What follows belongs to an exercise in optimizing a design on an open flow for a short achievable clock period and few clock cycles; a production flow would make more cautious choices. RTL that was checked went through simulation tests only; none was proved equivalent to the original. The series may have gaps, and a smaller design here may also do less where the tests do not look. No functional check of the RTL was part of runs 2 and 8 to 11.

Figure 1. Signal wires by layer (run 1).
The bar under the picture is 100 um long.
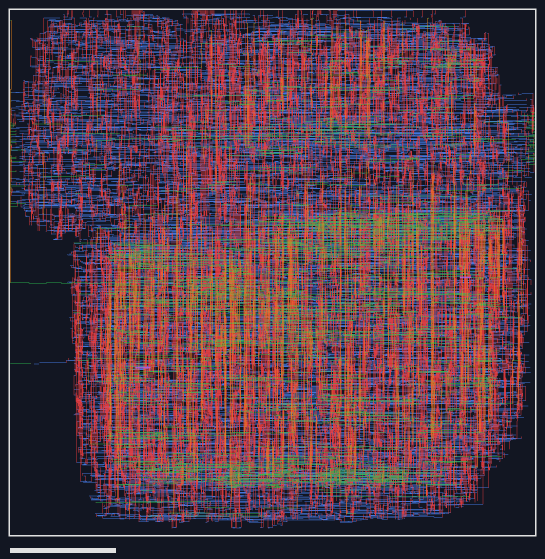
Figure 2. Cells colored by class (run 1).
Fill, decap, tap and diode cells in gray.
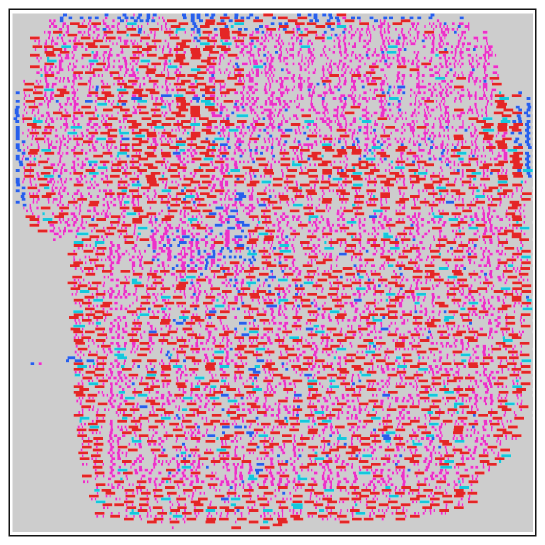
Figure 3. Flops by top-level scope (run 1).
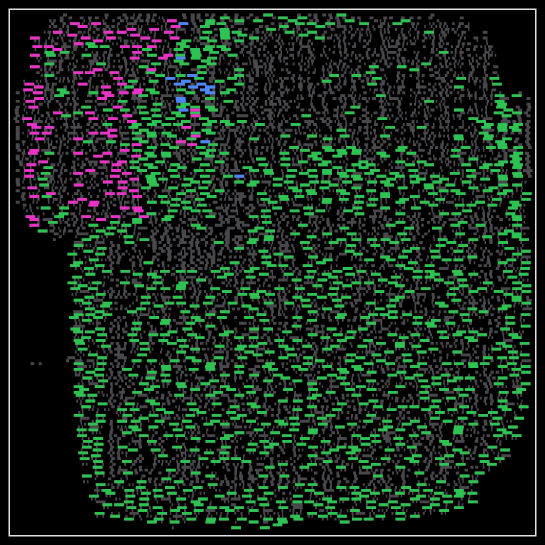
Figure 4. Final layout (run 1).
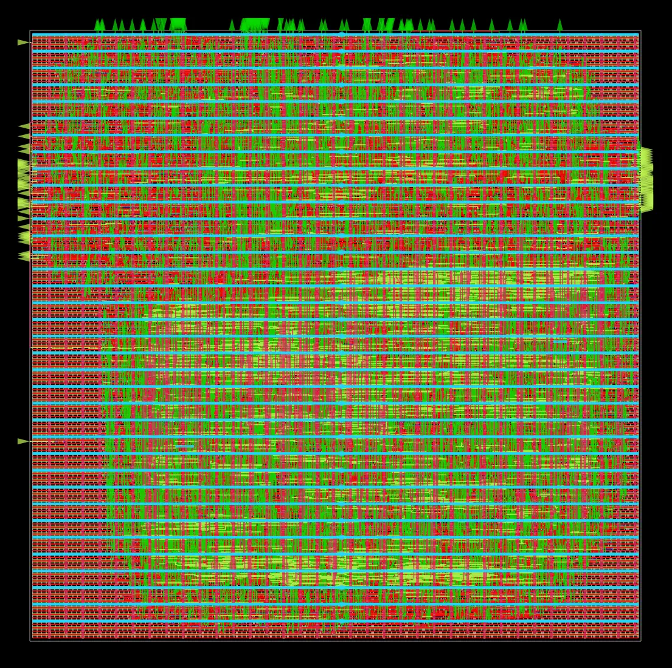
`flow/constraint.sdc`:
```
create_clock -name core_clock -period 8.0 [get_ports {clk}]
set_input_delay 1.6000 -clock core_clock [delete_from_list [all_inputs] [get_ports {clk}]]
set_output_delay 1.6000 -clock core_clock [all_outputs]
set_load 0.01 [all_outputs]
```
`flow/config.mk`:
```
export PLATFORM = sky130hd
export DESIGN_NAME = top
export DESIGN_NICKNAME = top
export VERILOG_FILES = /design/flow/design.v
export SDC_FILE = /design/flow/constraint.sdc
export NUM_CORES = 4
export LEC_CHECK = 0
export CAP_MARGIN = 20
export CELL_PAD_IN_SITES_DETAIL_PLACEMENT = 2
export CELL_PAD_IN_SITES_GLOBAL_PLACEMENT = 2
export CORE_MARGIN = 2
export CORE_UTILIZATION = 30
export SLEW_MARGIN = 20
```
`flow/design.v`:
```
`timescale 1ns / 1ps
module Mux (a,b,s,c);
    input [31:0]a,b;
    input s;
    output [31:0]c;
    assign c = (~s) ? a : b ;
endmodule
module Mux3 (a,b,c,s,d);
    input [31:0] a,b,c;
    input [1:0] s;
    output [31:0] d;
    assign d = (s == 2'b00) ? a : (s == 2'b01) ? b : (s == 2'b10) ? c : 32'h00000000;
endmodule
`timescale 1ns / 1ps
module mux2 #(parameter WIDTH = 8) 
(input [WIDTH-1:0] d0, d1,  
input s,  
output [WIDTH-1:0] y); 
assign y = s ? d1 : d0;  
endmodule 
`timescale 1ns / 1ps
module adder(input  [31:0] a, b,
             output [31:0] y); 
assign y = a + b; 
endmodule 
`timescale 1ns / 1ps
module flopr #(parameter WIDTH = 8) 
(input clk, reset, 
input [WIDTH-1:0] d,  
output reg [WIDTH-1:0] q); 
always @(posedge clk, posedge reset) 
if (reset)
 q <= 0; 
else       q <= d; 
endmodule
`timescale 1ns / 1ps
module flopenr #(parameter WIDTH = 8) 
(input clk, reset, en, 
input [WIDTH-1:0] d,  
output reg [WIDTH-1:0] q); 
always @(posedge clk, posedge reset) 
if (reset)   q <= 0; 
else if (en) q <= d; 
endmodule
`timescale 1ns / 1ps
module extend(instr,immsrc,immext);
input [31:0] instr;
input [1:0] immsrc;
output reg [31:0] immext;
always @(*)
begin
    case(immsrc)
      2'b00:     immext = {{20{instr[31]}}, instr[31:20]};   
      2'b01:     immext = {{20{instr[31]}}, instr[31:25],  instr[11:7]};
      2'b10:      immext = {{20{instr[31]}}, instr[7],  instr[30:25], instr[11:8], 1'b0};                                        
      2'b11:      immext = {{12{instr[31]}}, instr[19:12],  instr[20], instr[30:21], 1'b0};
           default: immext = 32'bx;  
        endcase
end
endmodule
`timescale 1ns / 1ps
module ALU(
    input [31:0] SrcAE, SrcBE,       
    input [2:0] ALUControlE,   
    output reg ZeroE,          
    output reg [31:0] ALUResult  
);
    wire [31:0] Sum;          
    wire [31:0] SubResult;    
    assign Sum = SrcAE + SrcBE; 
    assign SubResult = SrcAE - SrcBE;
    always @(*) begin
        case (ALUControlE)
            3'b000: ALUResult = Sum;                 
            3'b001: ALUResult = SubResult;           
            3'b010: ALUResult = SrcAE & SrcBE;       
            3'b011: ALUResult = SrcAE | SrcBE;       
            3'b100: ALUResult = SrcAE ^ SrcBE;      
            3'b101: ALUResult = ($signed(SrcAE) < $signed(SrcBE)) ? 32'b1 : 32'b0; 
            3'b110: ALUResult = SrcAE << 1;          
            3'b111: ALUResult = SrcAE >>> 1;         
            default: ALUResult = 32'b0;             
        endcase
        ZeroE = (ALUResult == 32'b0);
    end
endmodule
`timescale 1ns / 1ps
module register_File(CLK,rst,WE3,WD3,A1,A2,A3,RD1,RD2);
    input CLK,rst,WE3;
    input [4:0] A1,A2,A3;
    input [31:0]WD3;
    output reg [31:0]RD1,RD2;
    integer i;
    reg [31:0] register [31:0];
    always @ (posedge rst or negedge CLK) begin
        if (rst) begin
            for (i = 0; i < 32; i = i + 1) 
                register[i] <= 32'b0;  
        end 
        else if (WE3 && A3 != 5'b0) 
            register[A3] <= WD3;  
    end
    always @(*) begin
        RD1 = (A1 == 5'h0) ? 32'b0 : register[A1];  
        RD2 = (A2 == 5'h0) ? 32'b0 : register[A2];
    end
endmodule
 `timescale 1ns/1ps
 module maindec(input [6:0] op,
                           output [1:0] ResultSrc,
                           output           MemWrite,
                           output           Branch, ALUSrc,
                           output          RegWrite, Jump,
                           output [1:0] ImmSrc,
                           output [1:0] ALUOp);
    reg[11:0] controls;
    assign {RegWrite, ImmSrc, ALUSrc, MemWrite,
                  ResultSrc, Branch, ALUOp, Jump} = controls;
    always @(*)
    begin
       case(op)
            7'b0000011: controls = 11'b1_00_1_0_01_0_00_0;  
          7'b0100011: controls = 11'b0_01_1_1_00_0_00_0;  
          7'b0110011: controls = 11'b1_xx_0_0_00_0_10_0;  
          7'b1100011: controls = 11'b0_10_0_0_00_1_01_0;  
          7'b0010011: controls = 11'b1_00_1_0_00_0_10_0;  
          7'b1101111: controls = 11'b1_11_0_0_10_0_00_1;  
          7'b0000000: controls = 11'b0_00_0_0_00_0_00_0;
           default:      controls = 11'bx_xx_x_x_xx_x_xx_x;  
        endcase
        end
 endmodule
  module aludec(input           opb5,
                        input    [2:0] funct3,
                        input            funct7b5,
                        input  [1:0] ALUOp,
                        output reg [2:0] ALUControl);
    wire RtypeSub;
    assign RtypeSub = funct7b5 & opb5;   
    always @(*)
    begin
       case(ALUOp)
           2'b00: ALUControl = 3'b000;  
           2'b01: ALUControl = 3'b001;  
           default: case(funct3)  
                            3'b000:    if (RtypeSub)
                                                 ALUControl = 3'b001;  
                                            else
                                                ALUControl = 3'b000;  
                         3'b010:       ALUControl = 3'b101;  
                         3'b100:       ALUControl = 3'b100; 
                         3'b110:       ALUControl = 3'b011;  
                         3'b111:       ALUControl = 3'b010;  
                         default:      ALUControl = 3'bxxx;  
                         endcase
         endcase
         end
 endmodule
`timescale 1ns / 1ps
module control_d(clk, reset,clr, op,funct3,funct7, RegWriteE, ResultSrcE, MemWriteE, JumpE, BranchE, 
ALUControlE, ALUSrcE,ImmSrcD);
input clk,clr, reset ,funct7;
input [2:0] funct3;
input [6:0] op;
output [1:0] ImmSrcD;
output reg RegWriteE, MemWriteE, JumpE, BranchE, ALUSrcE;
output reg [1:0]  ResultSrcE;
output reg [2:0] ALUControlE;
wire [1:0] ALUOp;
wire RegWriteD, MemWriteD, JumpD, BranchD, ALUSrcD;
wire [1:0] ResultSrcD;
wire [2:0] ALUControlD;
maindec dec1(op,ResultSrcD,MemWriteD,BranchD, ALUSrcD,RegWriteD, JumpD,
   ImmSrcD,ALUOp);
   aludec dec2(op[5], funct3, funct7, ALUOp,ALUControlD);
always @(posedge clk, posedge reset)
begin
if(reset)
begin
   ResultSrcE <= 0;
   MemWriteE <= 0;
   BranchE <= 0;
   ALUSrcE <= 0;
   RegWriteE <= 0;
   JumpE <= 0;
   ALUControlE <= 0;
end
else if(clr)
begin
   ResultSrcE <= 0;
   MemWriteE <= 0;
   BranchE <= 0;
   ALUSrcE <= 0;
   RegWriteE <= 0;
   JumpE <= 0;
   ALUControlE <= 0;
end
else
begin
   ResultSrcE <= ResultSrcD;
   MemWriteE <= MemWriteD;
   BranchE <= BranchD;
   ALUSrcE <= ALUSrcD;
   RegWriteE <= RegWriteD;
   JumpE <= JumpD;
   ALUControlE <= ALUControlD;
end
end
endmodule
`timescale 1ns/1ps
module control_e(clk, reset, RegWriteE, ResultSrcE, MemWriteE, JumpE, BranchE, RegWriteM,
     ResultSrcM, MemWriteM, ZeroE, PCSrcE );
input clk, reset, RegWriteE, MemWriteE, JumpE, BranchE, ZeroE;
input [1:0] ResultSrcE;
output reg RegWriteM, MemWriteM; 
output PCSrcE;
output reg [1:0]  ResultSrcM;
wire andr;
and (andr, ZeroE, BranchE);
or (PCSrcE, andr, JumpE);
always @(posedge clk, posedge reset)
begin
if(reset)
begin
   ResultSrcM <= 0;
   MemWriteM <= 0;
   RegWriteM <= 0;
end
else
begin  ResultSrcM <= ResultSrcE;
   MemWriteM <= MemWriteE;
   RegWriteM <= RegWriteE;
end
end
endmodule
`timescale 1ns / 1ps
module control_m(clk, reset, RegWriteM, ResultSrcM, RegWriteW, 
ResultSrcW);
input clk, reset, RegWriteM;
input [1:0] ResultSrcM;
output reg  RegWriteW;
output reg [1:0] ResultSrcW;
always @(posedge clk, posedge reset)
begin   
    if(reset)
    begin
        RegWriteW <= 0;
        ResultSrcW <= 0;
    end
    else
    begin
        RegWriteW <= RegWriteM;
        ResultSrcW <= ResultSrcM;
    end
end
endmodule
`timescale 1ns / 1ps
module Controller(clk, reset, FlushE,ZeroE, InstrD, ImmSrcD, ALUSrcE,
PCSrcE, ResultSrcE, ALUControlE,MemWriteM,RegWriteM, RegWriteW, ResultSrcW);
input clk, reset, FlushE, ZeroE;
input [31:0] InstrD;
output MemWriteM, ALUSrcE, PCSrcE, RegWriteM, RegWriteW;
output [1:0] ImmSrcD, ResultSrcE, ResultSrcW;
output [2:0] ALUControlE;
wire RegWriteE, MemWriteE, JumpE, BranchE;
wire [1:0]ResultSrcM;
control_d control1(clk, reset,FlushE, InstrD[6:0], InstrD[14:12],
InstrD[30],RegWriteE, ResultSrcE, MemWriteE, JumpE, BranchE, 
ALUControlE, ALUSrcE,ImmSrcD);
control_e control2(clk, reset, RegWriteE, ResultSrcE, MemWriteE, JumpE, BranchE, RegWriteM,
     ResultSrcM, MemWriteM, ZeroE, PCSrcE );
control_m control3(clk, reset, RegWriteM, ResultSrcM, RegWriteW, 
ResultSrcW);
endmodule
`timescale 1ns / 1ps
module Hazard(regWriteW, rdW, regWriteM, rdM, resultSrcE, forwardBE, forwardAE, pcSrcE,
rs1E, rs2E, rdE, flushE, rs1D, rs2D, stallD, flushD, stallF );
input regWriteW, regWriteM, pcSrcE;
input [1:0] resultSrcE;
input [4:0] rdM, rdW, rs1E, rs2E, rdE, rs1D, rs2D;
output flushE, stallD, flushD, stallF;
output reg [1:0] forwardBE, forwardAE;
wire lwStallD;
always @(*)
    begin
        if (((rs1E == rdM)& regWriteM)&(rs1E != 0)) forwardAE = 2'b10;
        else if (((rs1E == rdW)& regWriteW)&(rs1E != 0)) forwardAE = 2'b01;
        else forwardAE = 2'b00;
        if (((rs2E == rdM)& regWriteM)&(rs2E != 0)) forwardBE = 2'b10;
        else if (((rs2E == rdW)& regWriteW)&(rs2E != 0)) forwardBE = 2'b01;
        else forwardBE = 2'b00;
    end
        assign lwStallD = resultSrcE[0] & ((rs1D == rdE) | (rs2D == rdE));   
        assign stallD = lwStallD; 
        assign stallF = lwStallD; 
        assign flushD = pcSrcE; 
        assign flushE = lwStallD | pcSrcE; 
endmodule 
`timescale 1ns / 1ps
module Fetch_reg(clk, reset, FlushD, StallD,RD, PCF, PCPlus4F, InstrD, PCD, PCPlus4D);
input clk, reset, FlushD,StallD;
input[31:0] RD, PCF, PCPlus4F;
output reg [31:0] InstrD, PCD, PCPlus4D;
    always @(posedge clk or posedge reset)
     begin
        if (reset) begin
            InstrD <= 0;
            PCD <= 0;
            PCPlus4D <= 0;
        end else if (FlushD) begin
            InstrD <= 0;
            PCD <= 0;
            PCPlus4D <= 0;
        end else if (!StallD) begin
            InstrD <= RD;
            PCD <= PCF;
            PCPlus4D <= PCPlus4F;
        end
    end
endmodule
`timescale 1ns / 1ps
module fetch(clk, reset,PCSrcE, StallF,StallD, FlushD, InstrF, PCF,PCTargetE,
 InstrD, PCPlus4D, PCD);
input clk, reset,PCSrcE, StallF, StallD, FlushD;
input [31:0] InstrF, PCTargetE;
output [31:0] PCF, InstrD,PCPlus4D, PCD;
wire [31:0] PCPlus4F, PCNextF;
mux2 #(32) m1(PCPlus4F, PCTargetE, PCSrcE, PCNextF);
flopenr #(32) pcflop(clk, reset, ~StallF, PCNextF, PCF);
adder pcadd(PCF, 32'h4, PCPlus4F);
Fetch_reg fetch_reg(clk, reset, FlushD, StallD,
InstrF, PCF, PCPlus4F, InstrD, PCD, PCPlus4D);
endmodule
`timescale 1ns / 1ps
module data_Path (CLK,rst,InstrD,ImmSrcD,PCD,PCPlus4D,RS1_E,ResultSrcW,RD,
RS2_E, RD_E,RegWriteW,flushE,ForwardA_E,ForwardB_E,
ALUControlE,ALUSrcE, RD_M,PCPlus4M, WriteDataM, ALU_ResultM,RDW,
PCTargetE,ZeroE);
    input CLK, rst, RegWriteW,ALUSrcE, flushE;
    input [31:0] InstrD, PCD, PCPlus4D,RD;
    input [1:0] ForwardA_E, ForwardB_E,ImmSrcD,ResultSrcW;
    input [2:0] ALUControlE;
    output ZeroE;
    output [4:0] RD_M,RS1_E, RS2_E, RD_E; 
    output [31:0] PCTargetE;
    output [4:0] RDW;
    output [31:0] PCPlus4M, WriteDataM, ALU_ResultM;
    wire [31:0] ResultW;
    wire [31:0] RD1_D, RD2_D, Imm_Ext_D;
    wire [31:0] RD1_E, RD2_E, Imm_Ext_E;
    wire [31:0] PCE, PCPlus4E;
    wire [31:0] Src_A, Src_B_inter, Src_B;
    wire [31:0] ResultE;
    wire ZeroE1;
    wire [31:0] PCPlus4W, WriteDataW, ALUResultW,ReadDataW;
    reg [31:0] RD1_D_r, RD2_D_r, Imm_Ext_D_r;
    reg [4:0] RD_D_r, RS1_D_r, RS2_D_r;
    reg [31:0] PCD_r, PCPlus4D_r;
    reg RegWriteE_r, MemWriteE_r, ResultSrcE_r;
    reg [4:0] RD_E_r;
    reg [31:0] PCPlus4E_r, RD2_E_r, ResultE_r;
    register_File reg1(
        .CLK(CLK),.rst(rst),.WE3(RegWriteW),.WD3(ResultW),.A1(InstrD[19:15]),.A2(InstrD[24:20]),.A3(RDW),.RD1(RD1_D),.RD2(RD2_D)
    );
    extend ext(
        .instr(InstrD), .immsrc(ImmSrcD) , .immext(Imm_Ext_D)
    );
    always @(posedge CLK or posedge rst) begin
        if(rst) begin
            RD1_D_r <= 32'h00000000; 
            RD2_D_r <= 32'h00000000; 
            Imm_Ext_D_r <= 32'h00000000;
            RD_D_r <= 5'h00;
            PCD_r <= 32'h00000000; 
            PCPlus4D_r <= 32'h00000000;
            RS1_D_r <= 5'h00;
            RS2_D_r <= 5'h00;
        end
        else if(flushE) begin
            RD1_D_r <= 32'h00000000; 
            RD2_D_r <= 32'h00000000; 
            Imm_Ext_D_r <= 32'h00000000;
            RD_D_r <= 5'h00;
            PCD_r <= 32'h00000000; 
            PCPlus4D_r <= 32'h00000000;
            RS1_D_r <= 5'h00;
            RS2_D_r <= 5'h00;
        end
        else begin
            RD1_D_r <= RD1_D; 
            RD2_D_r <= RD2_D; 
            Imm_Ext_D_r <= Imm_Ext_D;
            RD_D_r <= InstrD[11:7];
            PCD_r <= PCD; 
            PCPlus4D_r <= PCPlus4D;
            RS1_D_r <= InstrD[19:15];
            RS2_D_r <= InstrD[24:20];
        end
    end
    assign RD1_E = RD1_D_r;
    assign RD2_E = RD2_D_r;
    assign Imm_Ext_E = Imm_Ext_D_r;
    assign RD_E = RD_D_r;
    assign PCE = PCD_r;
    assign PCPlus4E = PCPlus4D_r;
    assign RS1_E = RS1_D_r;
    assign RS2_E = RS2_D_r;
    Mux3 srca (
                        .a(RD1_E),
                        .b(ResultW),
                        .c(ALU_ResultM),
                        .s(ForwardA_E),
                        .d(Src_A)
                        );
    Mux3 srcb (
                        .a(RD2_E),
                        .b(ResultW),
                        .c(ALU_ResultM),
                        .s(ForwardB_E),
                        .d(Src_B_inter)
                        );
    Mux alu_src_mux (
            .a(Src_B_inter),
            .b(Imm_Ext_E),
            .s(ALUSrcE),
            .c(Src_B)
            );
    ALU alu (
            .SrcAE(Src_A),
            .SrcBE(Src_B),
            .ALUResult(ResultE),
            .ALUControlE(ALUControlE),
            .ZeroE(ZeroE1)
            );
    adder branch_adder (
            .a(PCE),
            .b(Imm_Ext_E),
            .y(PCTargetE)
            );
    always @(posedge CLK or posedge rst) begin
        if(rst) begin
            RD_E_r <= 5'h00;
            PCPlus4E_r <= 32'h00000000; 
            RD2_E_r <= 32'h00000000; 
            ResultE_r <= 32'h00000000;
        end
        else begin
            RD_E_r <= RD_E;
            PCPlus4E_r <= PCPlus4E; 
            RD2_E_r <= Src_B_inter; 
            ResultE_r <= ResultE;
        end
    end
    assign ZeroE = ZeroE1;
    assign RD_M = RD_E_r;
    assign PCPlus4M = PCPlus4E_r;
    assign WriteDataM = RD2_E_r;
    assign ALU_ResultM = ResultE_r;
    flopr  #(101) regW(CLK, rst,{ALU_ResultM, RD ,RD_M, PCPlus4M}, {ALUResultW, ReadDataW, RDW, PCPlus4W});
    Mux3 resulta(
                        .a(ALUResultW),
                        .b(ReadDataW),
                        .c(PCPlus4W),
                        .s(ResultSrcW),
                        .d(ResultW)
                        );
endmodule
`timescale 1ns / 1ps
module top(input clk, reset, input [31:0] InstrF, readDataM, output memWriteM, output [31:0] ALUResultM, writeDataM, pcF);
wire FlushE,StallD,FlushD,StallF, ZeroE, ALUSrcE, PCSrcE, RegWriteM, RegWriteW ;
wire [1:0] ImmSrcD, ResultSrcE,ResultSrcW, ForwardAE, ForwardBE;
wire [2:0] ALUControlE;
wire [31:0] InstrD, PCD, PCPlus4D, PCTargetE, PCPlus4M; 
wire [4:0] RS1E, RS2E,RDE, RDW, RDM ;
Controller controller1(clk, reset, FlushE,ZeroE, InstrD, ImmSrcD, ALUSrcE,
PCSrcE, ResultSrcE, ALUControlE,memWriteM,RegWriteM, RegWriteW, ResultSrcW);
data_Path dataPath(clk,reset,InstrD,ImmSrcD,PCD,PCPlus4D,RS1E,ResultSrcW,readDataM,
RS2E, RDE,RegWriteW,FlushE,ForwardAE,ForwardBE,
ALUControlE,ALUSrcE, RDM,PCPlus4M, writeDataM, ALUResultM,RDW,
PCTargetE,ZeroE);
Hazard hazard_unit(RegWriteW, RDW, RegWriteM, RDM, ResultSrcE, ForwardBE, ForwardAE, PCSrcE,
RS1E, RS2E, RDE, FlushE, InstrD[19:15], InstrD[24:20] , StallD, FlushD, StallF );
fetch Fetch(clk, reset,PCSrcE, StallF,StallD, FlushD, InstrF, pcF,PCTargetE,
 InstrD, PCPlus4D, PCD);
endmodule
```
`flow/run.sh`:
```
#!/bin/bash
# synth_recipe.tcl (not shown) runs the flow's synth.tcl, then flattens the netlist and writes it again
# the make line also repeats each setting of config.mk as NAME=value (left out here)
make -C /OpenROAD-flow-scripts/flow DESIGN_CONFIG=/design/flow/config.mk WORK_HOME=/design/flow/orfs CLKGATE_MAP_FILE= SYNTH_SCRIPT=/design/flow/synth_recipe.tcl finish
```
==> metrics.cfg, run 1 <==
[logic_synthesis]
yosysTopAreaCellShare_pct = 34.2
ys_seq_area_share_pct = 51.7
synthSimpleGateAreaFrac_pct = 14.2
yosys-top-cells-area = dfrtn_1, dfrtp_1, a21oi_1
synth_top_family_by_area = compound AO/OA/AOI/OAI gates
synth_compound_area_share_pct = 25.1
synth_top_cell_by_area = dfrtn_1
synth_fa_ha_area_share_pct = 2.29
yosysMostFrequentCell = dfrtn_1
ys_types = 77

[grt]
grt_max_degree = 106
grt_pass1_vias = 72900
use_met3_pct = 7.01

[setup_path]
timing.rr.start = dataPath.RS1_D_r[0]
crit_path_start = dataPath.RS1_D_r[0]
slowest_delay_ps = 690
worst-path-stages = 23
crit_fanout = 54
timing.rr.end = Fetch.pcflop.q[25]
r2r_slack_ps = 320
endpoint_kind = flop

[detailed_routing]
drt-pass1-iter-count = 9
highest_layer = met5
drt_iter0_drc = 8610

[hold_path]
min_path_type = reg2reg
holdPathEnd = dataPath.PCPlus4E_r[14]

[timing]
period_needed_ps = 7680
rsz0062_at_grt = false
fin_crit_sh_pct = 95.9
layout_setup_ws_ps = 324
setup_tns_ps = 0
fin_skew_ps = 119
slew_headroom_pct = 15.1

[cells_and_area]
clkCellAreaFrac_pct = 6.97
clock_buffers = 269
final.fill_count = 25800
largest_register_ffs = 992
fin_area_um2 = 86000
nFlopsAndLatches = 1498
multi_input_cells = 5441
drive_above_1_share_pct = 10.6

[clock_network]
htreeDepth = 4
cts_root_buf = clkbuf_16
cts_resized = 0
hold_buffers = 0
clk_path_buf_depth = 3

[placement]
dpl.hpwl_um = 266000
port_buffers = 162

[run_status]
outcome = timing/DRC/antenna clean

Testbench counts for the RTL of run 1, summed over its fixed seeds: cycles 22,409.
Back to the opening pictures, Figure 1:
[green] metal 3 | wire length: 35.0 mm
[orange] metal 4 | wire length: 24.5 mm
[blue] metal 1 | wire length: 181 mm
[red] metal 2 | wire length: 184 mm
[purple] metal 5 | wire length: 22.1 um
drt total wl: 424000 um
GRT Util Overall: 33.9%
DR vias: 70500

Back to the opening pictures, Figure 2:
[magenta] combinational and other logic | cells: 5561 | share of their area: 41%
[cyan] clock drivers and dummy loads | cells: 336 | share of their area: 7.3%
[blue] remaining buffers and delay cells | cells: 510 | share of their area: 6.1%
[red] sequential cells | cells: 1498 | share of their area: 46%
Core Area: 241000 um2
post-layout util: 35.7%

Back to the opening pictures, Figure 3:
[blue] `controller1` | placed flops: 16
[green] `dataPath` | placed flops: 1356 | where: widely spread
[magenta] `Fetch` | placed flops: 126 | where: top left
final cell count without fillers: 11100
die footprint: 246000 um2

Back to the opening pictures, Figure 4:
die span in x: 496 um
die height: 496 um

Figure 5. Sequential cells colored by netlist name (run 1).
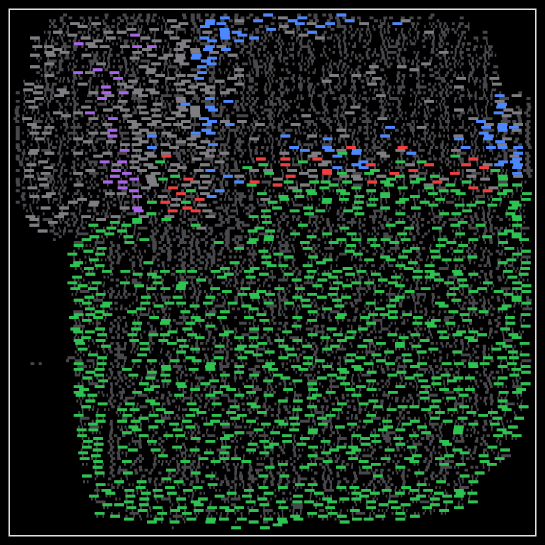

--- run 2 (changed files replaced; the others as in run 1) ---
==> flow/design.v <==
`timescale 1ns / 1ps
module top(input clk, reset, input [31:0] InstrF, readDataM,
           output memWriteM, output [31:0] ALUResultM, writeDataM, pcF);
  reg  [31:0] pcF_r;
  reg         validD, predTakenD;
  reg  [31:0] InstrD, PCPlus4D, altPC_D;
  reg  [31:0] A_E, B_E, SD_E, altPC_E;
  reg         fA_M, fB_M, fS_L, fS_M;
  reg         addE, subE, sltE, xorE, orE, andE;
  reg         branchE, predTakenE, loadE, storeE, regWriteE;
  reg  [4:0]  rdE;
  reg  [31:0] ALUResultM_r, WD_M;
  reg         memWriteM_r, loadM, regWriteM;
  reg  [4:0]  rdM;
  reg  [31:0] resW;
  reg         regWriteW;
  reg  [4:0]  rdW;
  reg  [31:0] rf [1:31];
  assign pcF        = pcF_r;
  assign ALUResultM = ALUResultM_r;
  assign memWriteM  = memWriteM_r;
  assign writeDataM = WD_M;
  wire mispE;
  wire [6:0]  opF   = InstrF[6:0];
  wire        isJF  = (opF == 7'b1101111);
  wire        isBF  = (opF == 7'b1100011);
  wire        predF = isJF | (isBF & ((InstrF[19:15] == InstrF[24:20]) | InstrF[31]));
  wire [31:0] immBF = {{20{InstrF[31]}}, InstrF[7], InstrF[30:25], InstrF[11:8], 1'b0};
  wire [31:0] immJF = {{12{InstrF[31]}}, InstrF[19:12], InstrF[20], InstrF[30:21], 1'b0};
  wire [31:0] targetJF = pcF_r + immJF;
  wire [31:0] targetBF = pcF_r + immBF;
  wire [31:0] targetF  = ({32{isJF}} & targetJF) | ({32{~isJF}} & targetBF);
  wire [31:0] PCPlus4F = pcF_r + 32'd4;
  wire        stallD;
  wire [31:0] pcNext   = mispE ? altPC_E : stallD ? pcF_r : predF ? targetF : PCPlus4F;
  always @(posedge clk or posedge reset) begin
    if (reset) begin
      pcF_r      <= 32'd0;
      validD     <= 1'b0;
      predTakenD <= 1'b0;
      InstrD     <= 32'd0;
      PCPlus4D   <= 32'd0;
      altPC_D    <= 32'd0;
    end else begin
      pcF_r      <= pcNext;
      if (mispE)
        validD <= 1'b0;
      else if (!stallD)
        validD <= 1'b1;
      if (!stallD) begin
        predTakenD <= predF;
        InstrD     <= InstrF;
        PCPlus4D   <= PCPlus4F;
        altPC_D    <= predF ? PCPlus4F : targetF;
      end
    end
  end
  wire [6:0] op  = InstrD[6:0];
  wire [2:0] f3  = InstrD[14:12];
  wire [4:0] rs1 = InstrD[19:15];
  wire [4:0] rs2 = InstrD[24:20];
  wire [4:0] rd  = InstrD[11:7];
  wire isR = (op == 7'b0110011);
  wire isI = (op == 7'b0010011);
  wire isL = (op == 7'b0000011);
  wire isS = (op == 7'b0100011);
  wire isB = (op == 7'b1100011);
  wire isJ = (op == 7'b1101111);
  wire [31:0] immI = {{20{InstrD[31]}}, InstrD[31:20]};
  wire [31:0] immS = {{20{InstrD[31]}}, InstrD[31:25], InstrD[11:7]};
  wire useA  = isR | isI | isL | isS | isB;
  wire useB  = isR | isB;
  wire useSD = isS;
  wire wrD   = (isR | isI | isL | isJ) & (rd != 5'd0);
  wire [31:0] rf1 = (rs1 == 5'd0) ? 32'd0 : rf[rs1];
  wire [31:0] rf2 = (rs2 == 5'd0) ? 32'd0 : rf[rs2];
  wire [31:0] rw1 = (regWriteW && rdW == rs1) ? resW : rf1;
  wire [31:0] rw2 = (regWriteW && rdW == rs2) ? resW : rf2;
  wire e1 = regWriteE && rdE == rs1;
  wire e2 = regWriteE && rdE == rs2;
  wire m1 = regWriteM && rdM == rs1;
  wire m2 = regWriteM && rdM == rs2;
  wire [31:0] valM = loadM ? readDataM : ALUResultM_r;
  wire [31:0] rv1 = m1 ? valM : rw1;
  wire [31:0] rv2 = m2 ? valM : rw2;
  assign stallD = validD & loadE & ((useA & e1) | (useB & e2));
  wire goE = validD & ~mispE & ~stallD;
  always @(posedge clk or posedge reset) begin
    if (reset) begin
      A_E <= 32'd0; B_E <= 32'd0; SD_E <= 32'd0; altPC_E <= 32'd0;
      fA_M <= 1'b0;
      fB_M <= 1'b0;
      fS_L <= 1'b0; fS_M <= 1'b0;
      addE <= 1'b0; subE <= 1'b0; sltE <= 1'b0; xorE <= 1'b0; orE <= 1'b0; andE <= 1'b0;
      branchE <= 1'b0; predTakenE <= 1'b0; loadE <= 1'b0; storeE <= 1'b0;
      regWriteE <= 1'b0; rdE <= 5'd0;
    end else begin
      A_E  <= isJ ? PCPlus4D : rv1;
      B_E  <= useB ? rv2 : isJ ? 32'd0 : isS ? immS : immI;
      SD_E <= rv2;
      altPC_E <= altPC_D;
      fA_M <= useA & e1;
      fB_M <= useB & e2;
      fS_L <= useSD & e2 & loadE;
      fS_M <= useSD & e2 & ~loadE;
      addE <= isL | isS | isJ | ((isR | isI) & f3 == 3'b000 & ~(isR & InstrD[30]));
      subE <= isR & f3 == 3'b000 & InstrD[30];
      sltE <= (isR | isI) & f3 == 3'b010;
      xorE <= (isR | isI) & f3 == 3'b100;
      orE  <= (isR | isI) & f3 == 3'b110;
      andE <= (isR | isI) & f3 == 3'b111;
      predTakenE <= predTakenD;
      rdE  <= rd;
      branchE   <= goE & isB;
      loadE     <= goE & isL;
      storeE    <= goE & isS;
      regWriteE <= goE & wrD;
    end
  end
  wire [31:0] srcA = fA_M ? ALUResultM_r : A_E;
  wire [31:0] srcB = fB_M ? ALUResultM_r : B_E;
  wire [31:0] sdE  = ({32{fS_L}} & readDataM) | ({32{fS_M}} & ALUResultM_r) |
                     ({32{~(fS_L | fS_M)}} & SD_E);
  wire [31:0] sum  = srcA + srcB;
  wire [31:0] diff = srcA - srcB;
  wire        lt   = $signed(srcA) < $signed(srcB);
  wire [31:0] aluE = ({32{addE}} & sum) | ({32{subE}} & diff) |
                     ({32{andE}} & (srcA & srcB)) | ({32{orE}} & (srcA | srcB)) |
                     ({32{xorE}} & (srcA ^ srcB)) | {31'd0, sltE & lt};
  wire        eqE  = (srcA == srcB);
  assign mispE = branchE & (eqE ^ predTakenE);
  always @(posedge clk or posedge reset) begin
    if (reset) begin
      ALUResultM_r <= 32'd0; WD_M <= 32'd0;
      memWriteM_r <= 1'b0; loadM <= 1'b0; regWriteM <= 1'b0; rdM <= 5'd0;
    end else begin
      ALUResultM_r <= aluE;
      WD_M         <= sdE;
      memWriteM_r  <= storeE;
      loadM        <= loadE;
      regWriteM    <= regWriteE;
      rdM          <= rdE;
    end
  end
  integer i;
  always @(posedge clk or posedge reset) begin
    if (reset) begin
      resW <= 32'd0; regWriteW <= 1'b0; rdW <= 5'd0;
      for (i = 1; i < 32; i = i + 1) rf[i] <= 32'd0;
    end else begin
      resW      <= loadM ? readDataM : ALUResultM_r;
      regWriteW <= regWriteM;
      rdW       <= rdM;
      if (regWriteW) rf[rdW] <= resW;
    end
  end
endmodule
==> flow/config.mk <==
export PLATFORM = sky130hd
export DESIGN_NAME = top
export DESIGN_NICKNAME = top
export VERILOG_FILES = /design/flow/design.v
export SDC_FILE = /design/flow/constraint.sdc
export NUM_CORES = 4
export LEC_CHECK = 0
export ABC_CLOCK_PERIOD_IN_PS = 2500
export CAP_MARGIN = 20
export CELL_PAD_IN_SITES_DETAIL_PLACEMENT = 2
export CELL_PAD_IN_SITES_GLOBAL_PLACEMENT = 2
export CORE_MARGIN = 2
export CORE_UTILIZATION = 30
export SETUP_SLACK_MARGIN = 5
export SLEW_MARGIN = 20
export TNS_END_PERCENT = 100
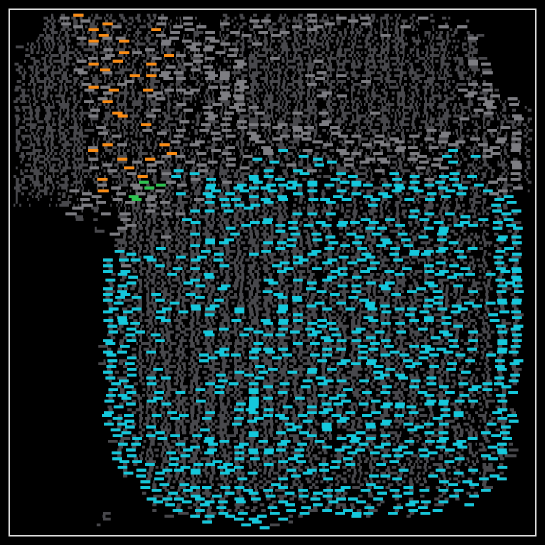
Figure 6: run 2, sequential cells colored by netlist name.
[orange] `pcF_r` | placed flops: 32 | where: top left
[green] `rdE` | placed flops: 5
[cyan] `rf` | placed flops: 992
not colored: 351

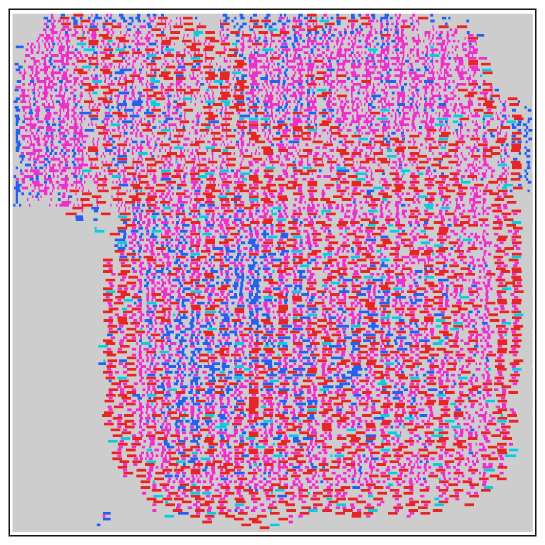
Figure 7: run 2, cells colored by class.
Fill, decap, tap and diode cells in gray.
[magenta] combinational and other logic | cells: 4755 | share of their area: 44%
[cyan] clock drivers and dummy loads | cells: 286 | share of their area: 5.5%
[blue] remaining buffers and delay cells | cells: 1342 | share of their area: 16%
[red] sequential cells | cells: 1380 | share of their area: 35%

==> metrics.cfg, run 2 <==
[grt]
grt_pass1_vias = 72500  ; -0.43%
use_met3_pct = 12.7  ; +5.7 points
grt_max_degree = 156  ; +47%
track_usage_pct = 36.7  ; +2.8 points

[setup_path]
timing.rr.end = B_E[4]
slowest_delay_ps = 970  ; +280 ps
worst-path-stages = 17  ; -26%
crit_fanout = 5  ; -91%
r2r_slack_ps = 3810  ; +3490 ps
endpoint_kind = flop
timing.rr.start = InstrD[22]

[cells_and_area]
final.fill_count = 23900  ; -7.3%
nFlopsAndLatches = 1380  ; -7.9%
clkCellAreaFrac_pct = 5.29  ; -1.7 points
clock_buffers = 230  ; -14%
multi_input_cells = 4599  ; -15%
final_cells = 11000  ; -1.2%

[logic_synthesis]
netlist_instances = 6717
synth_fa_ha_area_share_pct = 2.52  ; +0.23 points
yosys-top-cells-area = dfrtp_1, mux2_2, a22oi_1
synth_compound_area_share_pct = 18.2  ; -6.9 points
ys_types = 91  ; +18%
ys_seq_area_share_pct = 47.6  ; -4.1 points
synthSimpleGateAreaFrac_pct = 9.12  ; -5.1 points
synth_top_cell_by_area = dfrtp_1
yosysTopAreaCellShare_pct = 47.6  ; +13 points
yosysMostFrequentCell = dfrtp_1

[timing]
rsz0062_at_grt = true
slew_headroom_pct = 5.89  ; -9.2 points
setup_tns_ps = 0  ; unchanged
maxSlewViolCount = 0
finalHoldViolations = 0
fin_skew_ps = 67.0  ; -52.4 ps
fin_crit_sh_pct = 52.4  ; -44 points
layout_setup_ws_ps = 3810  ; +3490 ps
period_needed_ps = 4190  ; -3490 ps

[detailed_routing]
highest_layer = met5
drt_iter0_drc = 10700  ; +24%
num_vias = 73300  ; +3.9%
wirelength_um = 491000  ; +16%

[hold_path]
holdPathEnd = altPC_E[17]

[clock_network]
htreeDepth = 4  ; unchanged
cts_resized = 1718  ; +1718
hold_buffers = 0  ; unchanged
cts_tree = yes
cts_root_buf = clkbuf_16

[placement]
port_buffers = 162  ; unchanged
dpl.hpwl_um = 250000  ; -6.1%

[floorplanning]
fp.coreArea_um2 = 241000  ; unchanged

[run_status]
outcome = timing/DRC/antenna clean

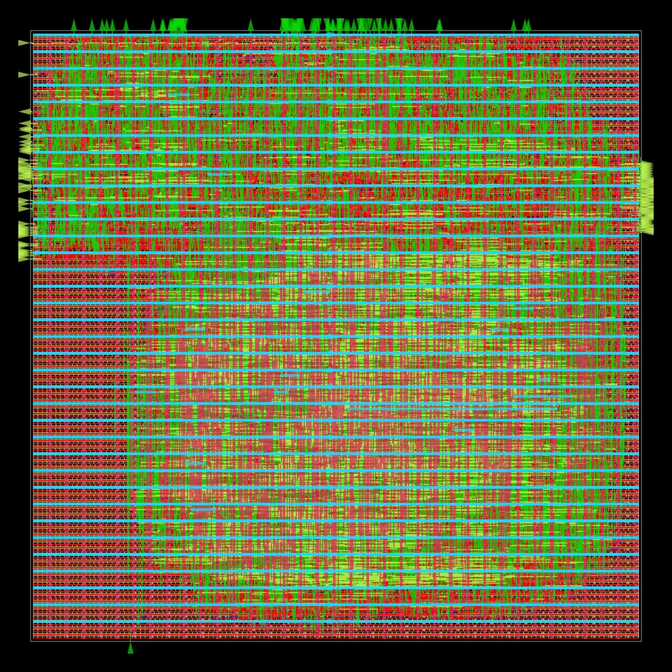
Figure 8: run 2, final layout.
die span in x: 496 um
design area: 103000 um2
die height: 496 um
die footprint: 246000 um2

Figure 9. Signal wires by layer (run 2).
The bar under the picture is 100 um long.
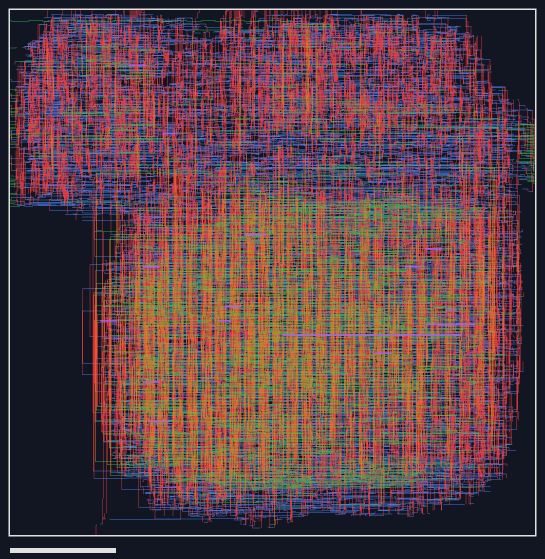

--- run 3 (changed files replaced; the others as in run 2) ---
==> flow/design.v <==
`timescale 1ns / 1ps
module top(input clk, reset, input [31:0] InstrF, readDataM,
           output memWriteM, output [31:0] ALUResultM, writeDataM, pcF);
  reg  [31:0] pcF_r;
  reg         validD, predTakenD;
  reg  [31:0] InstrD, PCPlus4D, altPC_D;
  reg  [31:0] A_E, B_E, SD_E, altPC_E;
  reg         fA_L, fA_M, fA_W, fB_L, fB_M, fB_W, fS_L, fS_M, fS_W;
  reg         addE, subE, sltE, xorE, orE, andE;
  reg         branchE, predTakenE, loadE, storeE, regWriteE;
  reg  [4:0]  rdE;
  reg  [31:0] ALUResultM_r, WD_M;
  reg         memWriteM_r, loadM, regWriteM;
  reg  [4:0]  rdM;
  reg  [31:0] resW;
  reg         regWriteW;
  reg  [4:0]  rdW;
  reg  [31:0] rf [1:31];
  assign pcF        = pcF_r;
  assign ALUResultM = ALUResultM_r;
  assign memWriteM  = memWriteM_r;
  assign writeDataM = WD_M;
  wire mispE;
  wire [6:0]  opF   = InstrF[6:0];
  wire        isJF  = (opF == 7'b1101111);
  wire        isBF  = (opF == 7'b1100011);
  wire        predF = isJF | (isBF & ((InstrF[19:15] == InstrF[24:20]) | InstrF[31]));
  wire [31:0] immBF = {{20{InstrF[31]}}, InstrF[7], InstrF[30:25], InstrF[11:8], 1'b0};
  wire [31:0] immJF = {{12{InstrF[31]}}, InstrF[19:12], InstrF[20], InstrF[30:21], 1'b0};
  wire [31:0] targetJF = pcF_r + immJF;
  wire [31:0] targetBF = pcF_r + immBF;
  wire [31:0] targetF  = isJF ? targetJF : targetBF;
  wire [31:0] PCPlus4F = pcF_r + 32'd4;
  wire [31:0] pcNext   = mispE ? altPC_E : predF ? targetF : PCPlus4F;
  always @(posedge clk or posedge reset) begin
    if (reset) begin
      pcF_r      <= 32'd0;
      validD     <= 1'b0;
      predTakenD <= 1'b0;
      InstrD     <= 32'd0;
      PCPlus4D   <= 32'd0;
      altPC_D    <= 32'd0;
    end else begin
      pcF_r      <= pcNext;
      validD     <= ~mispE;
      predTakenD <= predF;
      InstrD     <= InstrF;
      PCPlus4D   <= PCPlus4F;
      altPC_D    <= predF ? PCPlus4F : targetF;
    end
  end
  wire [6:0] op  = InstrD[6:0];
  wire [2:0] f3  = InstrD[14:12];
  wire [4:0] rs1 = InstrD[19:15];
  wire [4:0] rs2 = InstrD[24:20];
  wire [4:0] rd  = InstrD[11:7];
  wire isR = (op == 7'b0110011);
  wire isI = (op == 7'b0010011);
  wire isL = (op == 7'b0000011);
  wire isS = (op == 7'b0100011);
  wire isB = (op == 7'b1100011);
  wire isJ = (op == 7'b1101111);
  wire [31:0] immI = {{20{InstrD[31]}}, InstrD[31:20]};
  wire [31:0] immS = {{20{InstrD[31]}}, InstrD[31:25], InstrD[11:7]};
  wire useA  = isR | isI | isL | isS | isB;
  wire useB  = isR | isB;
  wire useSD = isS;
  wire wrD   = (isR | isI | isL | isJ) & (rd != 5'd0);
  wire [31:0] rf1 = (rs1 == 5'd0) ? 32'd0 : rf[rs1];
  wire [31:0] rf2 = (rs2 == 5'd0) ? 32'd0 : rf[rs2];
  wire [31:0] rv1 = (regWriteW && rdW == rs1) ? resW : rf1;
  wire [31:0] rv2 = (regWriteW && rdW == rs2) ? resW : rf2;
  wire e1 = regWriteE && rdE == rs1;
  wire e2 = regWriteE && rdE == rs2;
  wire m1 = regWriteM && rdM == rs1;
  wire m2 = regWriteM && rdM == rs2;
  wire goE = validD & ~mispE;
  always @(posedge clk or posedge reset) begin
    if (reset) begin
      A_E <= 32'd0; B_E <= 32'd0; SD_E <= 32'd0; altPC_E <= 32'd0;
      fA_L <= 1'b0; fA_M <= 1'b0; fA_W <= 1'b0;
      fB_L <= 1'b0; fB_M <= 1'b0; fB_W <= 1'b0;
      fS_L <= 1'b0; fS_M <= 1'b0; fS_W <= 1'b0;
      addE <= 1'b0; subE <= 1'b0; sltE <= 1'b0; xorE <= 1'b0; orE <= 1'b0; andE <= 1'b0;
      branchE <= 1'b0; predTakenE <= 1'b0; loadE <= 1'b0; storeE <= 1'b0;
      regWriteE <= 1'b0; rdE <= 5'd0;
    end else begin
      A_E  <= isJ ? PCPlus4D : rv1;
      B_E  <= useB ? rv2 : isJ ? 32'd0 : isS ? immS : immI;
      SD_E <= rv2;
      altPC_E <= altPC_D;
      fA_L <= useA & e1 & loadE;
      fA_M <= useA & e1 & ~loadE;
      fA_W <= useA & ~e1 & m1;
      fB_L <= useB & e2 & loadE;
      fB_M <= useB & e2 & ~loadE;
      fB_W <= useB & ~e2 & m2;
      fS_L <= useSD & e2 & loadE;
      fS_M <= useSD & e2 & ~loadE;
      fS_W <= useSD & ~e2 & m2;
      addE <= isL | isS | isJ | ((isR | isI) & f3 == 3'b000 & ~(isR & InstrD[30]));
      subE <= isR & f3 == 3'b000 & InstrD[30];
      sltE <= (isR | isI) & f3 == 3'b010;
      xorE <= (isR | isI) & f3 == 3'b100;
      orE  <= (isR | isI) & f3 == 3'b110;
      andE <= (isR | isI) & f3 == 3'b111;
      predTakenE <= predTakenD;
      rdE  <= rd;
      branchE   <= goE & isB;
      loadE     <= goE & isL;
      storeE    <= goE & isS;
      regWriteE <= goE & wrD;
    end
  end
  wire [31:0] srcA = ({32{fA_L}} & readDataM) | ({32{fA_M}} & ALUResultM_r) |
                     ({32{fA_W}} & resW) | ({32{~(fA_L | fA_M | fA_W)}} & A_E);
  wire [31:0] srcB = ({32{fB_L}} & readDataM) | ({32{fB_M}} & ALUResultM_r) |
                     ({32{fB_W}} & resW) | ({32{~(fB_L | fB_M | fB_W)}} & B_E);
  wire [31:0] sdE  = ({32{fS_L}} & readDataM) | ({32{fS_M}} & ALUResultM_r) |
                     ({32{fS_W}} & resW) | ({32{~(fS_L | fS_M | fS_W)}} & SD_E);
  wire [31:0] sum  = srcA + srcB;
  wire [31:0] diff = srcA - srcB;
  wire        lt   = $signed(srcA) < $signed(srcB);
  wire [31:0] aluE = ({32{addE}} & sum) | ({32{subE}} & diff) |
                     ({32{andE}} & (srcA & srcB)) | ({32{orE}} & (srcA | srcB)) |
                     ({32{xorE}} & (srcA ^ srcB)) | {31'd0, sltE & lt};
  wire        eqE  = (srcA == srcB);
  assign mispE = branchE & (eqE ^ predTakenE);
  always @(posedge clk or posedge reset) begin
    if (reset) begin
      ALUResultM_r <= 32'd0; WD_M <= 32'd0;
      memWriteM_r <= 1'b0; loadM <= 1'b0; regWriteM <= 1'b0; rdM <= 5'd0;
    end else begin
      ALUResultM_r <= aluE;
      WD_M         <= sdE;
      memWriteM_r  <= storeE;
      loadM        <= loadE;
      regWriteM    <= regWriteE;
      rdM          <= rdE;
    end
  end
  integer i;
  always @(posedge clk or posedge reset) begin
    if (reset) begin
      resW <= 32'd0; regWriteW <= 1'b0; rdW <= 5'd0;
      for (i = 1; i < 32; i = i + 1) rf[i] <= 32'd0;
    end else begin
      resW      <= loadM ? readDataM : ALUResultM_r;
      regWriteW <= regWriteM;
      rdW       <= rdM;
      if (regWriteW) rf[rdW] <= resW;
    end
  end
endmodule
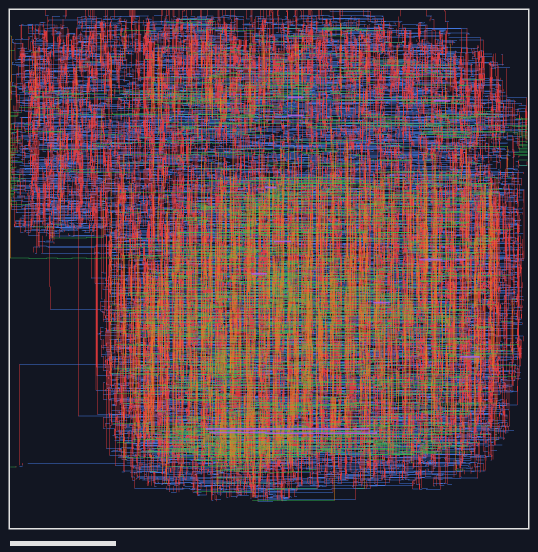
Figure 10: run 3, signal wires by layer.
The bar under the picture is 100 um long.
[purple] metal 5 | wire length: 444 um
[red] metal 2 | wire length: 186 mm
[orange] metal 4 | wire length: 33.5 mm
[blue] metal 1 | wire length: 177 mm
[green] metal 3 | wire length: 49.9 mm
GRT Util Overall: 35.3%
DR WL/cell: 43.3 um
DR vias: 68000
drt total wl: 447000 um

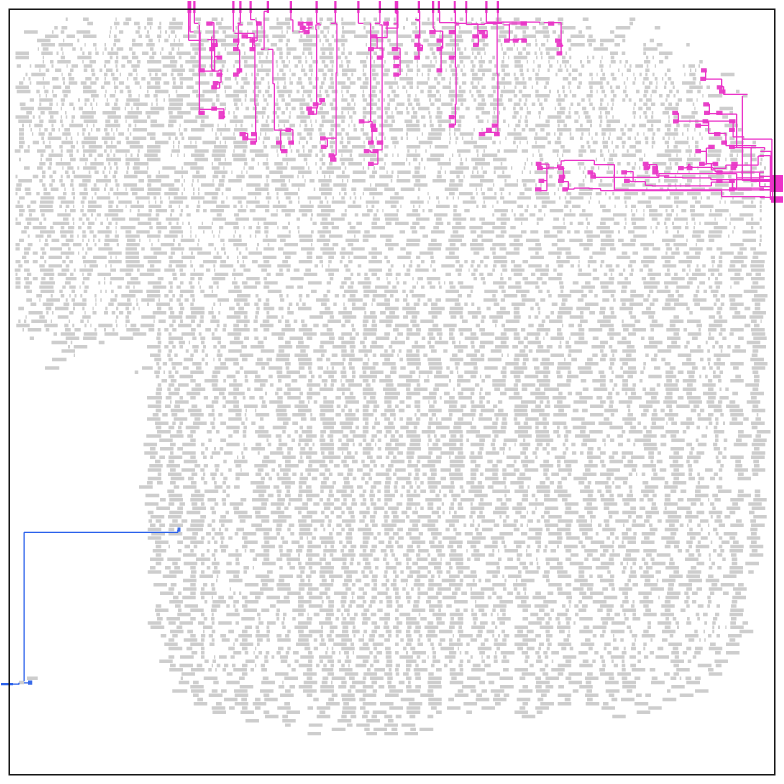
Figure 11: run 3, port wiring.
[blue] `reset` | bits: 1 | direction: input | edge: left | end cells: 2 | buffers: 1 | wire: 204 um
[magenta] `readDataM` | bits: 32 | direction: input | edge: 21 top, 11 right | end cells: 128 | buffers: 37 | wire: 2970 um

==> metrics.cfg, run 3 <==
[run_status]
outcome = timing/DRC/antenna clean

[grt]
use_met3_pct = 9.04  ; -3.6 points
grt_pass1_vias = 68900  ; -5.1%
grt_pass1_wl_um = 589000
grt_max_degree = 154  ; -1.3%

[cells_and_area]
fin_area_um2 = 94700  ; -7.6%
clkCellAreaFrac_pct = 5.94  ; +0.65 points
clock_buffers = 234  ; +1.7%
final.fill_count = 23400  ; -2.4%
nFlopsAndLatches = 1384  ; +0.29%
signal_buffers = 1101
multi_input_cells = 4262  ; -7.3%
final_cells = 10300  ; -6.0%
layout.nonclk_buf_share_pct = 12.6

[logic_synthesis]
yosysTopAreaCellShare_pct = 49.1  ; +1.6 points
ys_seq_area_share_pct = 49.1  ; +1.6 points
synth_top_cell_by_area = dfrtp_1
synth_compound_area_share_pct = 18.2  ; about the same
synthSimpleGateAreaFrac_pct = 8.25  ; -0.87 points
synth_fa_ha_area_share_pct = 2.34  ; -0.18 points
synth-seq-cells = 1384
yosysMostFrequentCell = dfrtp_1
yosys-top-cells-area = dfrtp_1, mux2_2, a22oi_1
netlist_instances = 6377  ; -5.1%

[timing]
maxSlewViolCount = 0  ; unchanged
setup_tns_ps = 0  ; unchanged
layout_setup_ws_ps = 3660  ; -154 ps
slew_headroom_pct = 15.4  ; +9.6 points
fin_skew_ps = 84.2  ; +17.2 ps
finalHoldViolations = 0  ; unchanged
rsz0062_at_grt = true

[setup_path]
crit_fanout = 6  ; +1
crit_slowest_cell = fa_2
worst-path-stages = 19  ; +2
timing.rr.start = fB_L
timing.rr.end = ALUResultM_r[24]
slowest_delay_ps = 400  ; -570 ps

[floorplanning]
die_y_um = 489  ; -1.4%
fp.coreArea_um2 = 233000  ; -3.0%
fp.dieW_um = 489  ; -1.4%
dieArea_um2 = 239000  ; -2.9%

[placement]
port_buffers = 162  ; unchanged
dpl.hpwl_um = 242000  ; -3.0%

[clock_network]
htreeDepth = 4  ; unchanged
hold_buffers = 0  ; unchanged
cts_resized = 1597  ; -7.0%
clkSinkCount = 1384
cts_tree = yes

[detailed_routing]
drt_iter0_drc = 10200  ; -4.2%
highest_layer = met5

[hold_path]
min_from = altPC_D[26]
holdPathEnd = altPC_E[26]

Testbench counts for the RTL of run 3, summed over its fixed seeds: cycles 18,568.
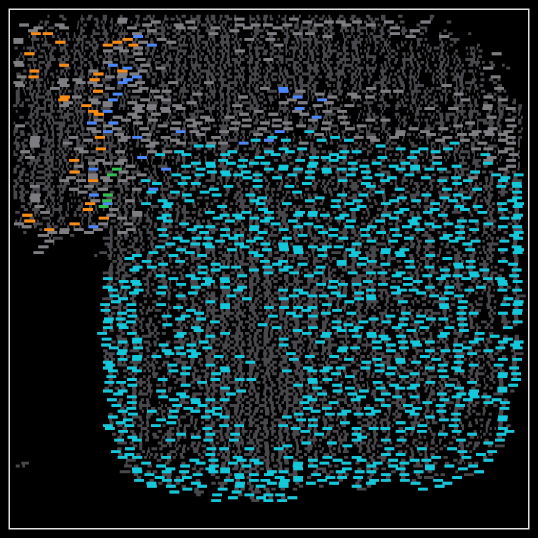
Figure 12: run 3, sequential cells colored by netlist name.
[blue] `PCPlus4D` | placed flops: 31
[green] `rdE` | placed flops: 5
[cyan] `rf` | placed flops: 992
[orange] `pcF_r` | placed flops: 32 | where: top left
post-layout util: 40.6%

==> run 4: a larger rewrite; changed files in full <==
==> flow/design.v <==
`timescale 1ns / 1ps
module top(input clk, reset, input [31:0] InstrF, readDataM,
           output memWriteM, output [31:0] ALUResultM, writeDataM, pcF);
  reg  [31:0] pcF_r;
  reg         validD, predTakenD;
  reg  [31:0] InstrD, PCPlus4D, altPC_D;
  reg  [31:1] rs1oh, rs2oh;
  reg  [31:0] A_E, B_E, SD_E, altPC_E;
  reg         fA_M, fB_M, fS_L, fS_M;
  reg         addE, subE, sltE, xorE, orE, andE;
  reg         branchE, predTakenE, loadE, storeE, regWriteE;
  reg  [4:0]  rdE;
  reg  [31:0] ALUResultM_r, WD_M;
  reg         memWriteM_r, loadM, regWriteM;
  reg  [4:0]  rdM;
  reg  [31:0] resW;
  reg         regWriteW;
  reg  [4:0]  rdW;
  reg  [31:0] rf [1:31];
  assign pcF        = pcF_r;
  assign ALUResultM = ALUResultM_r;
  assign memWriteM  = memWriteM_r;
  assign writeDataM = WD_M;
  wire mispE;
  wire [6:0]  opF   = InstrF[6:0];
  wire        isJF  = (opF == 7'b1101111);
  wire        isBF  = (opF == 7'b1100011);
  wire        predF = isJF | (isBF & ((InstrF[19:15] == InstrF[24:20]) | InstrF[31]));
  wire [31:0] immBF = {{20{InstrF[31]}}, InstrF[7], InstrF[30:25], InstrF[11:8], 1'b0};
  wire [31:0] immJF = {{12{InstrF[31]}}, InstrF[19:12], InstrF[20], InstrF[30:21], 1'b0};
  wire [31:1] rs1ohF, rs2ohF;
  genvar gi;
  generate
    for (gi = 1; gi < 32; gi = gi + 1) begin : g_oh
      assign rs1ohF[gi] = (InstrF[19:15] == gi);
      assign rs2ohF[gi] = (InstrF[24:20] == gi);
    end
  endgenerate
  wire [31:0] targetJF, targetBF;
  add32 u_tJ (.a(pcF_r), .b(immJF), .s(targetJF));
  add32 u_tB (.a(pcF_r), .b(immBF), .s(targetBF));
  wire [31:0] targetF  = ({32{isJF}} & targetJF) | ({32{~isJF}} & targetBF);
  wire [31:0] PCPlus4F = pcF_r + 32'd4;
  wire        stallD;
  wire [31:0] pcNext   = mispE ? altPC_E : stallD ? pcF_r : predF ? targetF : PCPlus4F;
  always @(posedge clk or posedge reset) begin
    if (reset) begin
      pcF_r      <= 32'd0;
      validD     <= 1'b0;
    end else begin
      pcF_r      <= pcNext;
      if (mispE)
        validD <= 1'b0;
      else if (!stallD)
        validD <= 1'b1;
    end
  end
  always @(posedge clk) begin
      if (!stallD) begin
        predTakenD <= predF;
        InstrD     <= InstrF;
        PCPlus4D   <= PCPlus4F;
        altPC_D    <= predF ? PCPlus4F : targetF;
        rs1oh      <= rs1ohF;
        rs2oh      <= rs2ohF;
      end
  end
  wire [6:0] op  = InstrD[6:0];
  wire [2:0] f3  = InstrD[14:12];
  wire [4:0] rs1 = InstrD[19:15];
  wire [4:0] rs2 = InstrD[24:20];
  wire [4:0] rd  = InstrD[11:7];
  wire isR = (op == 7'b0110011);
  wire isI = (op == 7'b0010011);
  wire isL = (op == 7'b0000011);
  wire isS = (op == 7'b0100011);
  wire isB = (op == 7'b1100011);
  wire isJ = (op == 7'b1101111);
  wire [31:0] immI = {{20{InstrD[31]}}, InstrD[31:20]};
  wire [31:0] immS = {{20{InstrD[31]}}, InstrD[31:25], InstrD[11:7]};
  wire useA  = isR | isI | isL | isS | isB;
  wire useB  = isR | isB;
  wire useSD = isS;
  wire wrD   = (isR | isI | isL | isJ) & (rd != 5'd0);
  reg  [31:0] rf1, rf2;
  integer k;
  always @(*) begin
    rf1 = 32'd0;
    rf2 = 32'd0;
    for (k = 1; k < 32; k = k + 1) begin
      rf1 = rf1 | ({32{rs1oh[k]}} & rf[k]);
      rf2 = rf2 | ({32{rs2oh[k]}} & rf[k]);
    end
  end
  wire [31:0] rw1 = (regWriteW && rdW == rs1) ? resW : rf1;
  wire [31:0] rw2 = (regWriteW && rdW == rs2) ? resW : rf2;
  wire e1 = regWriteE && rdE == rs1;
  wire e2 = regWriteE && rdE == rs2;
  wire m1 = regWriteM && rdM == rs1;
  wire m2 = regWriteM && rdM == rs2;
  wire [31:0] valM = loadM ? readDataM : ALUResultM_r;
  wire [31:0] rv1 = m1 ? valM : rw1;
  wire [31:0] rv2 = m2 ? valM : rw2;
  assign stallD = validD & loadE & ((useA & e1) | (useB & e2));
  wire goE = validD & ~mispE & ~stallD;
  always @(posedge clk or posedge reset) begin
    if (reset) begin
      branchE <= 1'b0; loadE <= 1'b0; storeE <= 1'b0; regWriteE <= 1'b0;
    end else begin
      branchE   <= goE & isB;
      loadE     <= goE & isL;
      storeE    <= goE & isS;
      regWriteE <= goE & wrD;
    end
  end
  always @(posedge clk) begin
      A_E  <= isJ ? PCPlus4D : rv1;
      B_E  <= useB ? rv2 : isJ ? 32'd0 : isS ? immS : immI;
      SD_E <= rv2;
      altPC_E <= altPC_D;
      fA_M <= useA & e1;
      fB_M <= useB & e2;
      fS_L <= useSD & e2 & loadE;
      fS_M <= useSD & e2 & ~loadE;
      addE <= isL | isS | isJ | ((isR | isI) & f3 == 3'b000 & ~(isR & InstrD[30]));
      subE <= isR & f3 == 3'b000 & InstrD[30];
      sltE <= (isR | isI) & f3 == 3'b010;
      xorE <= (isR | isI) & f3 == 3'b100;
      orE  <= (isR | isI) & f3 == 3'b110;
      andE <= (isR | isI) & f3 == 3'b111;
      predTakenE <= predTakenD;
      rdE  <= rd;
  end
  wire [31:0] srcA = fA_M ? ALUResultM_r : A_E;
  wire [31:0] srcB = fB_M ? ALUResultM_r : B_E;
  wire [31:0] sdE  = ({32{fS_L}} & readDataM) | ({32{fS_M}} & ALUResultM_r) |
                     ({32{~(fS_L | fS_M)}} & SD_E);
  wire [31:0] sum, diff;
  add32 u_sum (.a(srcA), .b(srcB), .s(sum));
  sub32 u_diff (.a(srcA), .b(srcB), .d(diff));
  wire        lt   = (srcA[31] ^ srcB[31]) ? srcA[31] : diff[31];
  wire [31:0] aluE = ({32{addE}} & sum) | ({32{subE}} & diff) |
                     ({32{andE}} & (srcA & srcB)) | ({32{orE}} & (srcA | srcB)) |
                     ({32{xorE}} & (srcA ^ srcB)) | {31'd0, sltE & lt};
  wire        eqMB, eqAM, eqAB;
  eq32 u_eqMB (.a(ALUResultM_r), .b(B_E), .eq(eqMB));
  eq32 u_eqAM (.a(A_E), .b(ALUResultM_r), .eq(eqAM));
  eq32 u_eqAB (.a(A_E), .b(B_E), .eq(eqAB));
  wire        eqE  = fA_M ? (fB_M | eqMB) : fB_M ? eqAM : eqAB;
  assign mispE = branchE & (eqE ^ predTakenE);
  always @(posedge clk or posedge reset) begin
    if (reset) begin
      memWriteM_r <= 1'b0; loadM <= 1'b0; regWriteM <= 1'b0;
    end else begin
      memWriteM_r  <= storeE;
      loadM        <= loadE;
      regWriteM    <= regWriteE;
    end
  end
  always @(posedge clk) begin
      ALUResultM_r <= aluE;
      WD_M         <= sdE;
      rdM          <= rdE;
  end
  integer i;
  always @(posedge clk or posedge reset) begin
    if (reset) begin
      regWriteW <= 1'b0;
      for (i = 1; i < 32; i = i + 1) rf[i] <= 32'd0;
    end else begin
      regWriteW <= regWriteM;
      if (regWriteW) rf[rdW] <= resW;
    end
  end
  always @(posedge clk) begin
      resW      <= loadM ? readDataM : ALUResultM_r;
      rdW       <= rdM;
  end
endmodule
module add32(input [31:0] a, b, output [31:0] s);
  assign s = a + b;
endmodule
module sub32(input [31:0] a, b, output [31:0] d);
  assign d = a - b;
endmodule
module eq32(input [31:0] a, b, output eq);
  assign eq = (a == b);
endmodule
==> flow/config.mk <==
export PLATFORM = sky130hd
export DESIGN_NAME = top
export DESIGN_NICKNAME = top
export VERILOG_FILES = /design/flow/design.v
export SDC_FILE = /design/flow/constraint.sdc
export NUM_CORES = 4
export LEC_CHECK = 0
export CAP_MARGIN = 20
export CELL_PAD_IN_SITES_DETAIL_PLACEMENT = 2
export CELL_PAD_IN_SITES_GLOBAL_PLACEMENT = 2
export CORE_MARGIN = 2
export CORE_UTILIZATION = 50
export PLACE_DENSITY = 0.7
export SETUP_SLACK_MARGIN = 5
export SLEW_MARGIN = 20
export SYNTH_HIERARCHICAL = 1
export SYNTH_MINIMUM_KEEP_SIZE = 0
export TNS_END_PERCENT = 100
==> metrics.cfg, run 4 <==
[run_status]
failing_step = 4_1_cts
outcome = stopped before the end
error_message = [ERROR DPL-0033] detailed placement checks failed during check placement.

[clock_network]
cts_inserted_buffers = 161
htreeDepth = 4  ; unchanged
clk_path_buf_depth = 3
cts_root_buf = clkbuf_16
clkSinkCount = 1442  ; +4.2%
hold_buffers = 0  ; unchanged
cts_setup_buffers = 243
cts_resized = 1372  ; -14%

[logic_synthesis]
synth_fa_ha_area_share_pct = 3.26  ; +0.92 points
yosysTopAreaCellShare_pct = 34.5  ; -15 points
synth_common_cells = mux2_2, dfrtp_1, a22oi_1, clkbuf_1, nor2_1
synthArstFlopShare_pct = 71.6
ys_types = 95
ys_warn_count = 8
yosys-top-cells-area = dfrtp_1, mux2_2, a22oi_1
synth_xor_area_share_pct = 3.12
avgSynthCellArea_um2 = 11.2
synth_top_family_by_area = compound AO/OA/AOI/OAI gates
synth_area_um2 = 75000
synth_compound_area_share_pct = 17.8  ; -0.40 points
muxShareOfSynthArea_pct = 16.8
ys_seq_area_share_pct = 47.5  ; -1.6 points
synthSimpleGateAreaFrac_pct = 7.91  ; -0.35 points
yosysMostFrequentCell = mux2_2
netlist_instances = 6667  ; +4.5%
synth_edf_count = 159
synth-main-ff-cell = dfrtp_1
synth-seq-cells = 1442  ; +4.2%
synth_top_cell_by_area = dfrtp_1

[placement]
dp_cells = 8481
placed_cell_area_um2 = 78800
port_buffers = 162  ; unchanged
place_ws_ps = 2100
dpl.hpwl_um = 234000  ; -3.2%
routabilityCongestion = 0.931

[floorplanning]
die_y_um = 391  ; -20%
ios = 163
fp.dieW_um = 391  ; -20%
placementRows = 142
initial_core_util_pct = 50.2

Testbench counts for the RTL of run 4, summed over its fixed seeds: cycles 19,318.
==> run 5, diff against run 4 <==
--- a/flow/config.mk
+++ b/flow/config.mk
@@ -9,8 +9,7 @@
 export CELL_PAD_IN_SITES_DETAIL_PLACEMENT = 2
 export CELL_PAD_IN_SITES_GLOBAL_PLACEMENT = 2
 export CORE_MARGIN = 2
-export CORE_UTILIZATION = 50
-export PLACE_DENSITY = 0.7
+export CORE_UTILIZATION = 30
 export SETUP_SLACK_MARGIN = 5
 export SLEW_MARGIN = 20
 export SYNTH_HIERARCHICAL = 1
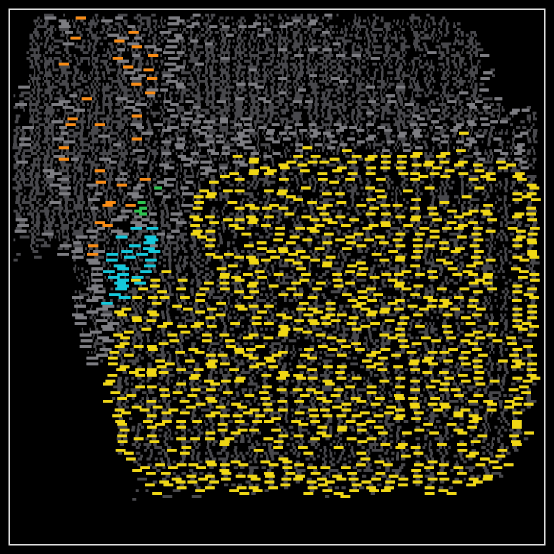
Figure 13: run 5, sequential cells colored by netlist name.
[yellow] `rf` | placed flops: 992
[cyan] `rs1oh` | placed flops: 31 | where: left middle
[orange] `pcF_r` | placed flops: 32 | where: top left
[green] `rdE` | placed flops: 5

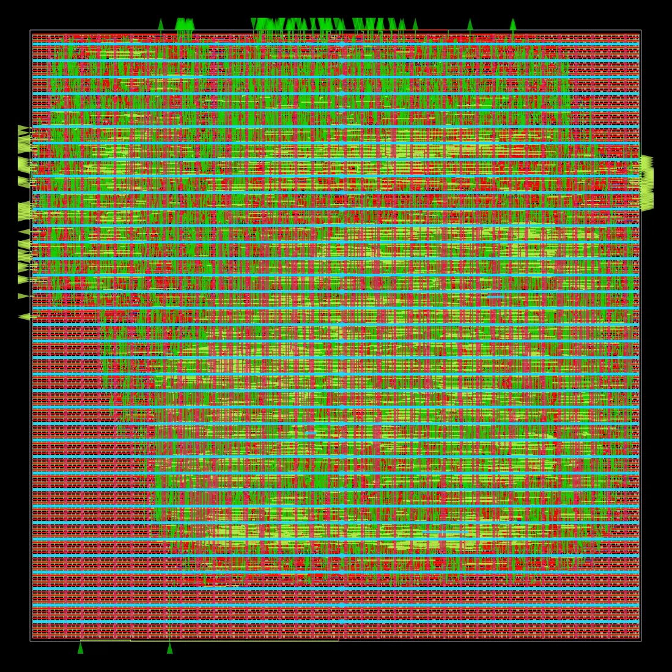
Figure 14: run 5, final layout.
die height: 504 um
final cell count without fillers: 10500
I/O pin count: 163

==> metrics.cfg, run 5 <==
[logic_synthesis]
yosysTopAreaCellShare_pct = 34.5  ; unchanged
synth_top_cell_by_area = dfrtp_1
synth_edf_count = 159  ; unchanged
ys_seq_area_share_pct = 47.5  ; unchanged
muxShareOfSynthArea_pct = 16.8  ; unchanged
synth_common_cells = mux2_2, dfrtp_1, a22oi_1, clkbuf_1, nor2_1
synth-seq-cells = 1442  ; unchanged
ys_warn_count = 8  ; unchanged
synth_area_um2 = 75000  ; unchanged
yosys-top-cells-area = dfrtp_1, mux2_2, a22oi_1
synth_fa_ha_area_share_pct = 3.26  ; unchanged
ys_types = 95  ; unchanged

[run_status]
outcome = timing/DRC/antenna clean

[floorplanning]
placementRows = 183  ; +29%
initial_core_util_pct = 30.2  ; -20 points
fp.dieW_um = 504  ; +29%

[clock_network]
cts_root_buf = clkbuf_16
cts_inserted_buffers = 169  ; +5.0%
cts_setup_buffers = 236  ; -2.9%
cts_resized = 1284  ; -6.4%
hold_buffers = 0  ; unchanged

[placement]
routabilityCongestion = 0.924  ; -0.67%
place_ws_ps = 2600  ; +496 ps
dpl.hpwl_um = 248000  ; +5.8%
placed_cell_area_um2 = 80600  ; +2.4%

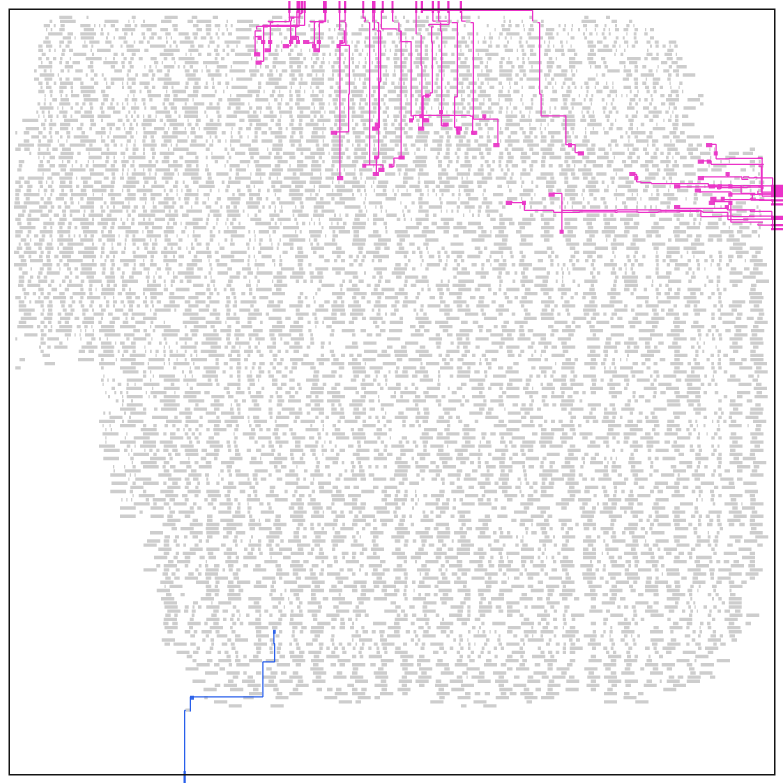
Figure 15: run 5, port wiring.
[magenta] `readDataM` | bits: 32 | direction: input | edge: 20 top, 12 right | end cells: 64 | buffers: 32 | wire: 2810 um
[blue] `reset` | bits: 1 | direction: input | edge: bottom | end cells: 2 | buffers: 1 | wire: 151 um
Port Buffers: 162

Figure 16. Signal wires by layer (run 5).
The bar under the picture is 200 um long.
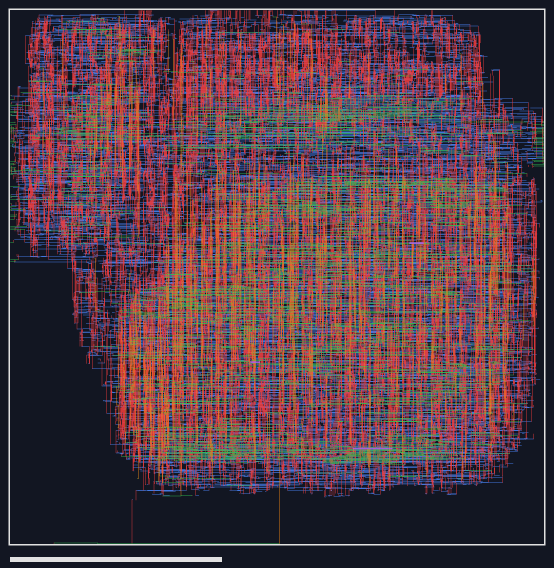

==> run 6, diff against run 5 <==
--- a/flow/design.v
+++ b/flow/design.v
@@ -17,8 +17,10 @@
   reg         regWriteW;
   reg  [4:0]  rdW;
   reg  [31:0] rf [1:31];
+  reg  [31:1] weW;     
   assign pcF        = pcF_r;
-  assign ALUResultM = ALUResultM_r;
+  reg  [31:0] addrM;
+  assign ALUResultM = addrM;
   assign memWriteM  = memWriteM_r;
   assign writeDataM = WD_M;
   wire mispE;
@@ -39,10 +41,12 @@
   wire [31:0] targetJF, targetBF;
   add32 u_tJ (.a(pcF_r), .b(immJF), .s(targetJF));
   add32 u_tB (.a(pcF_r), .b(immBF), .s(targetBF));
-  wire [31:0] targetF  = ({32{isJF}} & targetJF) | ({32{~isJF}} & targetBF);
   wire [31:0] PCPlus4F = pcF_r + 32'd4;
   wire        stallD;
-  wire [31:0] pcNext   = mispE ? altPC_E : stallD ? pcF_r : predF ? targetF : PCPlus4F;
+  wire        takeF    = ~mispE & ~stallD & predF;
+  wire [31:0] pcOther  = mispE ? altPC_E : stallD ? pcF_r : PCPlus4F;
+  wire [31:0] pcNext   = ({32{takeF & isJF}} & targetJF) | ({32{takeF & ~isJF}} & targetBF) |
+                         ({32{~takeF}} & pcOther);
   always @(posedge clk or posedge reset) begin
     if (reset) begin
       pcF_r      <= 32'd0;
@@ -60,7 +64,8 @@
         predTakenD <= predF;
         InstrD     <= InstrF;
         PCPlus4D   <= PCPlus4F;
-        altPC_D    <= predF ? PCPlus4F : targetF;
+        altPC_D    <= ({32{predF}} & PCPlus4F) | ({32{~predF & isJF}} & targetJF) |
+                      ({32{~predF & ~isJF}} & targetBF);
         rs1oh      <= rs1ohF;
         rs2oh      <= rs2ohF;
       end
@@ -136,9 +141,10 @@
   wire [31:0] sdE  = ({32{fS_L}} & readDataM) | ({32{fS_M}} & ALUResultM_r) |
                      ({32{~(fS_L | fS_M)}} & SD_E);
   wire [31:0] sum, diff;
-  add32 u_sum (.a(srcA), .b(srcB), .s(sum));
-  sub32 u_diff (.a(srcA), .b(srcB), .d(diff));
-  wire        lt   = (srcA[31] ^ srcB[31]) ? srcA[31] : diff[31];
+  fwd_add32 u_sum (.fa(fA_M), .fb(fB_M), .m(ALUResultM_r), .a(A_E), .b(B_E), .s(sum));
+  fwd_sub32 u_diff (.fa(fA_M), .fb(fB_M), .m(ALUResultM_r), .a(A_E), .b(B_E), .d(diff));
+  wire        lt;
+  fwd_lt32 u_lt (.fa(fA_M), .fb(fB_M), .m(ALUResultM_r), .a(A_E), .b(B_E), .lt(lt));
   wire [31:0] aluE = ({32{addE}} & sum) | ({32{subE}} & diff) |
                      ({32{andE}} & (srcA & srcB)) | ({32{orE}} & (srcA | srcB)) |
                      ({32{xorE}} & (srcA ^ srcB)) | {31'd0, sltE & lt};
@@ -159,6 +165,7 @@
   end
   always @(posedge clk) begin
       ALUResultM_r <= aluE;
+      addrM        <= sum;
       WD_M         <= sdE;
       rdM          <= rdE;
   end
@@ -166,10 +173,14 @@
   always @(posedge clk or posedge reset) begin
     if (reset) begin
       regWriteW <= 1'b0;
+      weW <= 31'd0;
       for (i = 1; i < 32; i = i + 1) rf[i] <= 32'd0;
     end else begin
       regWriteW <= regWriteM;
-      if (regWriteW) rf[rdW] <= resW;
+      for (i = 1; i < 32; i = i + 1) begin
+        weW[i] <= regWriteM && rdM == i;
+        if (weW[i]) rf[i] <= resW;
+      end
     end
   end
   always @(posedge clk) begin
@@ -186,3 +197,18 @@
 module eq32(input [31:0] a, b, output eq);
   assign eq = (a == b);
 endmodule
+module fwd_add32(input fa, fb, input [31:0] m, a, b, output [31:0] s);
+  wire [31:0] x = fa ? m : a;
+  wire [31:0] y = fb ? m : b;
+  assign s = x + y;
+endmodule
+module fwd_sub32(input fa, fb, input [31:0] m, a, b, output [31:0] d);
+  wire [31:0] x = fa ? m : a;
+  wire [31:0] y = fb ? m : b;
+  assign d = x - y;
+endmodule
+module fwd_lt32(input fa, fb, input [31:0] m, a, b, output lt);
+  wire [31:0] x = fa ? m : a;
+  wire [31:0] y = fb ? m : b;
+  assign lt = $signed(x) < $signed(y);
+endmodule
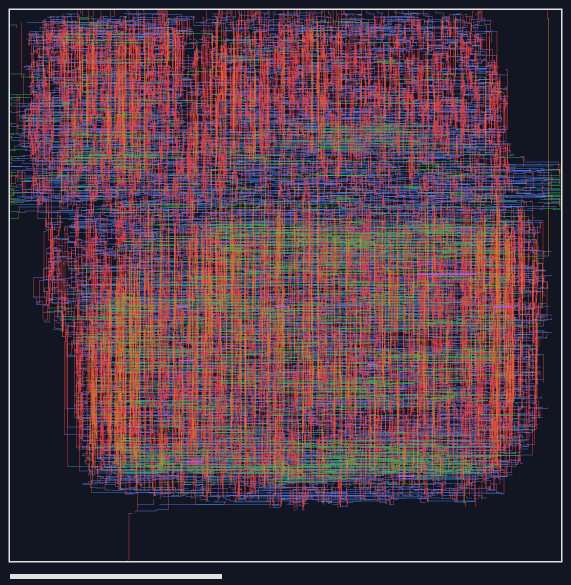
Figure 17: run 6, signal wires by layer.
The bar under the picture is 200 um long.
[green] metal 3 | wire length: 43.4 mm
[blue] metal 1 | wire length: 185 mm
[purple] metal 5 | wire length: 139 um
[orange] metal 4 | wire length: 22.9 mm
[red] metal 2 | wire length: 193 mm

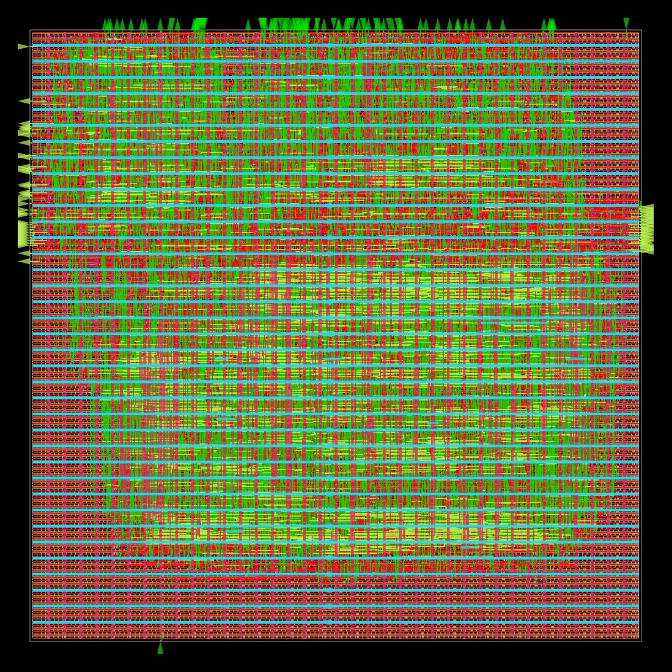
Figure 18: run 6, final layout.
post-layout util: 37.1%
# rows: 189

==> metrics.cfg, run 6 <==
[logic_synthesis]
ys_types = 122  ; +28%
yosysTopAreaCellShare_pct = 33.5  ; -1.0 points
ys_warn_count = 8  ; unchanged
synth_area_um2 = 79600  ; +6.1%
ys_seq_area_share_pct = 46.6  ; -0.96 points
synth_fa_ha_area_share_pct = 3.56  ; +0.30 points
synth_common_cells = mux2_2, dfrtp_1, a22oi_1, clkbuf_1, nor2_1
synth_top_cell_by_area = dfrtp_1
muxShareOfSynthArea_pct = 18.2  ; +1.3 points
synth_edf_count = 159  ; unchanged
synth-seq-cells = 1505  ; +4.4%

[run_status]
outcome = timing/DRC/antenna clean

[placement]
port_buffers = 162  ; unchanged
routabilityCongestion = 0.881  ; -4.7%
dpl.hpwl_um = 259000  ; +4.4%
placed_cell_area_um2 = 85100  ; +5.5%
place_ws_ps = 2680  ; +79.9 ps

[clock_network]
hold_buffers = 0  ; unchanged
cts_setup_buffers = 183  ; -22%
cts_inserted_buffers = 177  ; +4.7%
cts_root_buf = clkbuf_16
cts_resized = 1148  ; -11%

[floorplanning]
initial_core_util_pct = 30.1  ; -0.055 points
ios = 163  ; unchanged
die_y_um = 519  ; +3.0%

[grt]
grt_busiest_layer = met2

[cells_and_area]
largest_cell_class = multi-input combinational cells
final_cells = 11000  ; +4.6%

[detailed_routing]
wl_met3_um = 43400

[timing]
fin_skew_ps = 42.8

Testbench counts for the RTL of run 6, summed over its fixed seeds: cycles 19,318.
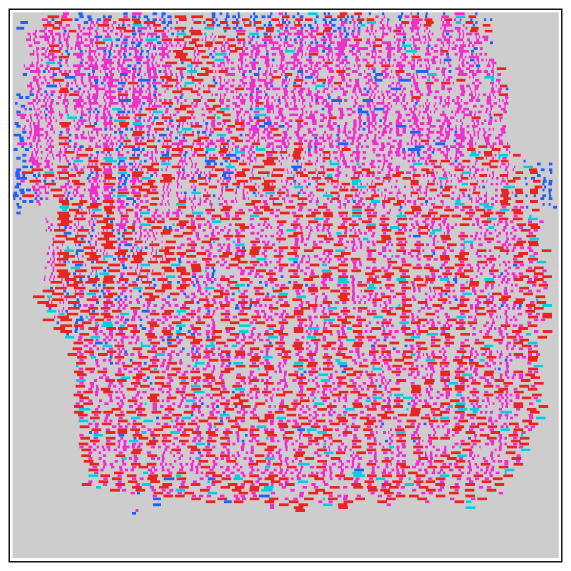
Figure 19: run 6, cells colored by class.
Fill, decap, tap and diode cells in gray.
[cyan] clock drivers and dummy loads | cells: 330 | share of their area: 6.6%
[magenta] combinational and other logic | cells: 4981 | share of their area: 47%
[red] sequential cells | cells: 1505 | share of their area: 40%
[blue] remaining buffers and delay cells | cells: 668 | share of their area: 6.7%

Figure 20. Port wiring (run 6).
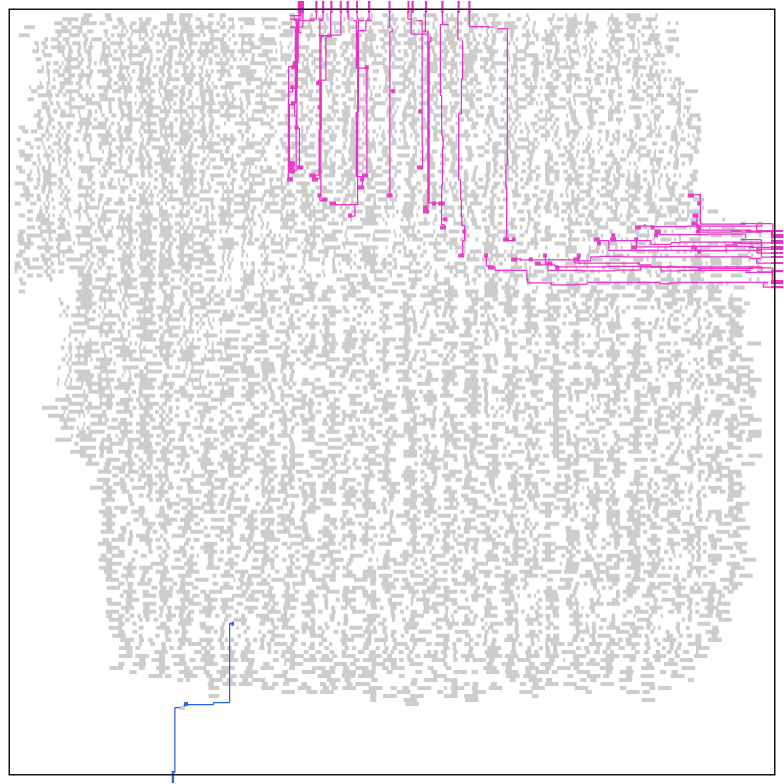

==> run 7, diff against run 6 <==
--- a/flow/config.mk
+++ b/flow/config.mk
@@ -6,10 +6,10 @@
 export NUM_CORES = 4
 export LEC_CHECK = 0
 export CAP_MARGIN = 20
-export CELL_PAD_IN_SITES_DETAIL_PLACEMENT = 2
-export CELL_PAD_IN_SITES_GLOBAL_PLACEMENT = 2
+export CELL_PAD_IN_SITES_DETAIL_PLACEMENT = 1
+export CELL_PAD_IN_SITES_GLOBAL_PLACEMENT = 1
 export CORE_MARGIN = 2
-export CORE_UTILIZATION = 30
+export CORE_UTILIZATION = 40
 export SETUP_SLACK_MARGIN = 5
 export SLEW_MARGIN = 20
 export SYNTH_HIERARCHICAL = 1
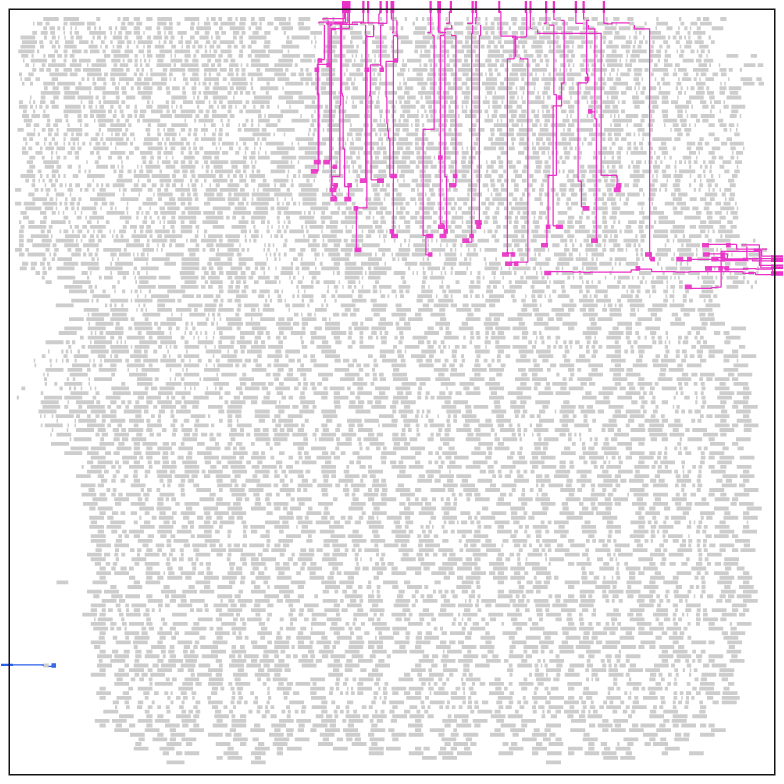
Figure 21: run 7, port wiring.
[blue] `reset` | bits: 1 | direction: input | edge: left | end cells: 1 | buffers: 1 | wire: 21.4 um
[magenta] `readDataM` | bits: 32 | direction: input | edge: 25 top, 7 right | end cells: 64 | buffers: 32 | wire: 3880 um

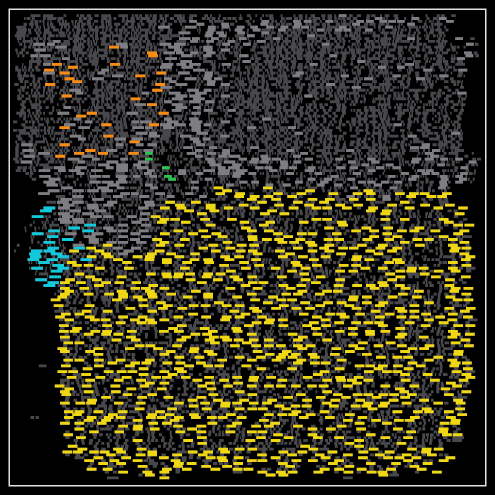
Figure 22: run 7, sequential cells colored by netlist name.
[yellow] `rf` | placed flops: 992
[green] `rdE` | placed flops: 5
[orange] `pcF_r` | placed flops: 32 | where: top left
[cyan] `rs1oh` | placed flops: 31 | where: left middle
not colored: 445

==> metrics.cfg, run 7 <==
[clock_network]
cts_root_buf = clkbuf_16
cts_inserted_buffers = 169  ; -4.5%
hold_buffers = 0  ; unchanged

[floorplanning]
placementRows = 163  ; -14%
die_y_um = 450  ; -13%
fp.coreArea_um2 = 197000
initial_core_util_pct = 40.3  ; +10 points

[timing]
fin_skew_ps = 33.0  ; -9.82 ps
layout_setup_ws_ps = 4500

[cells_and_area]
regArea_um2 = 37400
final_util_pct = 49.2  ; +12 points
final_cells = 10100  ; -8.2%
largest_cell_class = multi-input combinational cells

[logic_synthesis]
ys_warn_count = 8  ; unchanged
synth_fa_ha_area_share_pct = 3.56  ; unchanged
synth_common_cells = mux2_2, dfrtp_1, a22oi_1, clkbuf_1, nor2_1
ys_types = 122  ; unchanged
muxShareOfSynthArea_pct = 18.2  ; unchanged
synth_area_um2 = 79600  ; unchanged
yosysTopAreaCellShare_pct = 33.5  ; unchanged
synth_edf_count = 159  ; unchanged
synth_top_cell_by_area = dfrtp_1
ys_seq_area_share_pct = 46.6  ; unchanged

[placement]
port_buffers = 162  ; unchanged
routabilityCongestion = 0.940  ; +6.7%
placed_cell_area_um2 = 83800  ; -1.5%
place_ws_ps = 2700  ; +20.8 ps
dpl.hpwl_um = 228000  ; -12%

[run_status]
outcome = timing/DRC/antenna clean

[setup_path]
endpoint_kind = flop
worstSetupPathType = reg2reg

[grt]
grt_busiest_layer = met2

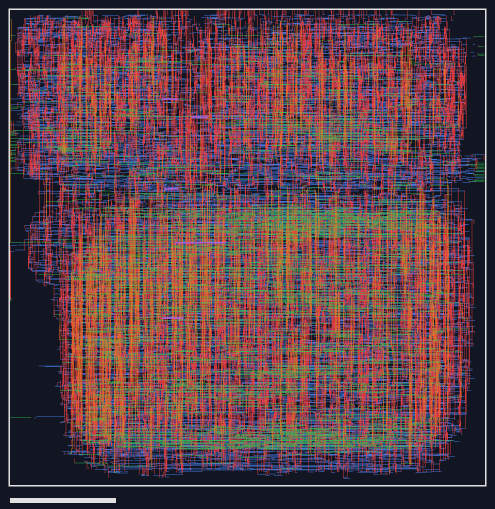
Figure 23: run 7, signal wires by layer.
The bar under the picture is 100 um long.
[blue] metal 1 | wire length: 159 mm
[orange] metal 4 | wire length: 29.2 mm
[green] metal 3 | wire length: 45.0 mm
[purple] metal 5 | wire length: 105 um
[red] metal 2 | wire length: 171 mm

Figure 24. Final layout (run 7).
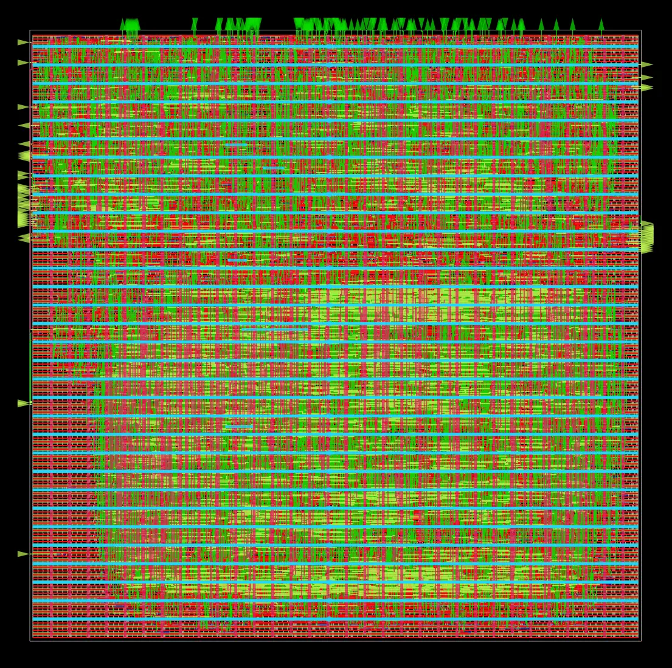

==> run 8, diff against run 7 <==
--- a/flow/design.v
+++ b/flow/design.v
@@ -6,7 +6,8 @@
   reg  [31:0] InstrD, PCPlus4D, altPC_D;
   reg  [31:1] rs1oh, rs2oh;
   reg  [31:0] A_E, B_E, SD_E, altPC_E;
-  reg         fA_M, fB_M, fS_L, fS_M;
+  reg         fS_L, fS_M;
+  reg  [31:0] fwdA_r, fwdB_r;
   reg         addE, subE, sltE, xorE, orE, andE;
   reg         branchE, predTakenE, loadE, storeE, regWriteE;
   reg  [4:0]  rdE;
@@ -108,6 +109,8 @@
   wire [31:0] rv2 = m2 ? valM : rw2;
   assign stallD = validD & loadE & ((useA & e1) | (useB & e2));
   wire goE = validD & ~mispE & ~stallD;
+  wire fAn = useA & e1;
+  wire fBn = useB & e2;
   always @(posedge clk or posedge reset) begin
     if (reset) begin
       branchE <= 1'b0; loadE <= 1'b0; storeE <= 1'b0; regWriteE <= 1'b0;
@@ -119,12 +122,10 @@
     end
   end
   always @(posedge clk) begin
-      A_E  <= isJ ? PCPlus4D : rv1;
-      B_E  <= useB ? rv2 : isJ ? 32'd0 : isS ? immS : immI;
+      A_E  <= fAn ? 32'd0 : isJ ? PCPlus4D : rv1;
+      B_E  <= fBn ? 32'd0 : useB ? rv2 : isJ ? 32'd0 : isS ? immS : immI;
       SD_E <= rv2;
       altPC_E <= altPC_D;
-      fA_M <= useA & e1;
-      fB_M <= useB & e2;
       fS_L <= useSD & e2 & loadE;
       fS_M <= useSD & e2 & ~loadE;
       addE <= isL | isS | isJ | ((isR | isI) & f3 == 3'b000 & ~(isR & InstrD[30]));
@@ -136,23 +137,20 @@
       predTakenE <= predTakenD;
       rdE  <= rd;
   end
-  wire [31:0] srcA = fA_M ? ALUResultM_r : A_E;
-  wire [31:0] srcB = fB_M ? ALUResultM_r : B_E;
+  wire [31:0] srcA = fwdA_r | A_E;
+  wire [31:0] srcB = fwdB_r | B_E;
   wire [31:0] sdE  = ({32{fS_L}} & readDataM) | ({32{fS_M}} & ALUResultM_r) |
                      ({32{~(fS_L | fS_M)}} & SD_E);
   wire [31:0] sum, diff;
-  fwd_add32 u_sum (.fa(fA_M), .fb(fB_M), .m(ALUResultM_r), .a(A_E), .b(B_E), .s(sum));
-  fwd_sub32 u_diff (.fa(fA_M), .fb(fB_M), .m(ALUResultM_r), .a(A_E), .b(B_E), .d(diff));
+  fwd_add32 u_sum (.xa(fwdA_r), .a(A_E), .xb(fwdB_r), .b(B_E), .s(sum));
+  fwd_sub32 u_diff (.xa(fwdA_r), .a(A_E), .xb(fwdB_r), .b(B_E), .d(diff));
   wire        lt;
-  fwd_lt32 u_lt (.fa(fA_M), .fb(fB_M), .m(ALUResultM_r), .a(A_E), .b(B_E), .lt(lt));
+  fwd_lt32 u_lt (.xa(fwdA_r), .a(A_E), .xb(fwdB_r), .b(B_E), .lt(lt));
   wire [31:0] aluE = ({32{addE}} & sum) | ({32{subE}} & diff) |
                      ({32{andE}} & (srcA & srcB)) | ({32{orE}} & (srcA | srcB)) |
                      ({32{xorE}} & (srcA ^ srcB)) | {31'd0, sltE & lt};
-  wire        eqMB, eqAM, eqAB;
-  eq32 u_eqMB (.a(ALUResultM_r), .b(B_E), .eq(eqMB));
-  eq32 u_eqAM (.a(A_E), .b(ALUResultM_r), .eq(eqAM));
-  eq32 u_eqAB (.a(A_E), .b(B_E), .eq(eqAB));
-  wire        eqE  = fA_M ? (fB_M | eqMB) : fB_M ? eqAM : eqAB;
+  wire        eqE;
+  fwd_eq32 u_eq (.xa(fwdA_r), .a(A_E), .xb(fwdB_r), .b(B_E), .eq(eqE));
   assign mispE = branchE & (eqE ^ predTakenE);
   always @(posedge clk or posedge reset) begin
     if (reset) begin
@@ -165,6 +163,8 @@
   end
   always @(posedge clk) begin
       ALUResultM_r <= aluE;
+      fwdA_r       <= aluE & {32{fAn}};
+      fwdB_r       <= aluE & {32{fBn}};
       addrM        <= sum;
       WD_M         <= sdE;
       rdM          <= rdE;
@@ -197,18 +197,15 @@
 module eq32(input [31:0] a, b, output eq);
   assign eq = (a == b);
 endmodule
-module fwd_add32(input fa, fb, input [31:0] m, a, b, output [31:0] s);
-  wire [31:0] x = fa ? m : a;
-  wire [31:0] y = fb ? m : b;
-  assign s = x + y;
-endmodule
-module fwd_sub32(input fa, fb, input [31:0] m, a, b, output [31:0] d);
-  wire [31:0] x = fa ? m : a;
-  wire [31:0] y = fb ? m : b;
-  assign d = x - y;
-endmodule
-module fwd_lt32(input fa, fb, input [31:0] m, a, b, output lt);
-  wire [31:0] x = fa ? m : a;
-  wire [31:0] y = fb ? m : b;
-  assign lt = $signed(x) < $signed(y);
-endmodule
+module fwd_add32(input [31:0] xa, a, xb, b, output [31:0] s);
+  assign s = (xa | a) + (xb | b);
+endmodule
+module fwd_sub32(input [31:0] xa, a, xb, b, output [31:0] d);
+  assign d = (xa | a) - (xb | b);
+endmodule
+module fwd_lt32(input [31:0] xa, a, xb, b, output lt);
+  assign lt = $signed(xa | a) < $signed(xb | b);
+endmodule
+module fwd_eq32(input [31:0] xa, a, xb, b, output eq);
+  assign eq = ((xa | a) == (xb | b));
+endmodule
--- a/flow/config.mk
+++ b/flow/config.mk
@@ -6,10 +6,10 @@
 export NUM_CORES = 4
 export LEC_CHECK = 0
 export CAP_MARGIN = 20
-export CELL_PAD_IN_SITES_DETAIL_PLACEMENT = 1
-export CELL_PAD_IN_SITES_GLOBAL_PLACEMENT = 1
+export CELL_PAD_IN_SITES_DETAIL_PLACEMENT = 2
+export CELL_PAD_IN_SITES_GLOBAL_PLACEMENT = 2
 export CORE_MARGIN = 2
-export CORE_UTILIZATION = 40
+export CORE_UTILIZATION = 30
 export SETUP_SLACK_MARGIN = 5
 export SLEW_MARGIN = 20
 export SYNTH_HIERARCHICAL = 1
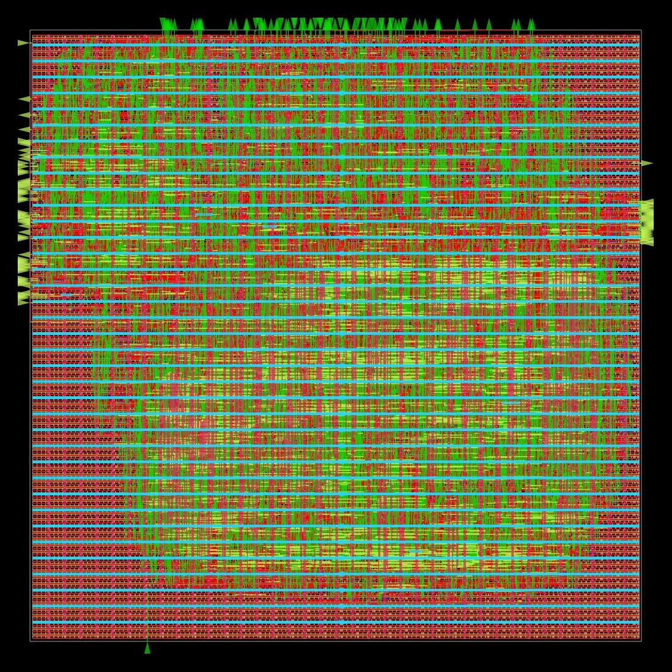
Figure 25: run 8, final layout.
die span in x: 519 um
drt total wl: 439000 um
die footprint: 269000 um2
design area: 97700 um2
die height: 519 um

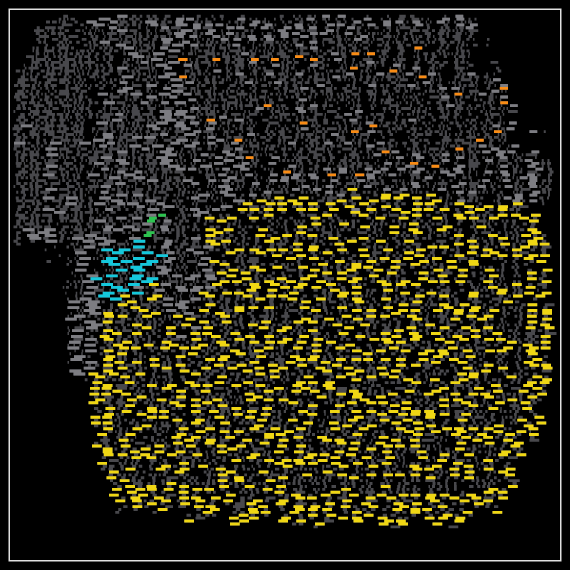
Figure 26: run 8, sequential cells colored by netlist name.
[yellow] `rf` | placed flops: 992
[green] `rdE` | placed flops: 5 | where: left middle
[orange] `fwdA_r` | placed flops: 32
[cyan] `rs1oh` | placed flops: 31 | where: left middle
not colored: 507
Reg area: 38500 um2
post-layout util: 37.1%
sequential share of cell area: 39.4%

==> metrics.cfg, run 8 <==
[floorplanning]
initial_core_util_pct = 30.2  ; -10 points
fp.coreArea_um2 = 263000  ; +33%
placementRows = 188  ; +15%

[logic_synthesis]
synth_edf_count = 159  ; unchanged
synth_area_um2 = 79400  ; -0.16%
ys_warn_count = 8  ; unchanged
muxShareOfSynthArea_pct = 14.7  ; -3.4 points
ys_types = 113  ; -7.4%
synth_fa_ha_area_share_pct = 3.57  ; +0.0058 points
synth_common_cells = dfrtp_1, mux2_2, a22oi_1, nor2_1, clkbuf_1
yosysTopAreaCellShare_pct = 33.5  ; +0.054 points
ys_seq_area_share_pct = 48.2  ; +1.6 points
synth_top_cell_by_area = dfrtp_1

[setup_path]
path_buf_inv = 4
worstSetupPathType = reg2reg
endpoint_kind = flop
crit_family = simple AND/OR/NAND/NOR gates

[placement]
placed_cell_area_um2 = 85300  ; +1.8%
port_buffers = 162  ; unchanged
dpl.hpwl_um = 263000  ; +15%
place_ws_ps = 2680  ; -23.0 ps
routabilityCongestion = 0.885  ; -5.8%

[cells_and_area]
final_cells = 11200  ; +10%
clock_buffers = 271
largest_cell_class = multi-input combinational cells
multi_input_area_share_pct = 43.1

[timing]
layout_setup_ws_ps = 4250  ; -254 ps
fin_skew_ps = 48.9  ; +15.9 ps

[clock_network]
cts_root_buf = clkbuf_16

[grt]
grt_busiest_layer = met2
use_met2_pct = 46.1

[run_status]
outcome = timing/DRC/antenna clean

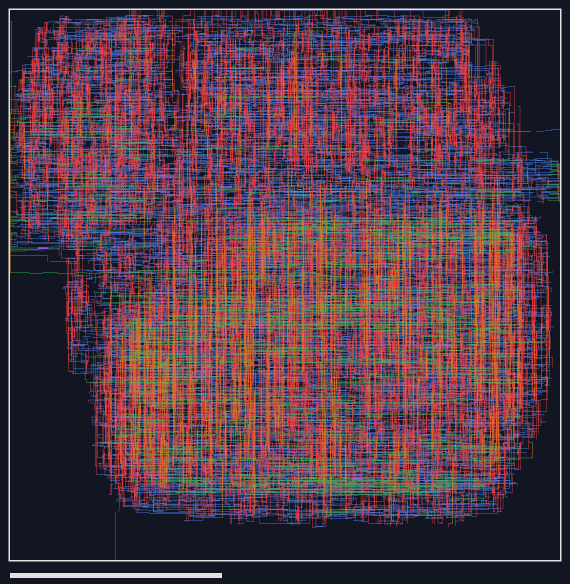
Figure 27: run 8, signal wires by layer.
The bar under the picture is 200 um long.
[orange] metal 4 | wire length: 26.6 mm
[blue] metal 1 | wire length: 188 mm
[red] metal 2 | wire length: 188 mm
[green] metal 3 | wire length: 36.9 mm
[purple] metal 5 | wire length: 52.4 um
GRT Util Overall: 31.4%
DR vias: 69900
DR WL/cell: 39.3 um

Figure 28. Cells colored by class (run 8).
Fill, decap, tap and diode cells in gray.
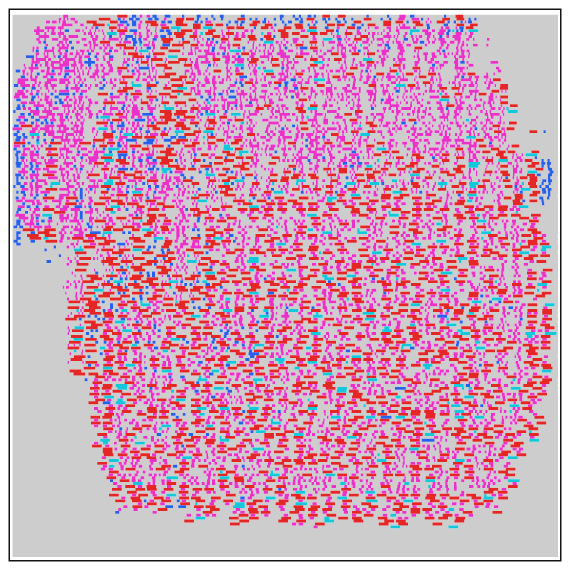

==> run 9, diff against run 8 <==
--- a/flow/design.v
+++ b/flow/design.v
@@ -40,14 +40,25 @@
     end
   endgenerate
   wire [31:0] targetJF, targetBF;
-  add32 u_tJ (.a(pcF_r), .b(immJF), .s(targetJF));
-  add32 u_tB (.a(pcF_r), .b(immBF), .s(targetBF));
+  wire        cJ, cB;
+  wire [11:0] hiJp, hiJm;
+  wire [19:0] hiBp, hiBm;
+  addc20 u_tJlo (.a(pcF_r[19:0]), .b(immJF[19:0]), .s(targetJF[19:0]), .c(cJ));
+  addc12 u_tBlo (.a(pcF_r[11:0]), .b(immBF[11:0]), .s(targetBF[11:0]), .c(cB));
+  incdec12 u_tJhi (.a(pcF_r[31:20]), .p(hiJp), .m(hiJm));
+  incdec20 u_tBhi (.a(pcF_r[31:12]), .p(hiBp), .m(hiBm));
+  wire        sF = InstrF[31];
+  assign targetJF[31:20] = ({12{~sF &  cJ}} & hiJp) | ({12{sF & ~cJ}} & hiJm) |
+                           ({12{sF == cJ}} & pcF_r[31:20]);
+  assign targetBF[31:12] = ({20{~sF &  cB}} & hiBp) | ({20{sF & ~cB}} & hiBm) |
+                           ({20{sF == cB}} & pcF_r[31:12]);
   wire [31:0] PCPlus4F = pcF_r + 32'd4;
   wire        stallD;
-  wire        takeF    = ~mispE & ~stallD & predF;
-  wire [31:0] pcOther  = mispE ? altPC_E : stallD ? pcF_r : PCPlus4F;
-  wire [31:0] pcNext   = ({32{takeF & isJF}} & targetJF) | ({32{takeF & ~isJF}} & targetBF) |
+  wire        takeF    = ~stallD & predF;
+  wire [31:0] pcOther  = stallD ? pcF_r : PCPlus4F;
+  wire [31:0] pcNorm   = ({32{takeF & isJF}} & targetJF) | ({32{takeF & ~isJF}} & targetBF) |
                          ({32{~takeF}} & pcOther);
+  wire [31:0] pcNext   = mispE ? altPC_E : pcNorm;
   always @(posedge clk or posedge reset) begin
     if (reset) begin
       pcF_r      <= 32'd0;
@@ -209,3 +220,17 @@
 module fwd_eq32(input [31:0] xa, a, xb, b, output eq);
   assign eq = ((xa | a) == (xb | b));
 endmodule
+module addc20(input [19:0] a, b, output [19:0] s, output c);
+  assign {c, s} = {1'b0, a} + {1'b0, b};
+endmodule
+module addc12(input [11:0] a, b, output [11:0] s, output c);
+  assign {c, s} = {1'b0, a} + {1'b0, b};
+endmodule
+module incdec12(input [11:0] a, output [11:0] p, m);
+  assign p = a + 12'd1;
+  assign m = a - 12'd1;
+endmodule
+module incdec20(input [19:0] a, output [19:0] p, m);
+  assign p = a + 20'd1;
+  assign m = a - 20'd1;
+endmodule
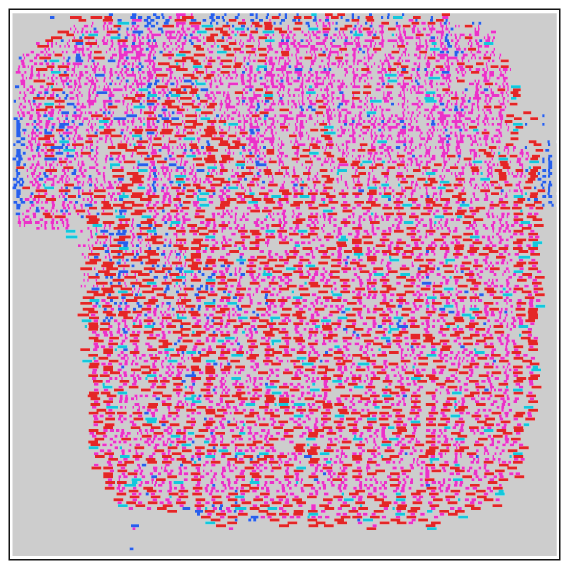
Figure 29: run 9, cells colored by class.
Fill, decap, tap and diode cells in gray.
[cyan] clock drivers and dummy loads | cells: 354 | share of their area: 7.1%
[red] sequential cells | cells: 1567 | share of their area: 42%
[magenta] combinational and other logic | cells: 5025 | share of their area: 44%
[blue] remaining buffers and delay cells | cells: 641 | share of their area: 6.6%

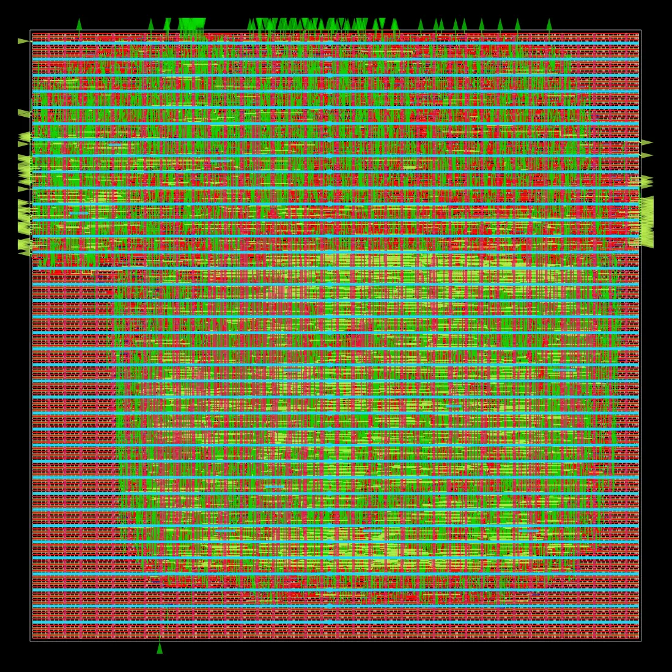
Figure 30: run 9, final layout.
# rows: 188
post-layout util: 36.6%

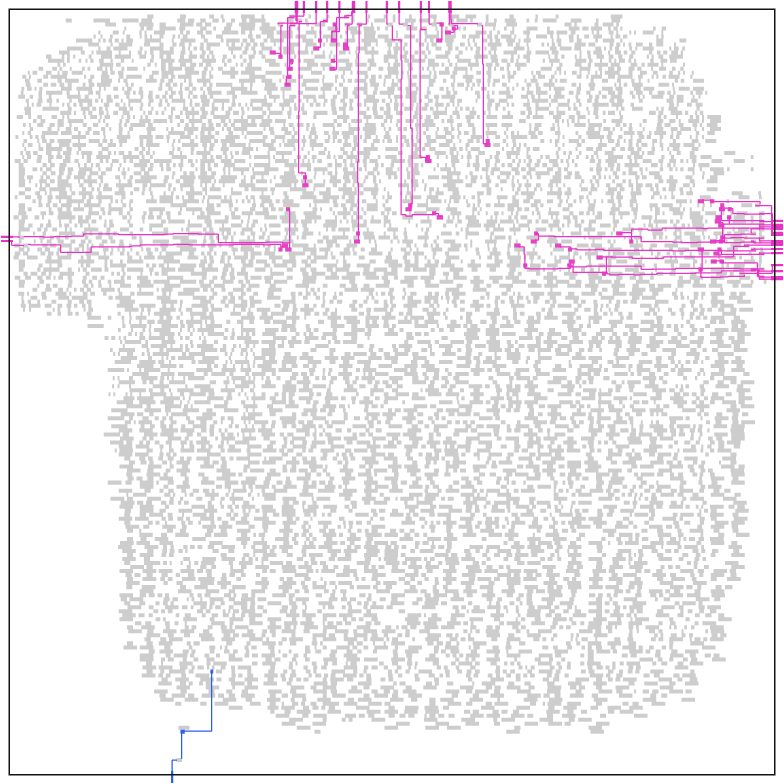
Figure 31: run 9, port wiring.
[magenta] `readDataM` | bits: 32 | direction: input | edge: 15 top, 15 right, 2 left | end cells: 64 | buffers: 32 | wire: 3110 um
[blue] `reset` | bits: 1 | direction: input | edge: bottom | end cells: 2 | buffers: 1 | wire: 92.2 um

==> metrics.cfg, run 9 <==
[run_status]
outcome = timing/DRC/antenna clean

[cells_and_area]
multi_input_area_share_pct = 41.7  ; -1.5 points
seq_share_pct = 40.1  ; +0.71 points
regArea_um2 = 38500  ; about the same
clock_buffers = 268  ; -1.1%
largest_cell_class = multi-input combinational cells
final_cells = 11100  ; -0.57%
fin_area_um2 = 96000  ; -1.7%

[detailed_routing]
num_vias = 69900  ; -0.043%
wl_per_cell_um = 39.7  ; +1.1%
drt_iter0_drc = 9014

[placement]
place_ws_ps = 2210  ; -462 ps
routabilityCongestion = 0.870  ; -1.7%
dpl.hpwl_um = 264000  ; +0.29%
placed_cell_area_um2 = 84500  ; -0.93%

[clock_network]
cts_setup_buffers = 173
cts_root_buf = clkbuf_16
clkSinkCount = 1567

[setup_path]
path_buf_inv = 5  ; +1
crit_family = compound AO/OA/AOI/OAI gates
endpoint_kind = flop
worstSetupPathType = reg2reg

[logic_synthesis]
synth_common_cells = dfrtp_1, mux2_2, nor2_1, a22oi_1, clkbuf_1
yosysTopAreaCellShare_pct = 33.7  ; +0.20 points
synth_edf_count = 159  ; unchanged
synth_area_um2 = 79000  ; -0.60%
ys_types = 109  ; -3.5%
synth_top_cell_by_area = dfrtp_1
ys_warn_count = 8  ; unchanged
synth_fa_ha_area_share_pct = 3.24  ; -0.33 points
muxShareOfSynthArea_pct = 14.9  ; +0.20 points

[floorplanning]
die_y_um = 517  ; -0.30%
dieArea_um2 = 267000  ; -0.59%
fp.dieW_um = 517  ; -0.30%
fp.coreArea_um2 = 262000  ; -0.36%
initial_core_util_pct = 30.1  ; -0.073 points

[grt]
grt_busiest_layer = met2
use_met2_pct = 48.4  ; +2.3 points

Figure 32. Sequential cells colored by netlist name (run 9).
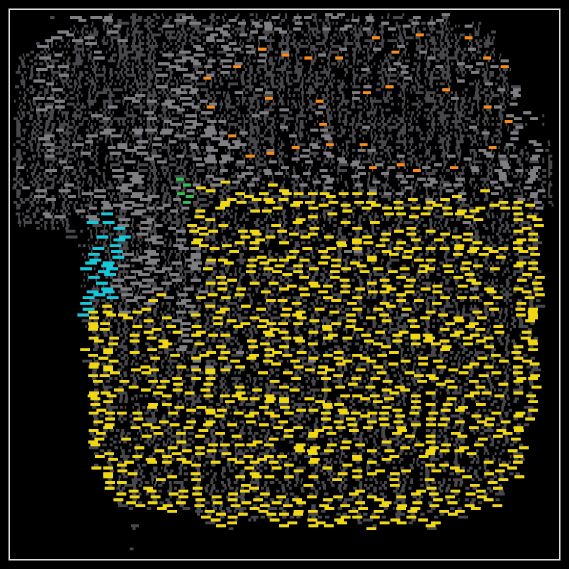

==> run 10, diff against run 9 <==
--- a/flow/design.v
+++ b/flow/design.v
@@ -157,8 +157,7 @@
   fwd_sub32 u_diff (.xa(fwdA_r), .a(A_E), .xb(fwdB_r), .b(B_E), .d(diff));
   wire        lt;
   fwd_lt32 u_lt (.xa(fwdA_r), .a(A_E), .xb(fwdB_r), .b(B_E), .lt(lt));
-  wire [31:0] aluE = ({32{addE}} & sum) | ({32{subE}} & diff) |
-                     ({32{andE}} & (srcA & srcB)) | ({32{orE}} & (srcA | srcB)) |
+  wire [31:0] logE = ({32{andE}} & (srcA & srcB)) | ({32{orE}} & (srcA | srcB)) |
                      ({32{xorE}} & (srcA ^ srcB)) | {31'd0, sltE & lt};
   wire        eqE;
   fwd_eq32 u_eq (.xa(fwdA_r), .a(A_E), .xb(fwdB_r), .b(B_E), .eq(eqE));
@@ -173,9 +172,9 @@
     end
   end
   always @(posedge clk) begin
-      ALUResultM_r <= aluE;
-      fwdA_r       <= aluE & {32{fAn}};
-      fwdB_r       <= aluE & {32{fBn}};
+      ALUResultM_r <= ({32{addE}} & sum) | ({32{subE}} & diff) | logE;
+      fwdA_r       <= ({32{addE & fAn}} & sum) | ({32{subE & fAn}} & diff) | ({32{fAn}} & logE);
+      fwdB_r       <= ({32{addE & fBn}} & sum) | ({32{subE & fBn}} & diff) | ({32{fBn}} & logE);
       addrM        <= sum;
       WD_M         <= sdE;
       rdM          <= rdE;
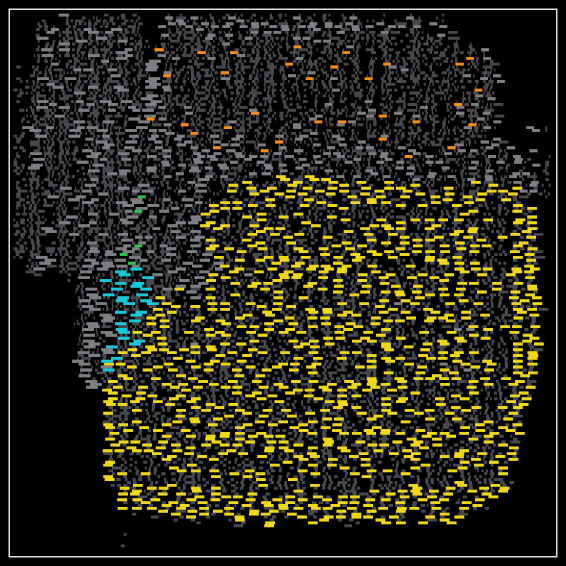
Figure 33: run 10, sequential cells colored by netlist name.
[cyan] `rs1oh` | placed flops: 31 | where: left middle
[orange] `fwdA_r` | placed flops: 32
[yellow] `rf` | placed flops: 992
[green] `rdE` | placed flops: 5 | where: left middle

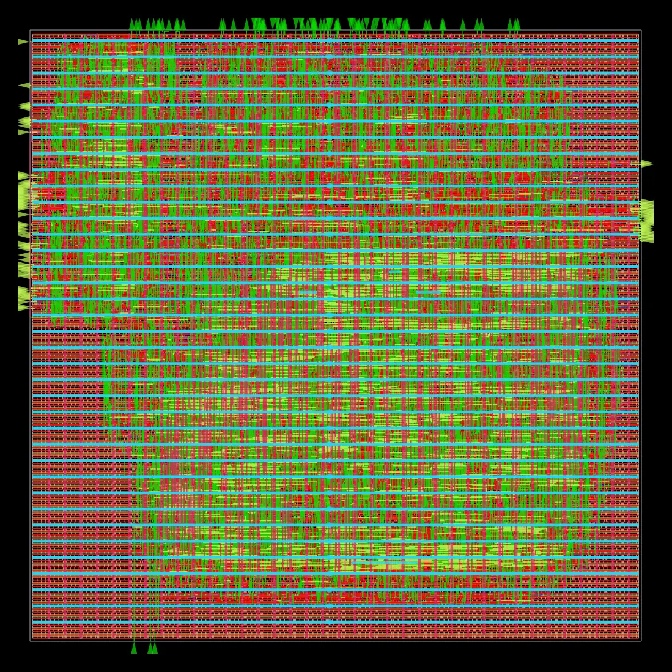
Figure 34: run 10, final layout.
die span in x: 515 um
design area: 95100 um2
# rows: 187

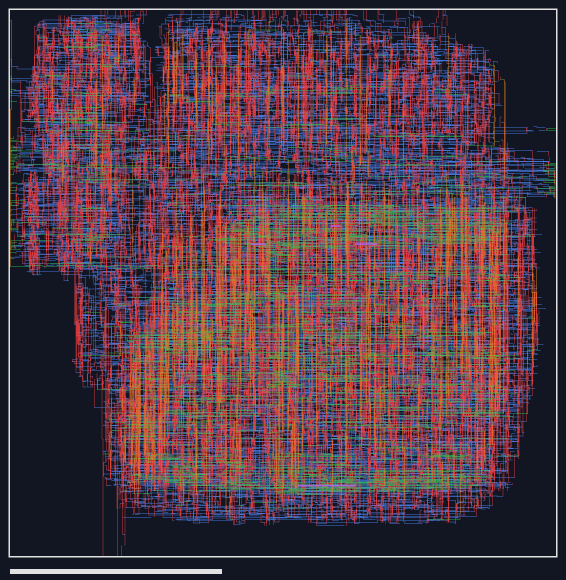
Figure 35: run 10, signal wires by layer.
The bar under the picture is 200 um long.
[purple] metal 5 | wire length: 92.9 um
[green] metal 3 | wire length: 38.6 mm
[blue] metal 1 | wire length: 181 mm
[orange] metal 4 | wire length: 25.1 mm
[red] metal 2 | wire length: 182 mm
GRT Util Overall: 31.3%
drt total wl: 427000 um
DR WL/cell: 39.5 um

==> metrics.cfg, run 10 <==
[clock_network]
htreeDepth = 4
clkSinkCount = 1567  ; unchanged
cts_setup_buffers = 168  ; -2.9%
cts_root_buf = clkbuf_16

[logic_synthesis]
ys_seq_area_share_pct = 48.9
yosysTopAreaCellShare_pct = 34.0  ; +0.30 points
synth_edf_count = 159  ; unchanged
synth_top_cell_by_area = dfrtp_1
synth_compound_area_share_pct = 16.8
synth_fa_ha_area_share_pct = 3.27  ; +0.029 points
ys_warn_count = 8  ; unchanged
muxShareOfSynthArea_pct = 15.1  ; +0.15 points
synth-seq-cells = 1567
synth_common_cells = dfrtp_1, mux2_2, a22oi_1, nor2_1, clkbuf_1
synth_area_um2 = 78300  ; -0.88%
ys_types = 104  ; -4.6%

[cells_and_area]
seq_share_pct = 40.5  ; +0.39 points
final_util_pct = 36.6  ; about the same
largest_cell_class = multi-input combinational cells
layout.cells.most_common_list = mux2_2, dfrtp_1, a22oi_1
clock_buffers = 264  ; -1.5%
final_cells = 10800  ; -2.6%
regArea_um2 = 38500  ; about the same
final.fill_count = 26800
multi_input_area_share_pct = 41.7  ; about the same

[timing]
finalHoldViolations = 0
setup_viol = 0
tightestPinTransition_ps = 1290
slew_headroom_pct = 14.0

[floorplanning]
initial_core_util_pct = 30.2  ; +0.031 points
fp.coreArea_um2 = 259000  ; -0.98%
dieArea_um2 = 265000  ; -0.87%

[grt]
grt_busiest_layer = met2
grt_pass1_vias = 71400
use_met2_pct = 46.1  ; -2.3 points
overflow = 0
grt_max_degree = 157
use_met1_pct = 43.1

[setup_path]
crit_chain = or2_4, ha_4, fa_2, a211o_1, a2111oi_4, nor4b_4, nor3_2, buf_4, o211ai_1, a211oi_2, xnor2_2, a222oi_1, o211a_1, nor2_1
worstSetupPathType = reg2reg
cp.arrival_ps = 4490
path_buf_inv = 1  ; -4
crit_family = compound AO/OA/AOI/OAI gates
endpoint_kind = flop

[placement]
port_buffers = 162
dpl.hpwl_um = 252000  ; -4.4%
routabilityCongestion = 0.878  ; +0.84%
place_ws_ps = 2370  ; +155 ps
placed_cell_area_um2 = 84000  ; -0.68%

[hold_path]
min_path_type = reg2reg

[detailed_routing]
drt_iter0_drc = 9330  ; +3.5%
num_vias = 68700  ; -1.7%
routed_via_density = 6.35
wl_met2_um = 182000

[run_status]
outcome = timing/DRC/antenna clean

Figure 36. Port wiring (run 10).
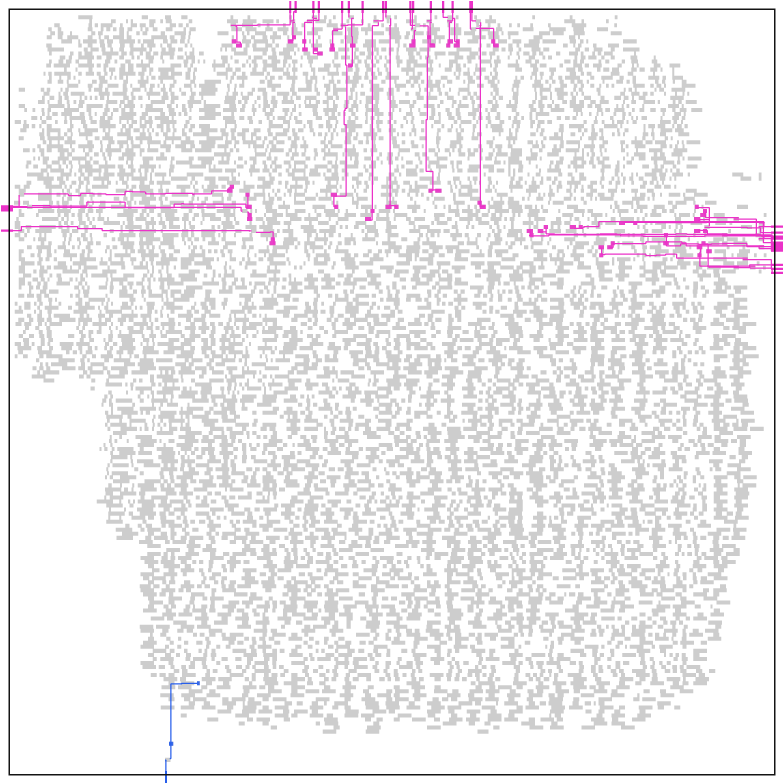

==> run 11, diff against run 10 <==
--- a/flow/design.v
+++ b/flow/design.v
@@ -5,9 +5,9 @@
   reg         validD, predTakenD;
   reg  [31:0] InstrD, PCPlus4D, altPC_D;
   reg  [31:1] rs1oh, rs2oh;
-  reg  [31:0] A_E, B_E, SD_E, altPC_E;
+  reg  [31:0] A_En, B_En, SD_E, altPC_E;    
   reg         fS_L, fS_M;
-  reg  [31:0] fwdA_r, fwdB_r;
+  reg  [31:0] fwdA_n, fwdB_n;
   reg         addE, subE, sltE, xorE, orE, andE;
   reg         branchE, predTakenE, loadE, storeE, regWriteE;
   reg  [4:0]  rdE;
@@ -133,8 +133,8 @@
     end
   end
   always @(posedge clk) begin
-      A_E  <= fAn ? 32'd0 : isJ ? PCPlus4D : rv1;
-      B_E  <= fBn ? 32'd0 : useB ? rv2 : isJ ? 32'd0 : isS ? immS : immI;
+      A_En <= ~(fAn ? 32'd0 : isJ ? PCPlus4D : rv1);
+      B_En <= ~(fBn ? 32'd0 : useB ? rv2 : isJ ? 32'd0 : isS ? immS : immI);
       SD_E <= rv2;
       altPC_E <= altPC_D;
       fS_L <= useSD & e2 & loadE;
@@ -148,19 +148,19 @@
       predTakenE <= predTakenD;
       rdE  <= rd;
   end
-  wire [31:0] srcA = fwdA_r | A_E;
-  wire [31:0] srcB = fwdB_r | B_E;
+  wire [31:0] srcA = ~(fwdA_n & A_En);
+  wire [31:0] srcB = ~(fwdB_n & B_En);
   wire [31:0] sdE  = ({32{fS_L}} & readDataM) | ({32{fS_M}} & ALUResultM_r) |
                      ({32{~(fS_L | fS_M)}} & SD_E);
   wire [31:0] sum, diff;
-  fwd_add32 u_sum (.xa(fwdA_r), .a(A_E), .xb(fwdB_r), .b(B_E), .s(sum));
-  fwd_sub32 u_diff (.xa(fwdA_r), .a(A_E), .xb(fwdB_r), .b(B_E), .d(diff));
+  add32 u_sum (.a(srcA), .b(srcB), .s(sum));
+  sub32 u_diff (.a(srcA), .b(srcB), .d(diff));
   wire        lt;
-  fwd_lt32 u_lt (.xa(fwdA_r), .a(A_E), .xb(fwdB_r), .b(B_E), .lt(lt));
+  lt32 u_lt (.a(srcA), .b(srcB), .lt(lt));
   wire [31:0] logE = ({32{andE}} & (srcA & srcB)) | ({32{orE}} & (srcA | srcB)) |
                      ({32{xorE}} & (srcA ^ srcB)) | {31'd0, sltE & lt};
   wire        eqE;
-  fwd_eq32 u_eq (.xa(fwdA_r), .a(A_E), .xb(fwdB_r), .b(B_E), .eq(eqE));
+  eq32 u_eq (.a(srcA), .b(srcB), .eq(eqE));
   assign mispE = branchE & (eqE ^ predTakenE);
   always @(posedge clk or posedge reset) begin
     if (reset) begin
@@ -173,8 +173,8 @@
   end
   always @(posedge clk) begin
       ALUResultM_r <= ({32{addE}} & sum) | ({32{subE}} & diff) | logE;
-      fwdA_r       <= ({32{addE & fAn}} & sum) | ({32{subE & fAn}} & diff) | ({32{fAn}} & logE);
-      fwdB_r       <= ({32{addE & fBn}} & sum) | ({32{subE & fBn}} & diff) | ({32{fBn}} & logE);
+      fwdA_n       <= ~(({32{addE & fAn}} & sum) | ({32{subE & fAn}} & diff) | ({32{fAn}} & logE));
+      fwdB_n       <= ~(({32{addE & fBn}} & sum) | ({32{subE & fBn}} & diff) | ({32{fBn}} & logE));
       addrM        <= sum;
       WD_M         <= sdE;
       rdM          <= rdE;
@@ -207,17 +207,8 @@
 module eq32(input [31:0] a, b, output eq);
   assign eq = (a == b);
 endmodule
-module fwd_add32(input [31:0] xa, a, xb, b, output [31:0] s);
-  assign s = (xa | a) + (xb | b);
-endmodule
-module fwd_sub32(input [31:0] xa, a, xb, b, output [31:0] d);
-  assign d = (xa | a) - (xb | b);
-endmodule
-module fwd_lt32(input [31:0] xa, a, xb, b, output lt);
-  assign lt = $signed(xa | a) < $signed(xb | b);
-endmodule
-module fwd_eq32(input [31:0] xa, a, xb, b, output eq);
-  assign eq = ((xa | a) == (xb | b));
+module lt32(input [31:0] a, b, output lt);
+  assign lt = $signed(a) < $signed(b);
 endmodule
 module addc20(input [19:0] a, b, output [19:0] s, output c);
   assign {c, s} = {1'b0, a} + {1'b0, b};
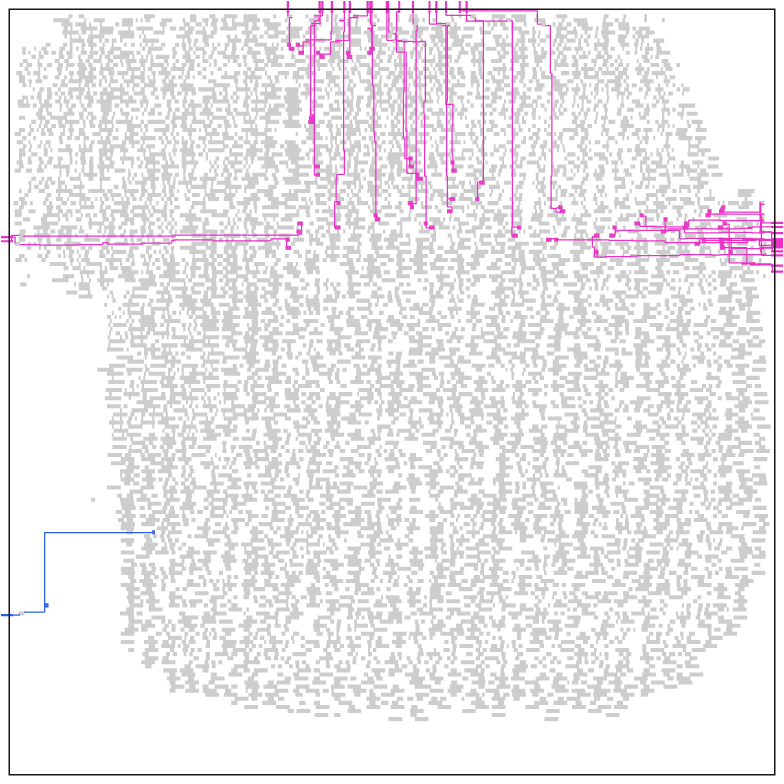
Figure 37: run 11, port wiring.
[magenta] `readDataM` | bits: 32 | direction: input | edge: 18 top, 12 right, 2 left | end cells: 64 | buffers: 32 | wire: 3620 um
[blue] `reset` | bits: 1 | direction: input | edge: left | end cells: 2 | buffers: 1 | wire: 146 um

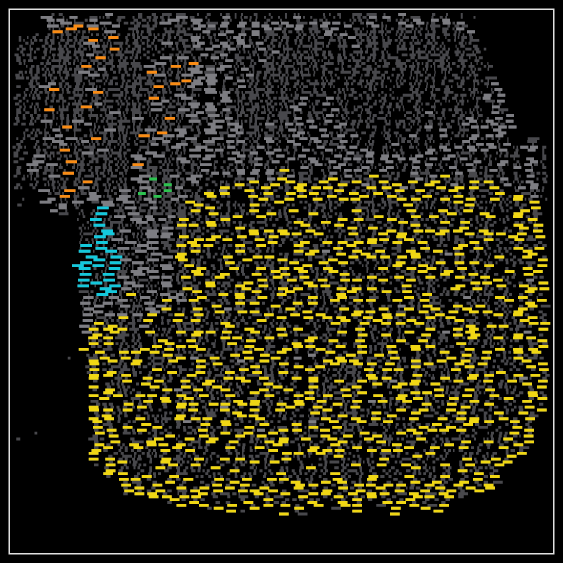
Figure 38: run 11, sequential cells colored by netlist name.
[cyan] `rs1oh` | placed flops: 31 | where: left middle
[yellow] `rf` | placed flops: 992
[orange] `pcF_r` | placed flops: 32 | where: top left
[green] `rdE` | placed flops: 5
not colored: 507
post-layout util: 37.0%
sequential share of cell area: 40.5%

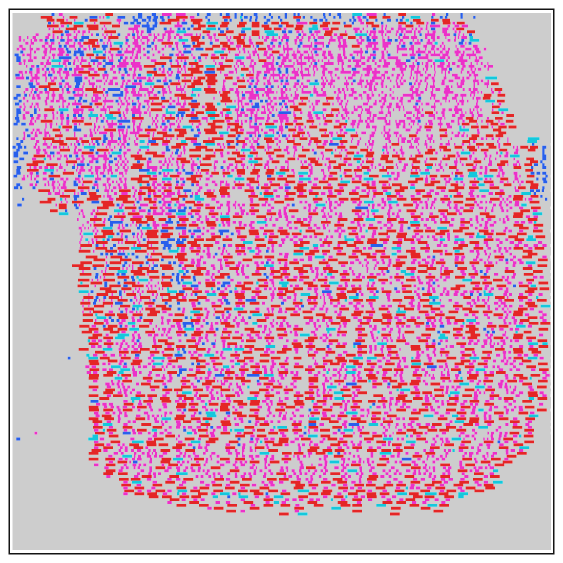
Figure 39: run 11, cells colored by class.
Fill, decap, tap and diode cells in gray.
[red] sequential cells | cells: 1567 | share of their area: 42%
[cyan] clock drivers and dummy loads | cells: 348 | share of their area: 7.1%
[magenta] combinational and other logic | cells: 4757 | share of their area: 43%
[blue] remaining buffers and delay cells | cells: 678 | share of their area: 7.1%

==> metrics.cfg, run 11 <==
[grt]
overflow = 0  ; unchanged
grt_max_degree = 155  ; -1.3%

[floorplanning]
fp.dieW_um = 511  ; -0.65%
initial_core_util_pct = 30.1  ; -0.045 points

[setup_path]
crit_family = compound AO/OA/AOI/OAI gates
crit_chain = buf_12, fa_2, a211oi_2, o21a_2, a221o_1, o221ai_2, a221o_2, ha_4, a222oi_1, and2_1, a2111oi_4, a221oi_2, a21oi_1
endpoint_kind = flop
cp.arrival_ps = 4660  ; +170 ps

[detailed_routing]
wl_met2_um = 185000  ; +1.6%
wl_per_cell_um = 40.4  ; +2.2%
wirelength_um = 434000  ; +1.5%

[run_status]
outcome = timing/DRC/antenna clean

[placement]
place_ws_ps = 2010  ; -358 ps
dpl.hpwl_um = 251000  ; -0.23%

[cells_and_area]
regArea_um2 = 38400  ; -0.22%
layout.cells.most_common_list = dfrtp_1, mux2_2, a22oi_1
multi_input_area_share_pct = 40.6  ; -1.1 points

[logic_synthesis]
yosysTopAreaCellShare_pct = 34.5  ; +0.45 points
synth_common_cells = dfrtp_1, mux2_2, a22oi_1, clkbuf_1, nand2_1
synth_top_cell_by_area = dfrtp_1
muxShareOfSynthArea_pct = 15.3  ; +0.23 points
ys_seq_area_share_pct = 49.6  ; +0.65 points
synth_compound_area_share_pct = 16.5  ; -0.36 points

[clock_network]
htreeDepth = 4  ; unchanged
cts_setup_buffers = 210  ; +25%

## afterwards: timing with drivers on the ports
Ports are ideal in the flow. The routed layouts listed here were re-timed in OpenROAD. Step 1, drivers: a clkbuf_16 drives clk and a buf_2 each remaining input, both assumed. Step 2 also shifts input and output timing later by t, the mid clock arrival at the registers, as if the neighbouring blocks saw the same clock. a / b / c = ideal / step 1 / step 2; a / b = the first two.
run	shift t [ns]	setup slack, ns	worst setup path after step 2	worst data-port slew with drivers (ns)
run 2	1.003	3.811 / 3.811 / 3.628	input to register	0.13
run 3	0.978	3.657 / 3.711 / 2.732	input to register	0.20
run 5	0.936	4.353 / 4.353 / 3.570	input to register	0.22
run 6	0.950	4.392 / 4.392 / 3.629	input to register	0.08
run 7	0.927	4.502 / 4.502 / 3.672	input to register	0.11
run 8	0.932	4.248 / 4.248 / 3.556	input to register	0.20
run 9	0.966	4.093 / 4.093 / 3.361	input to register	0.14
run 10	0.933	4.240 / 4.240 / 3.517	input to register	0.16
run 11	0.945	4.074 / 4.122 / 3.177	input to register	0.07
After both steps every run listed still meets setup and hold. The setup slack of run 3, which loses most, moves by +0.054 ns with the drivers and by -0.925 ns with both steps.
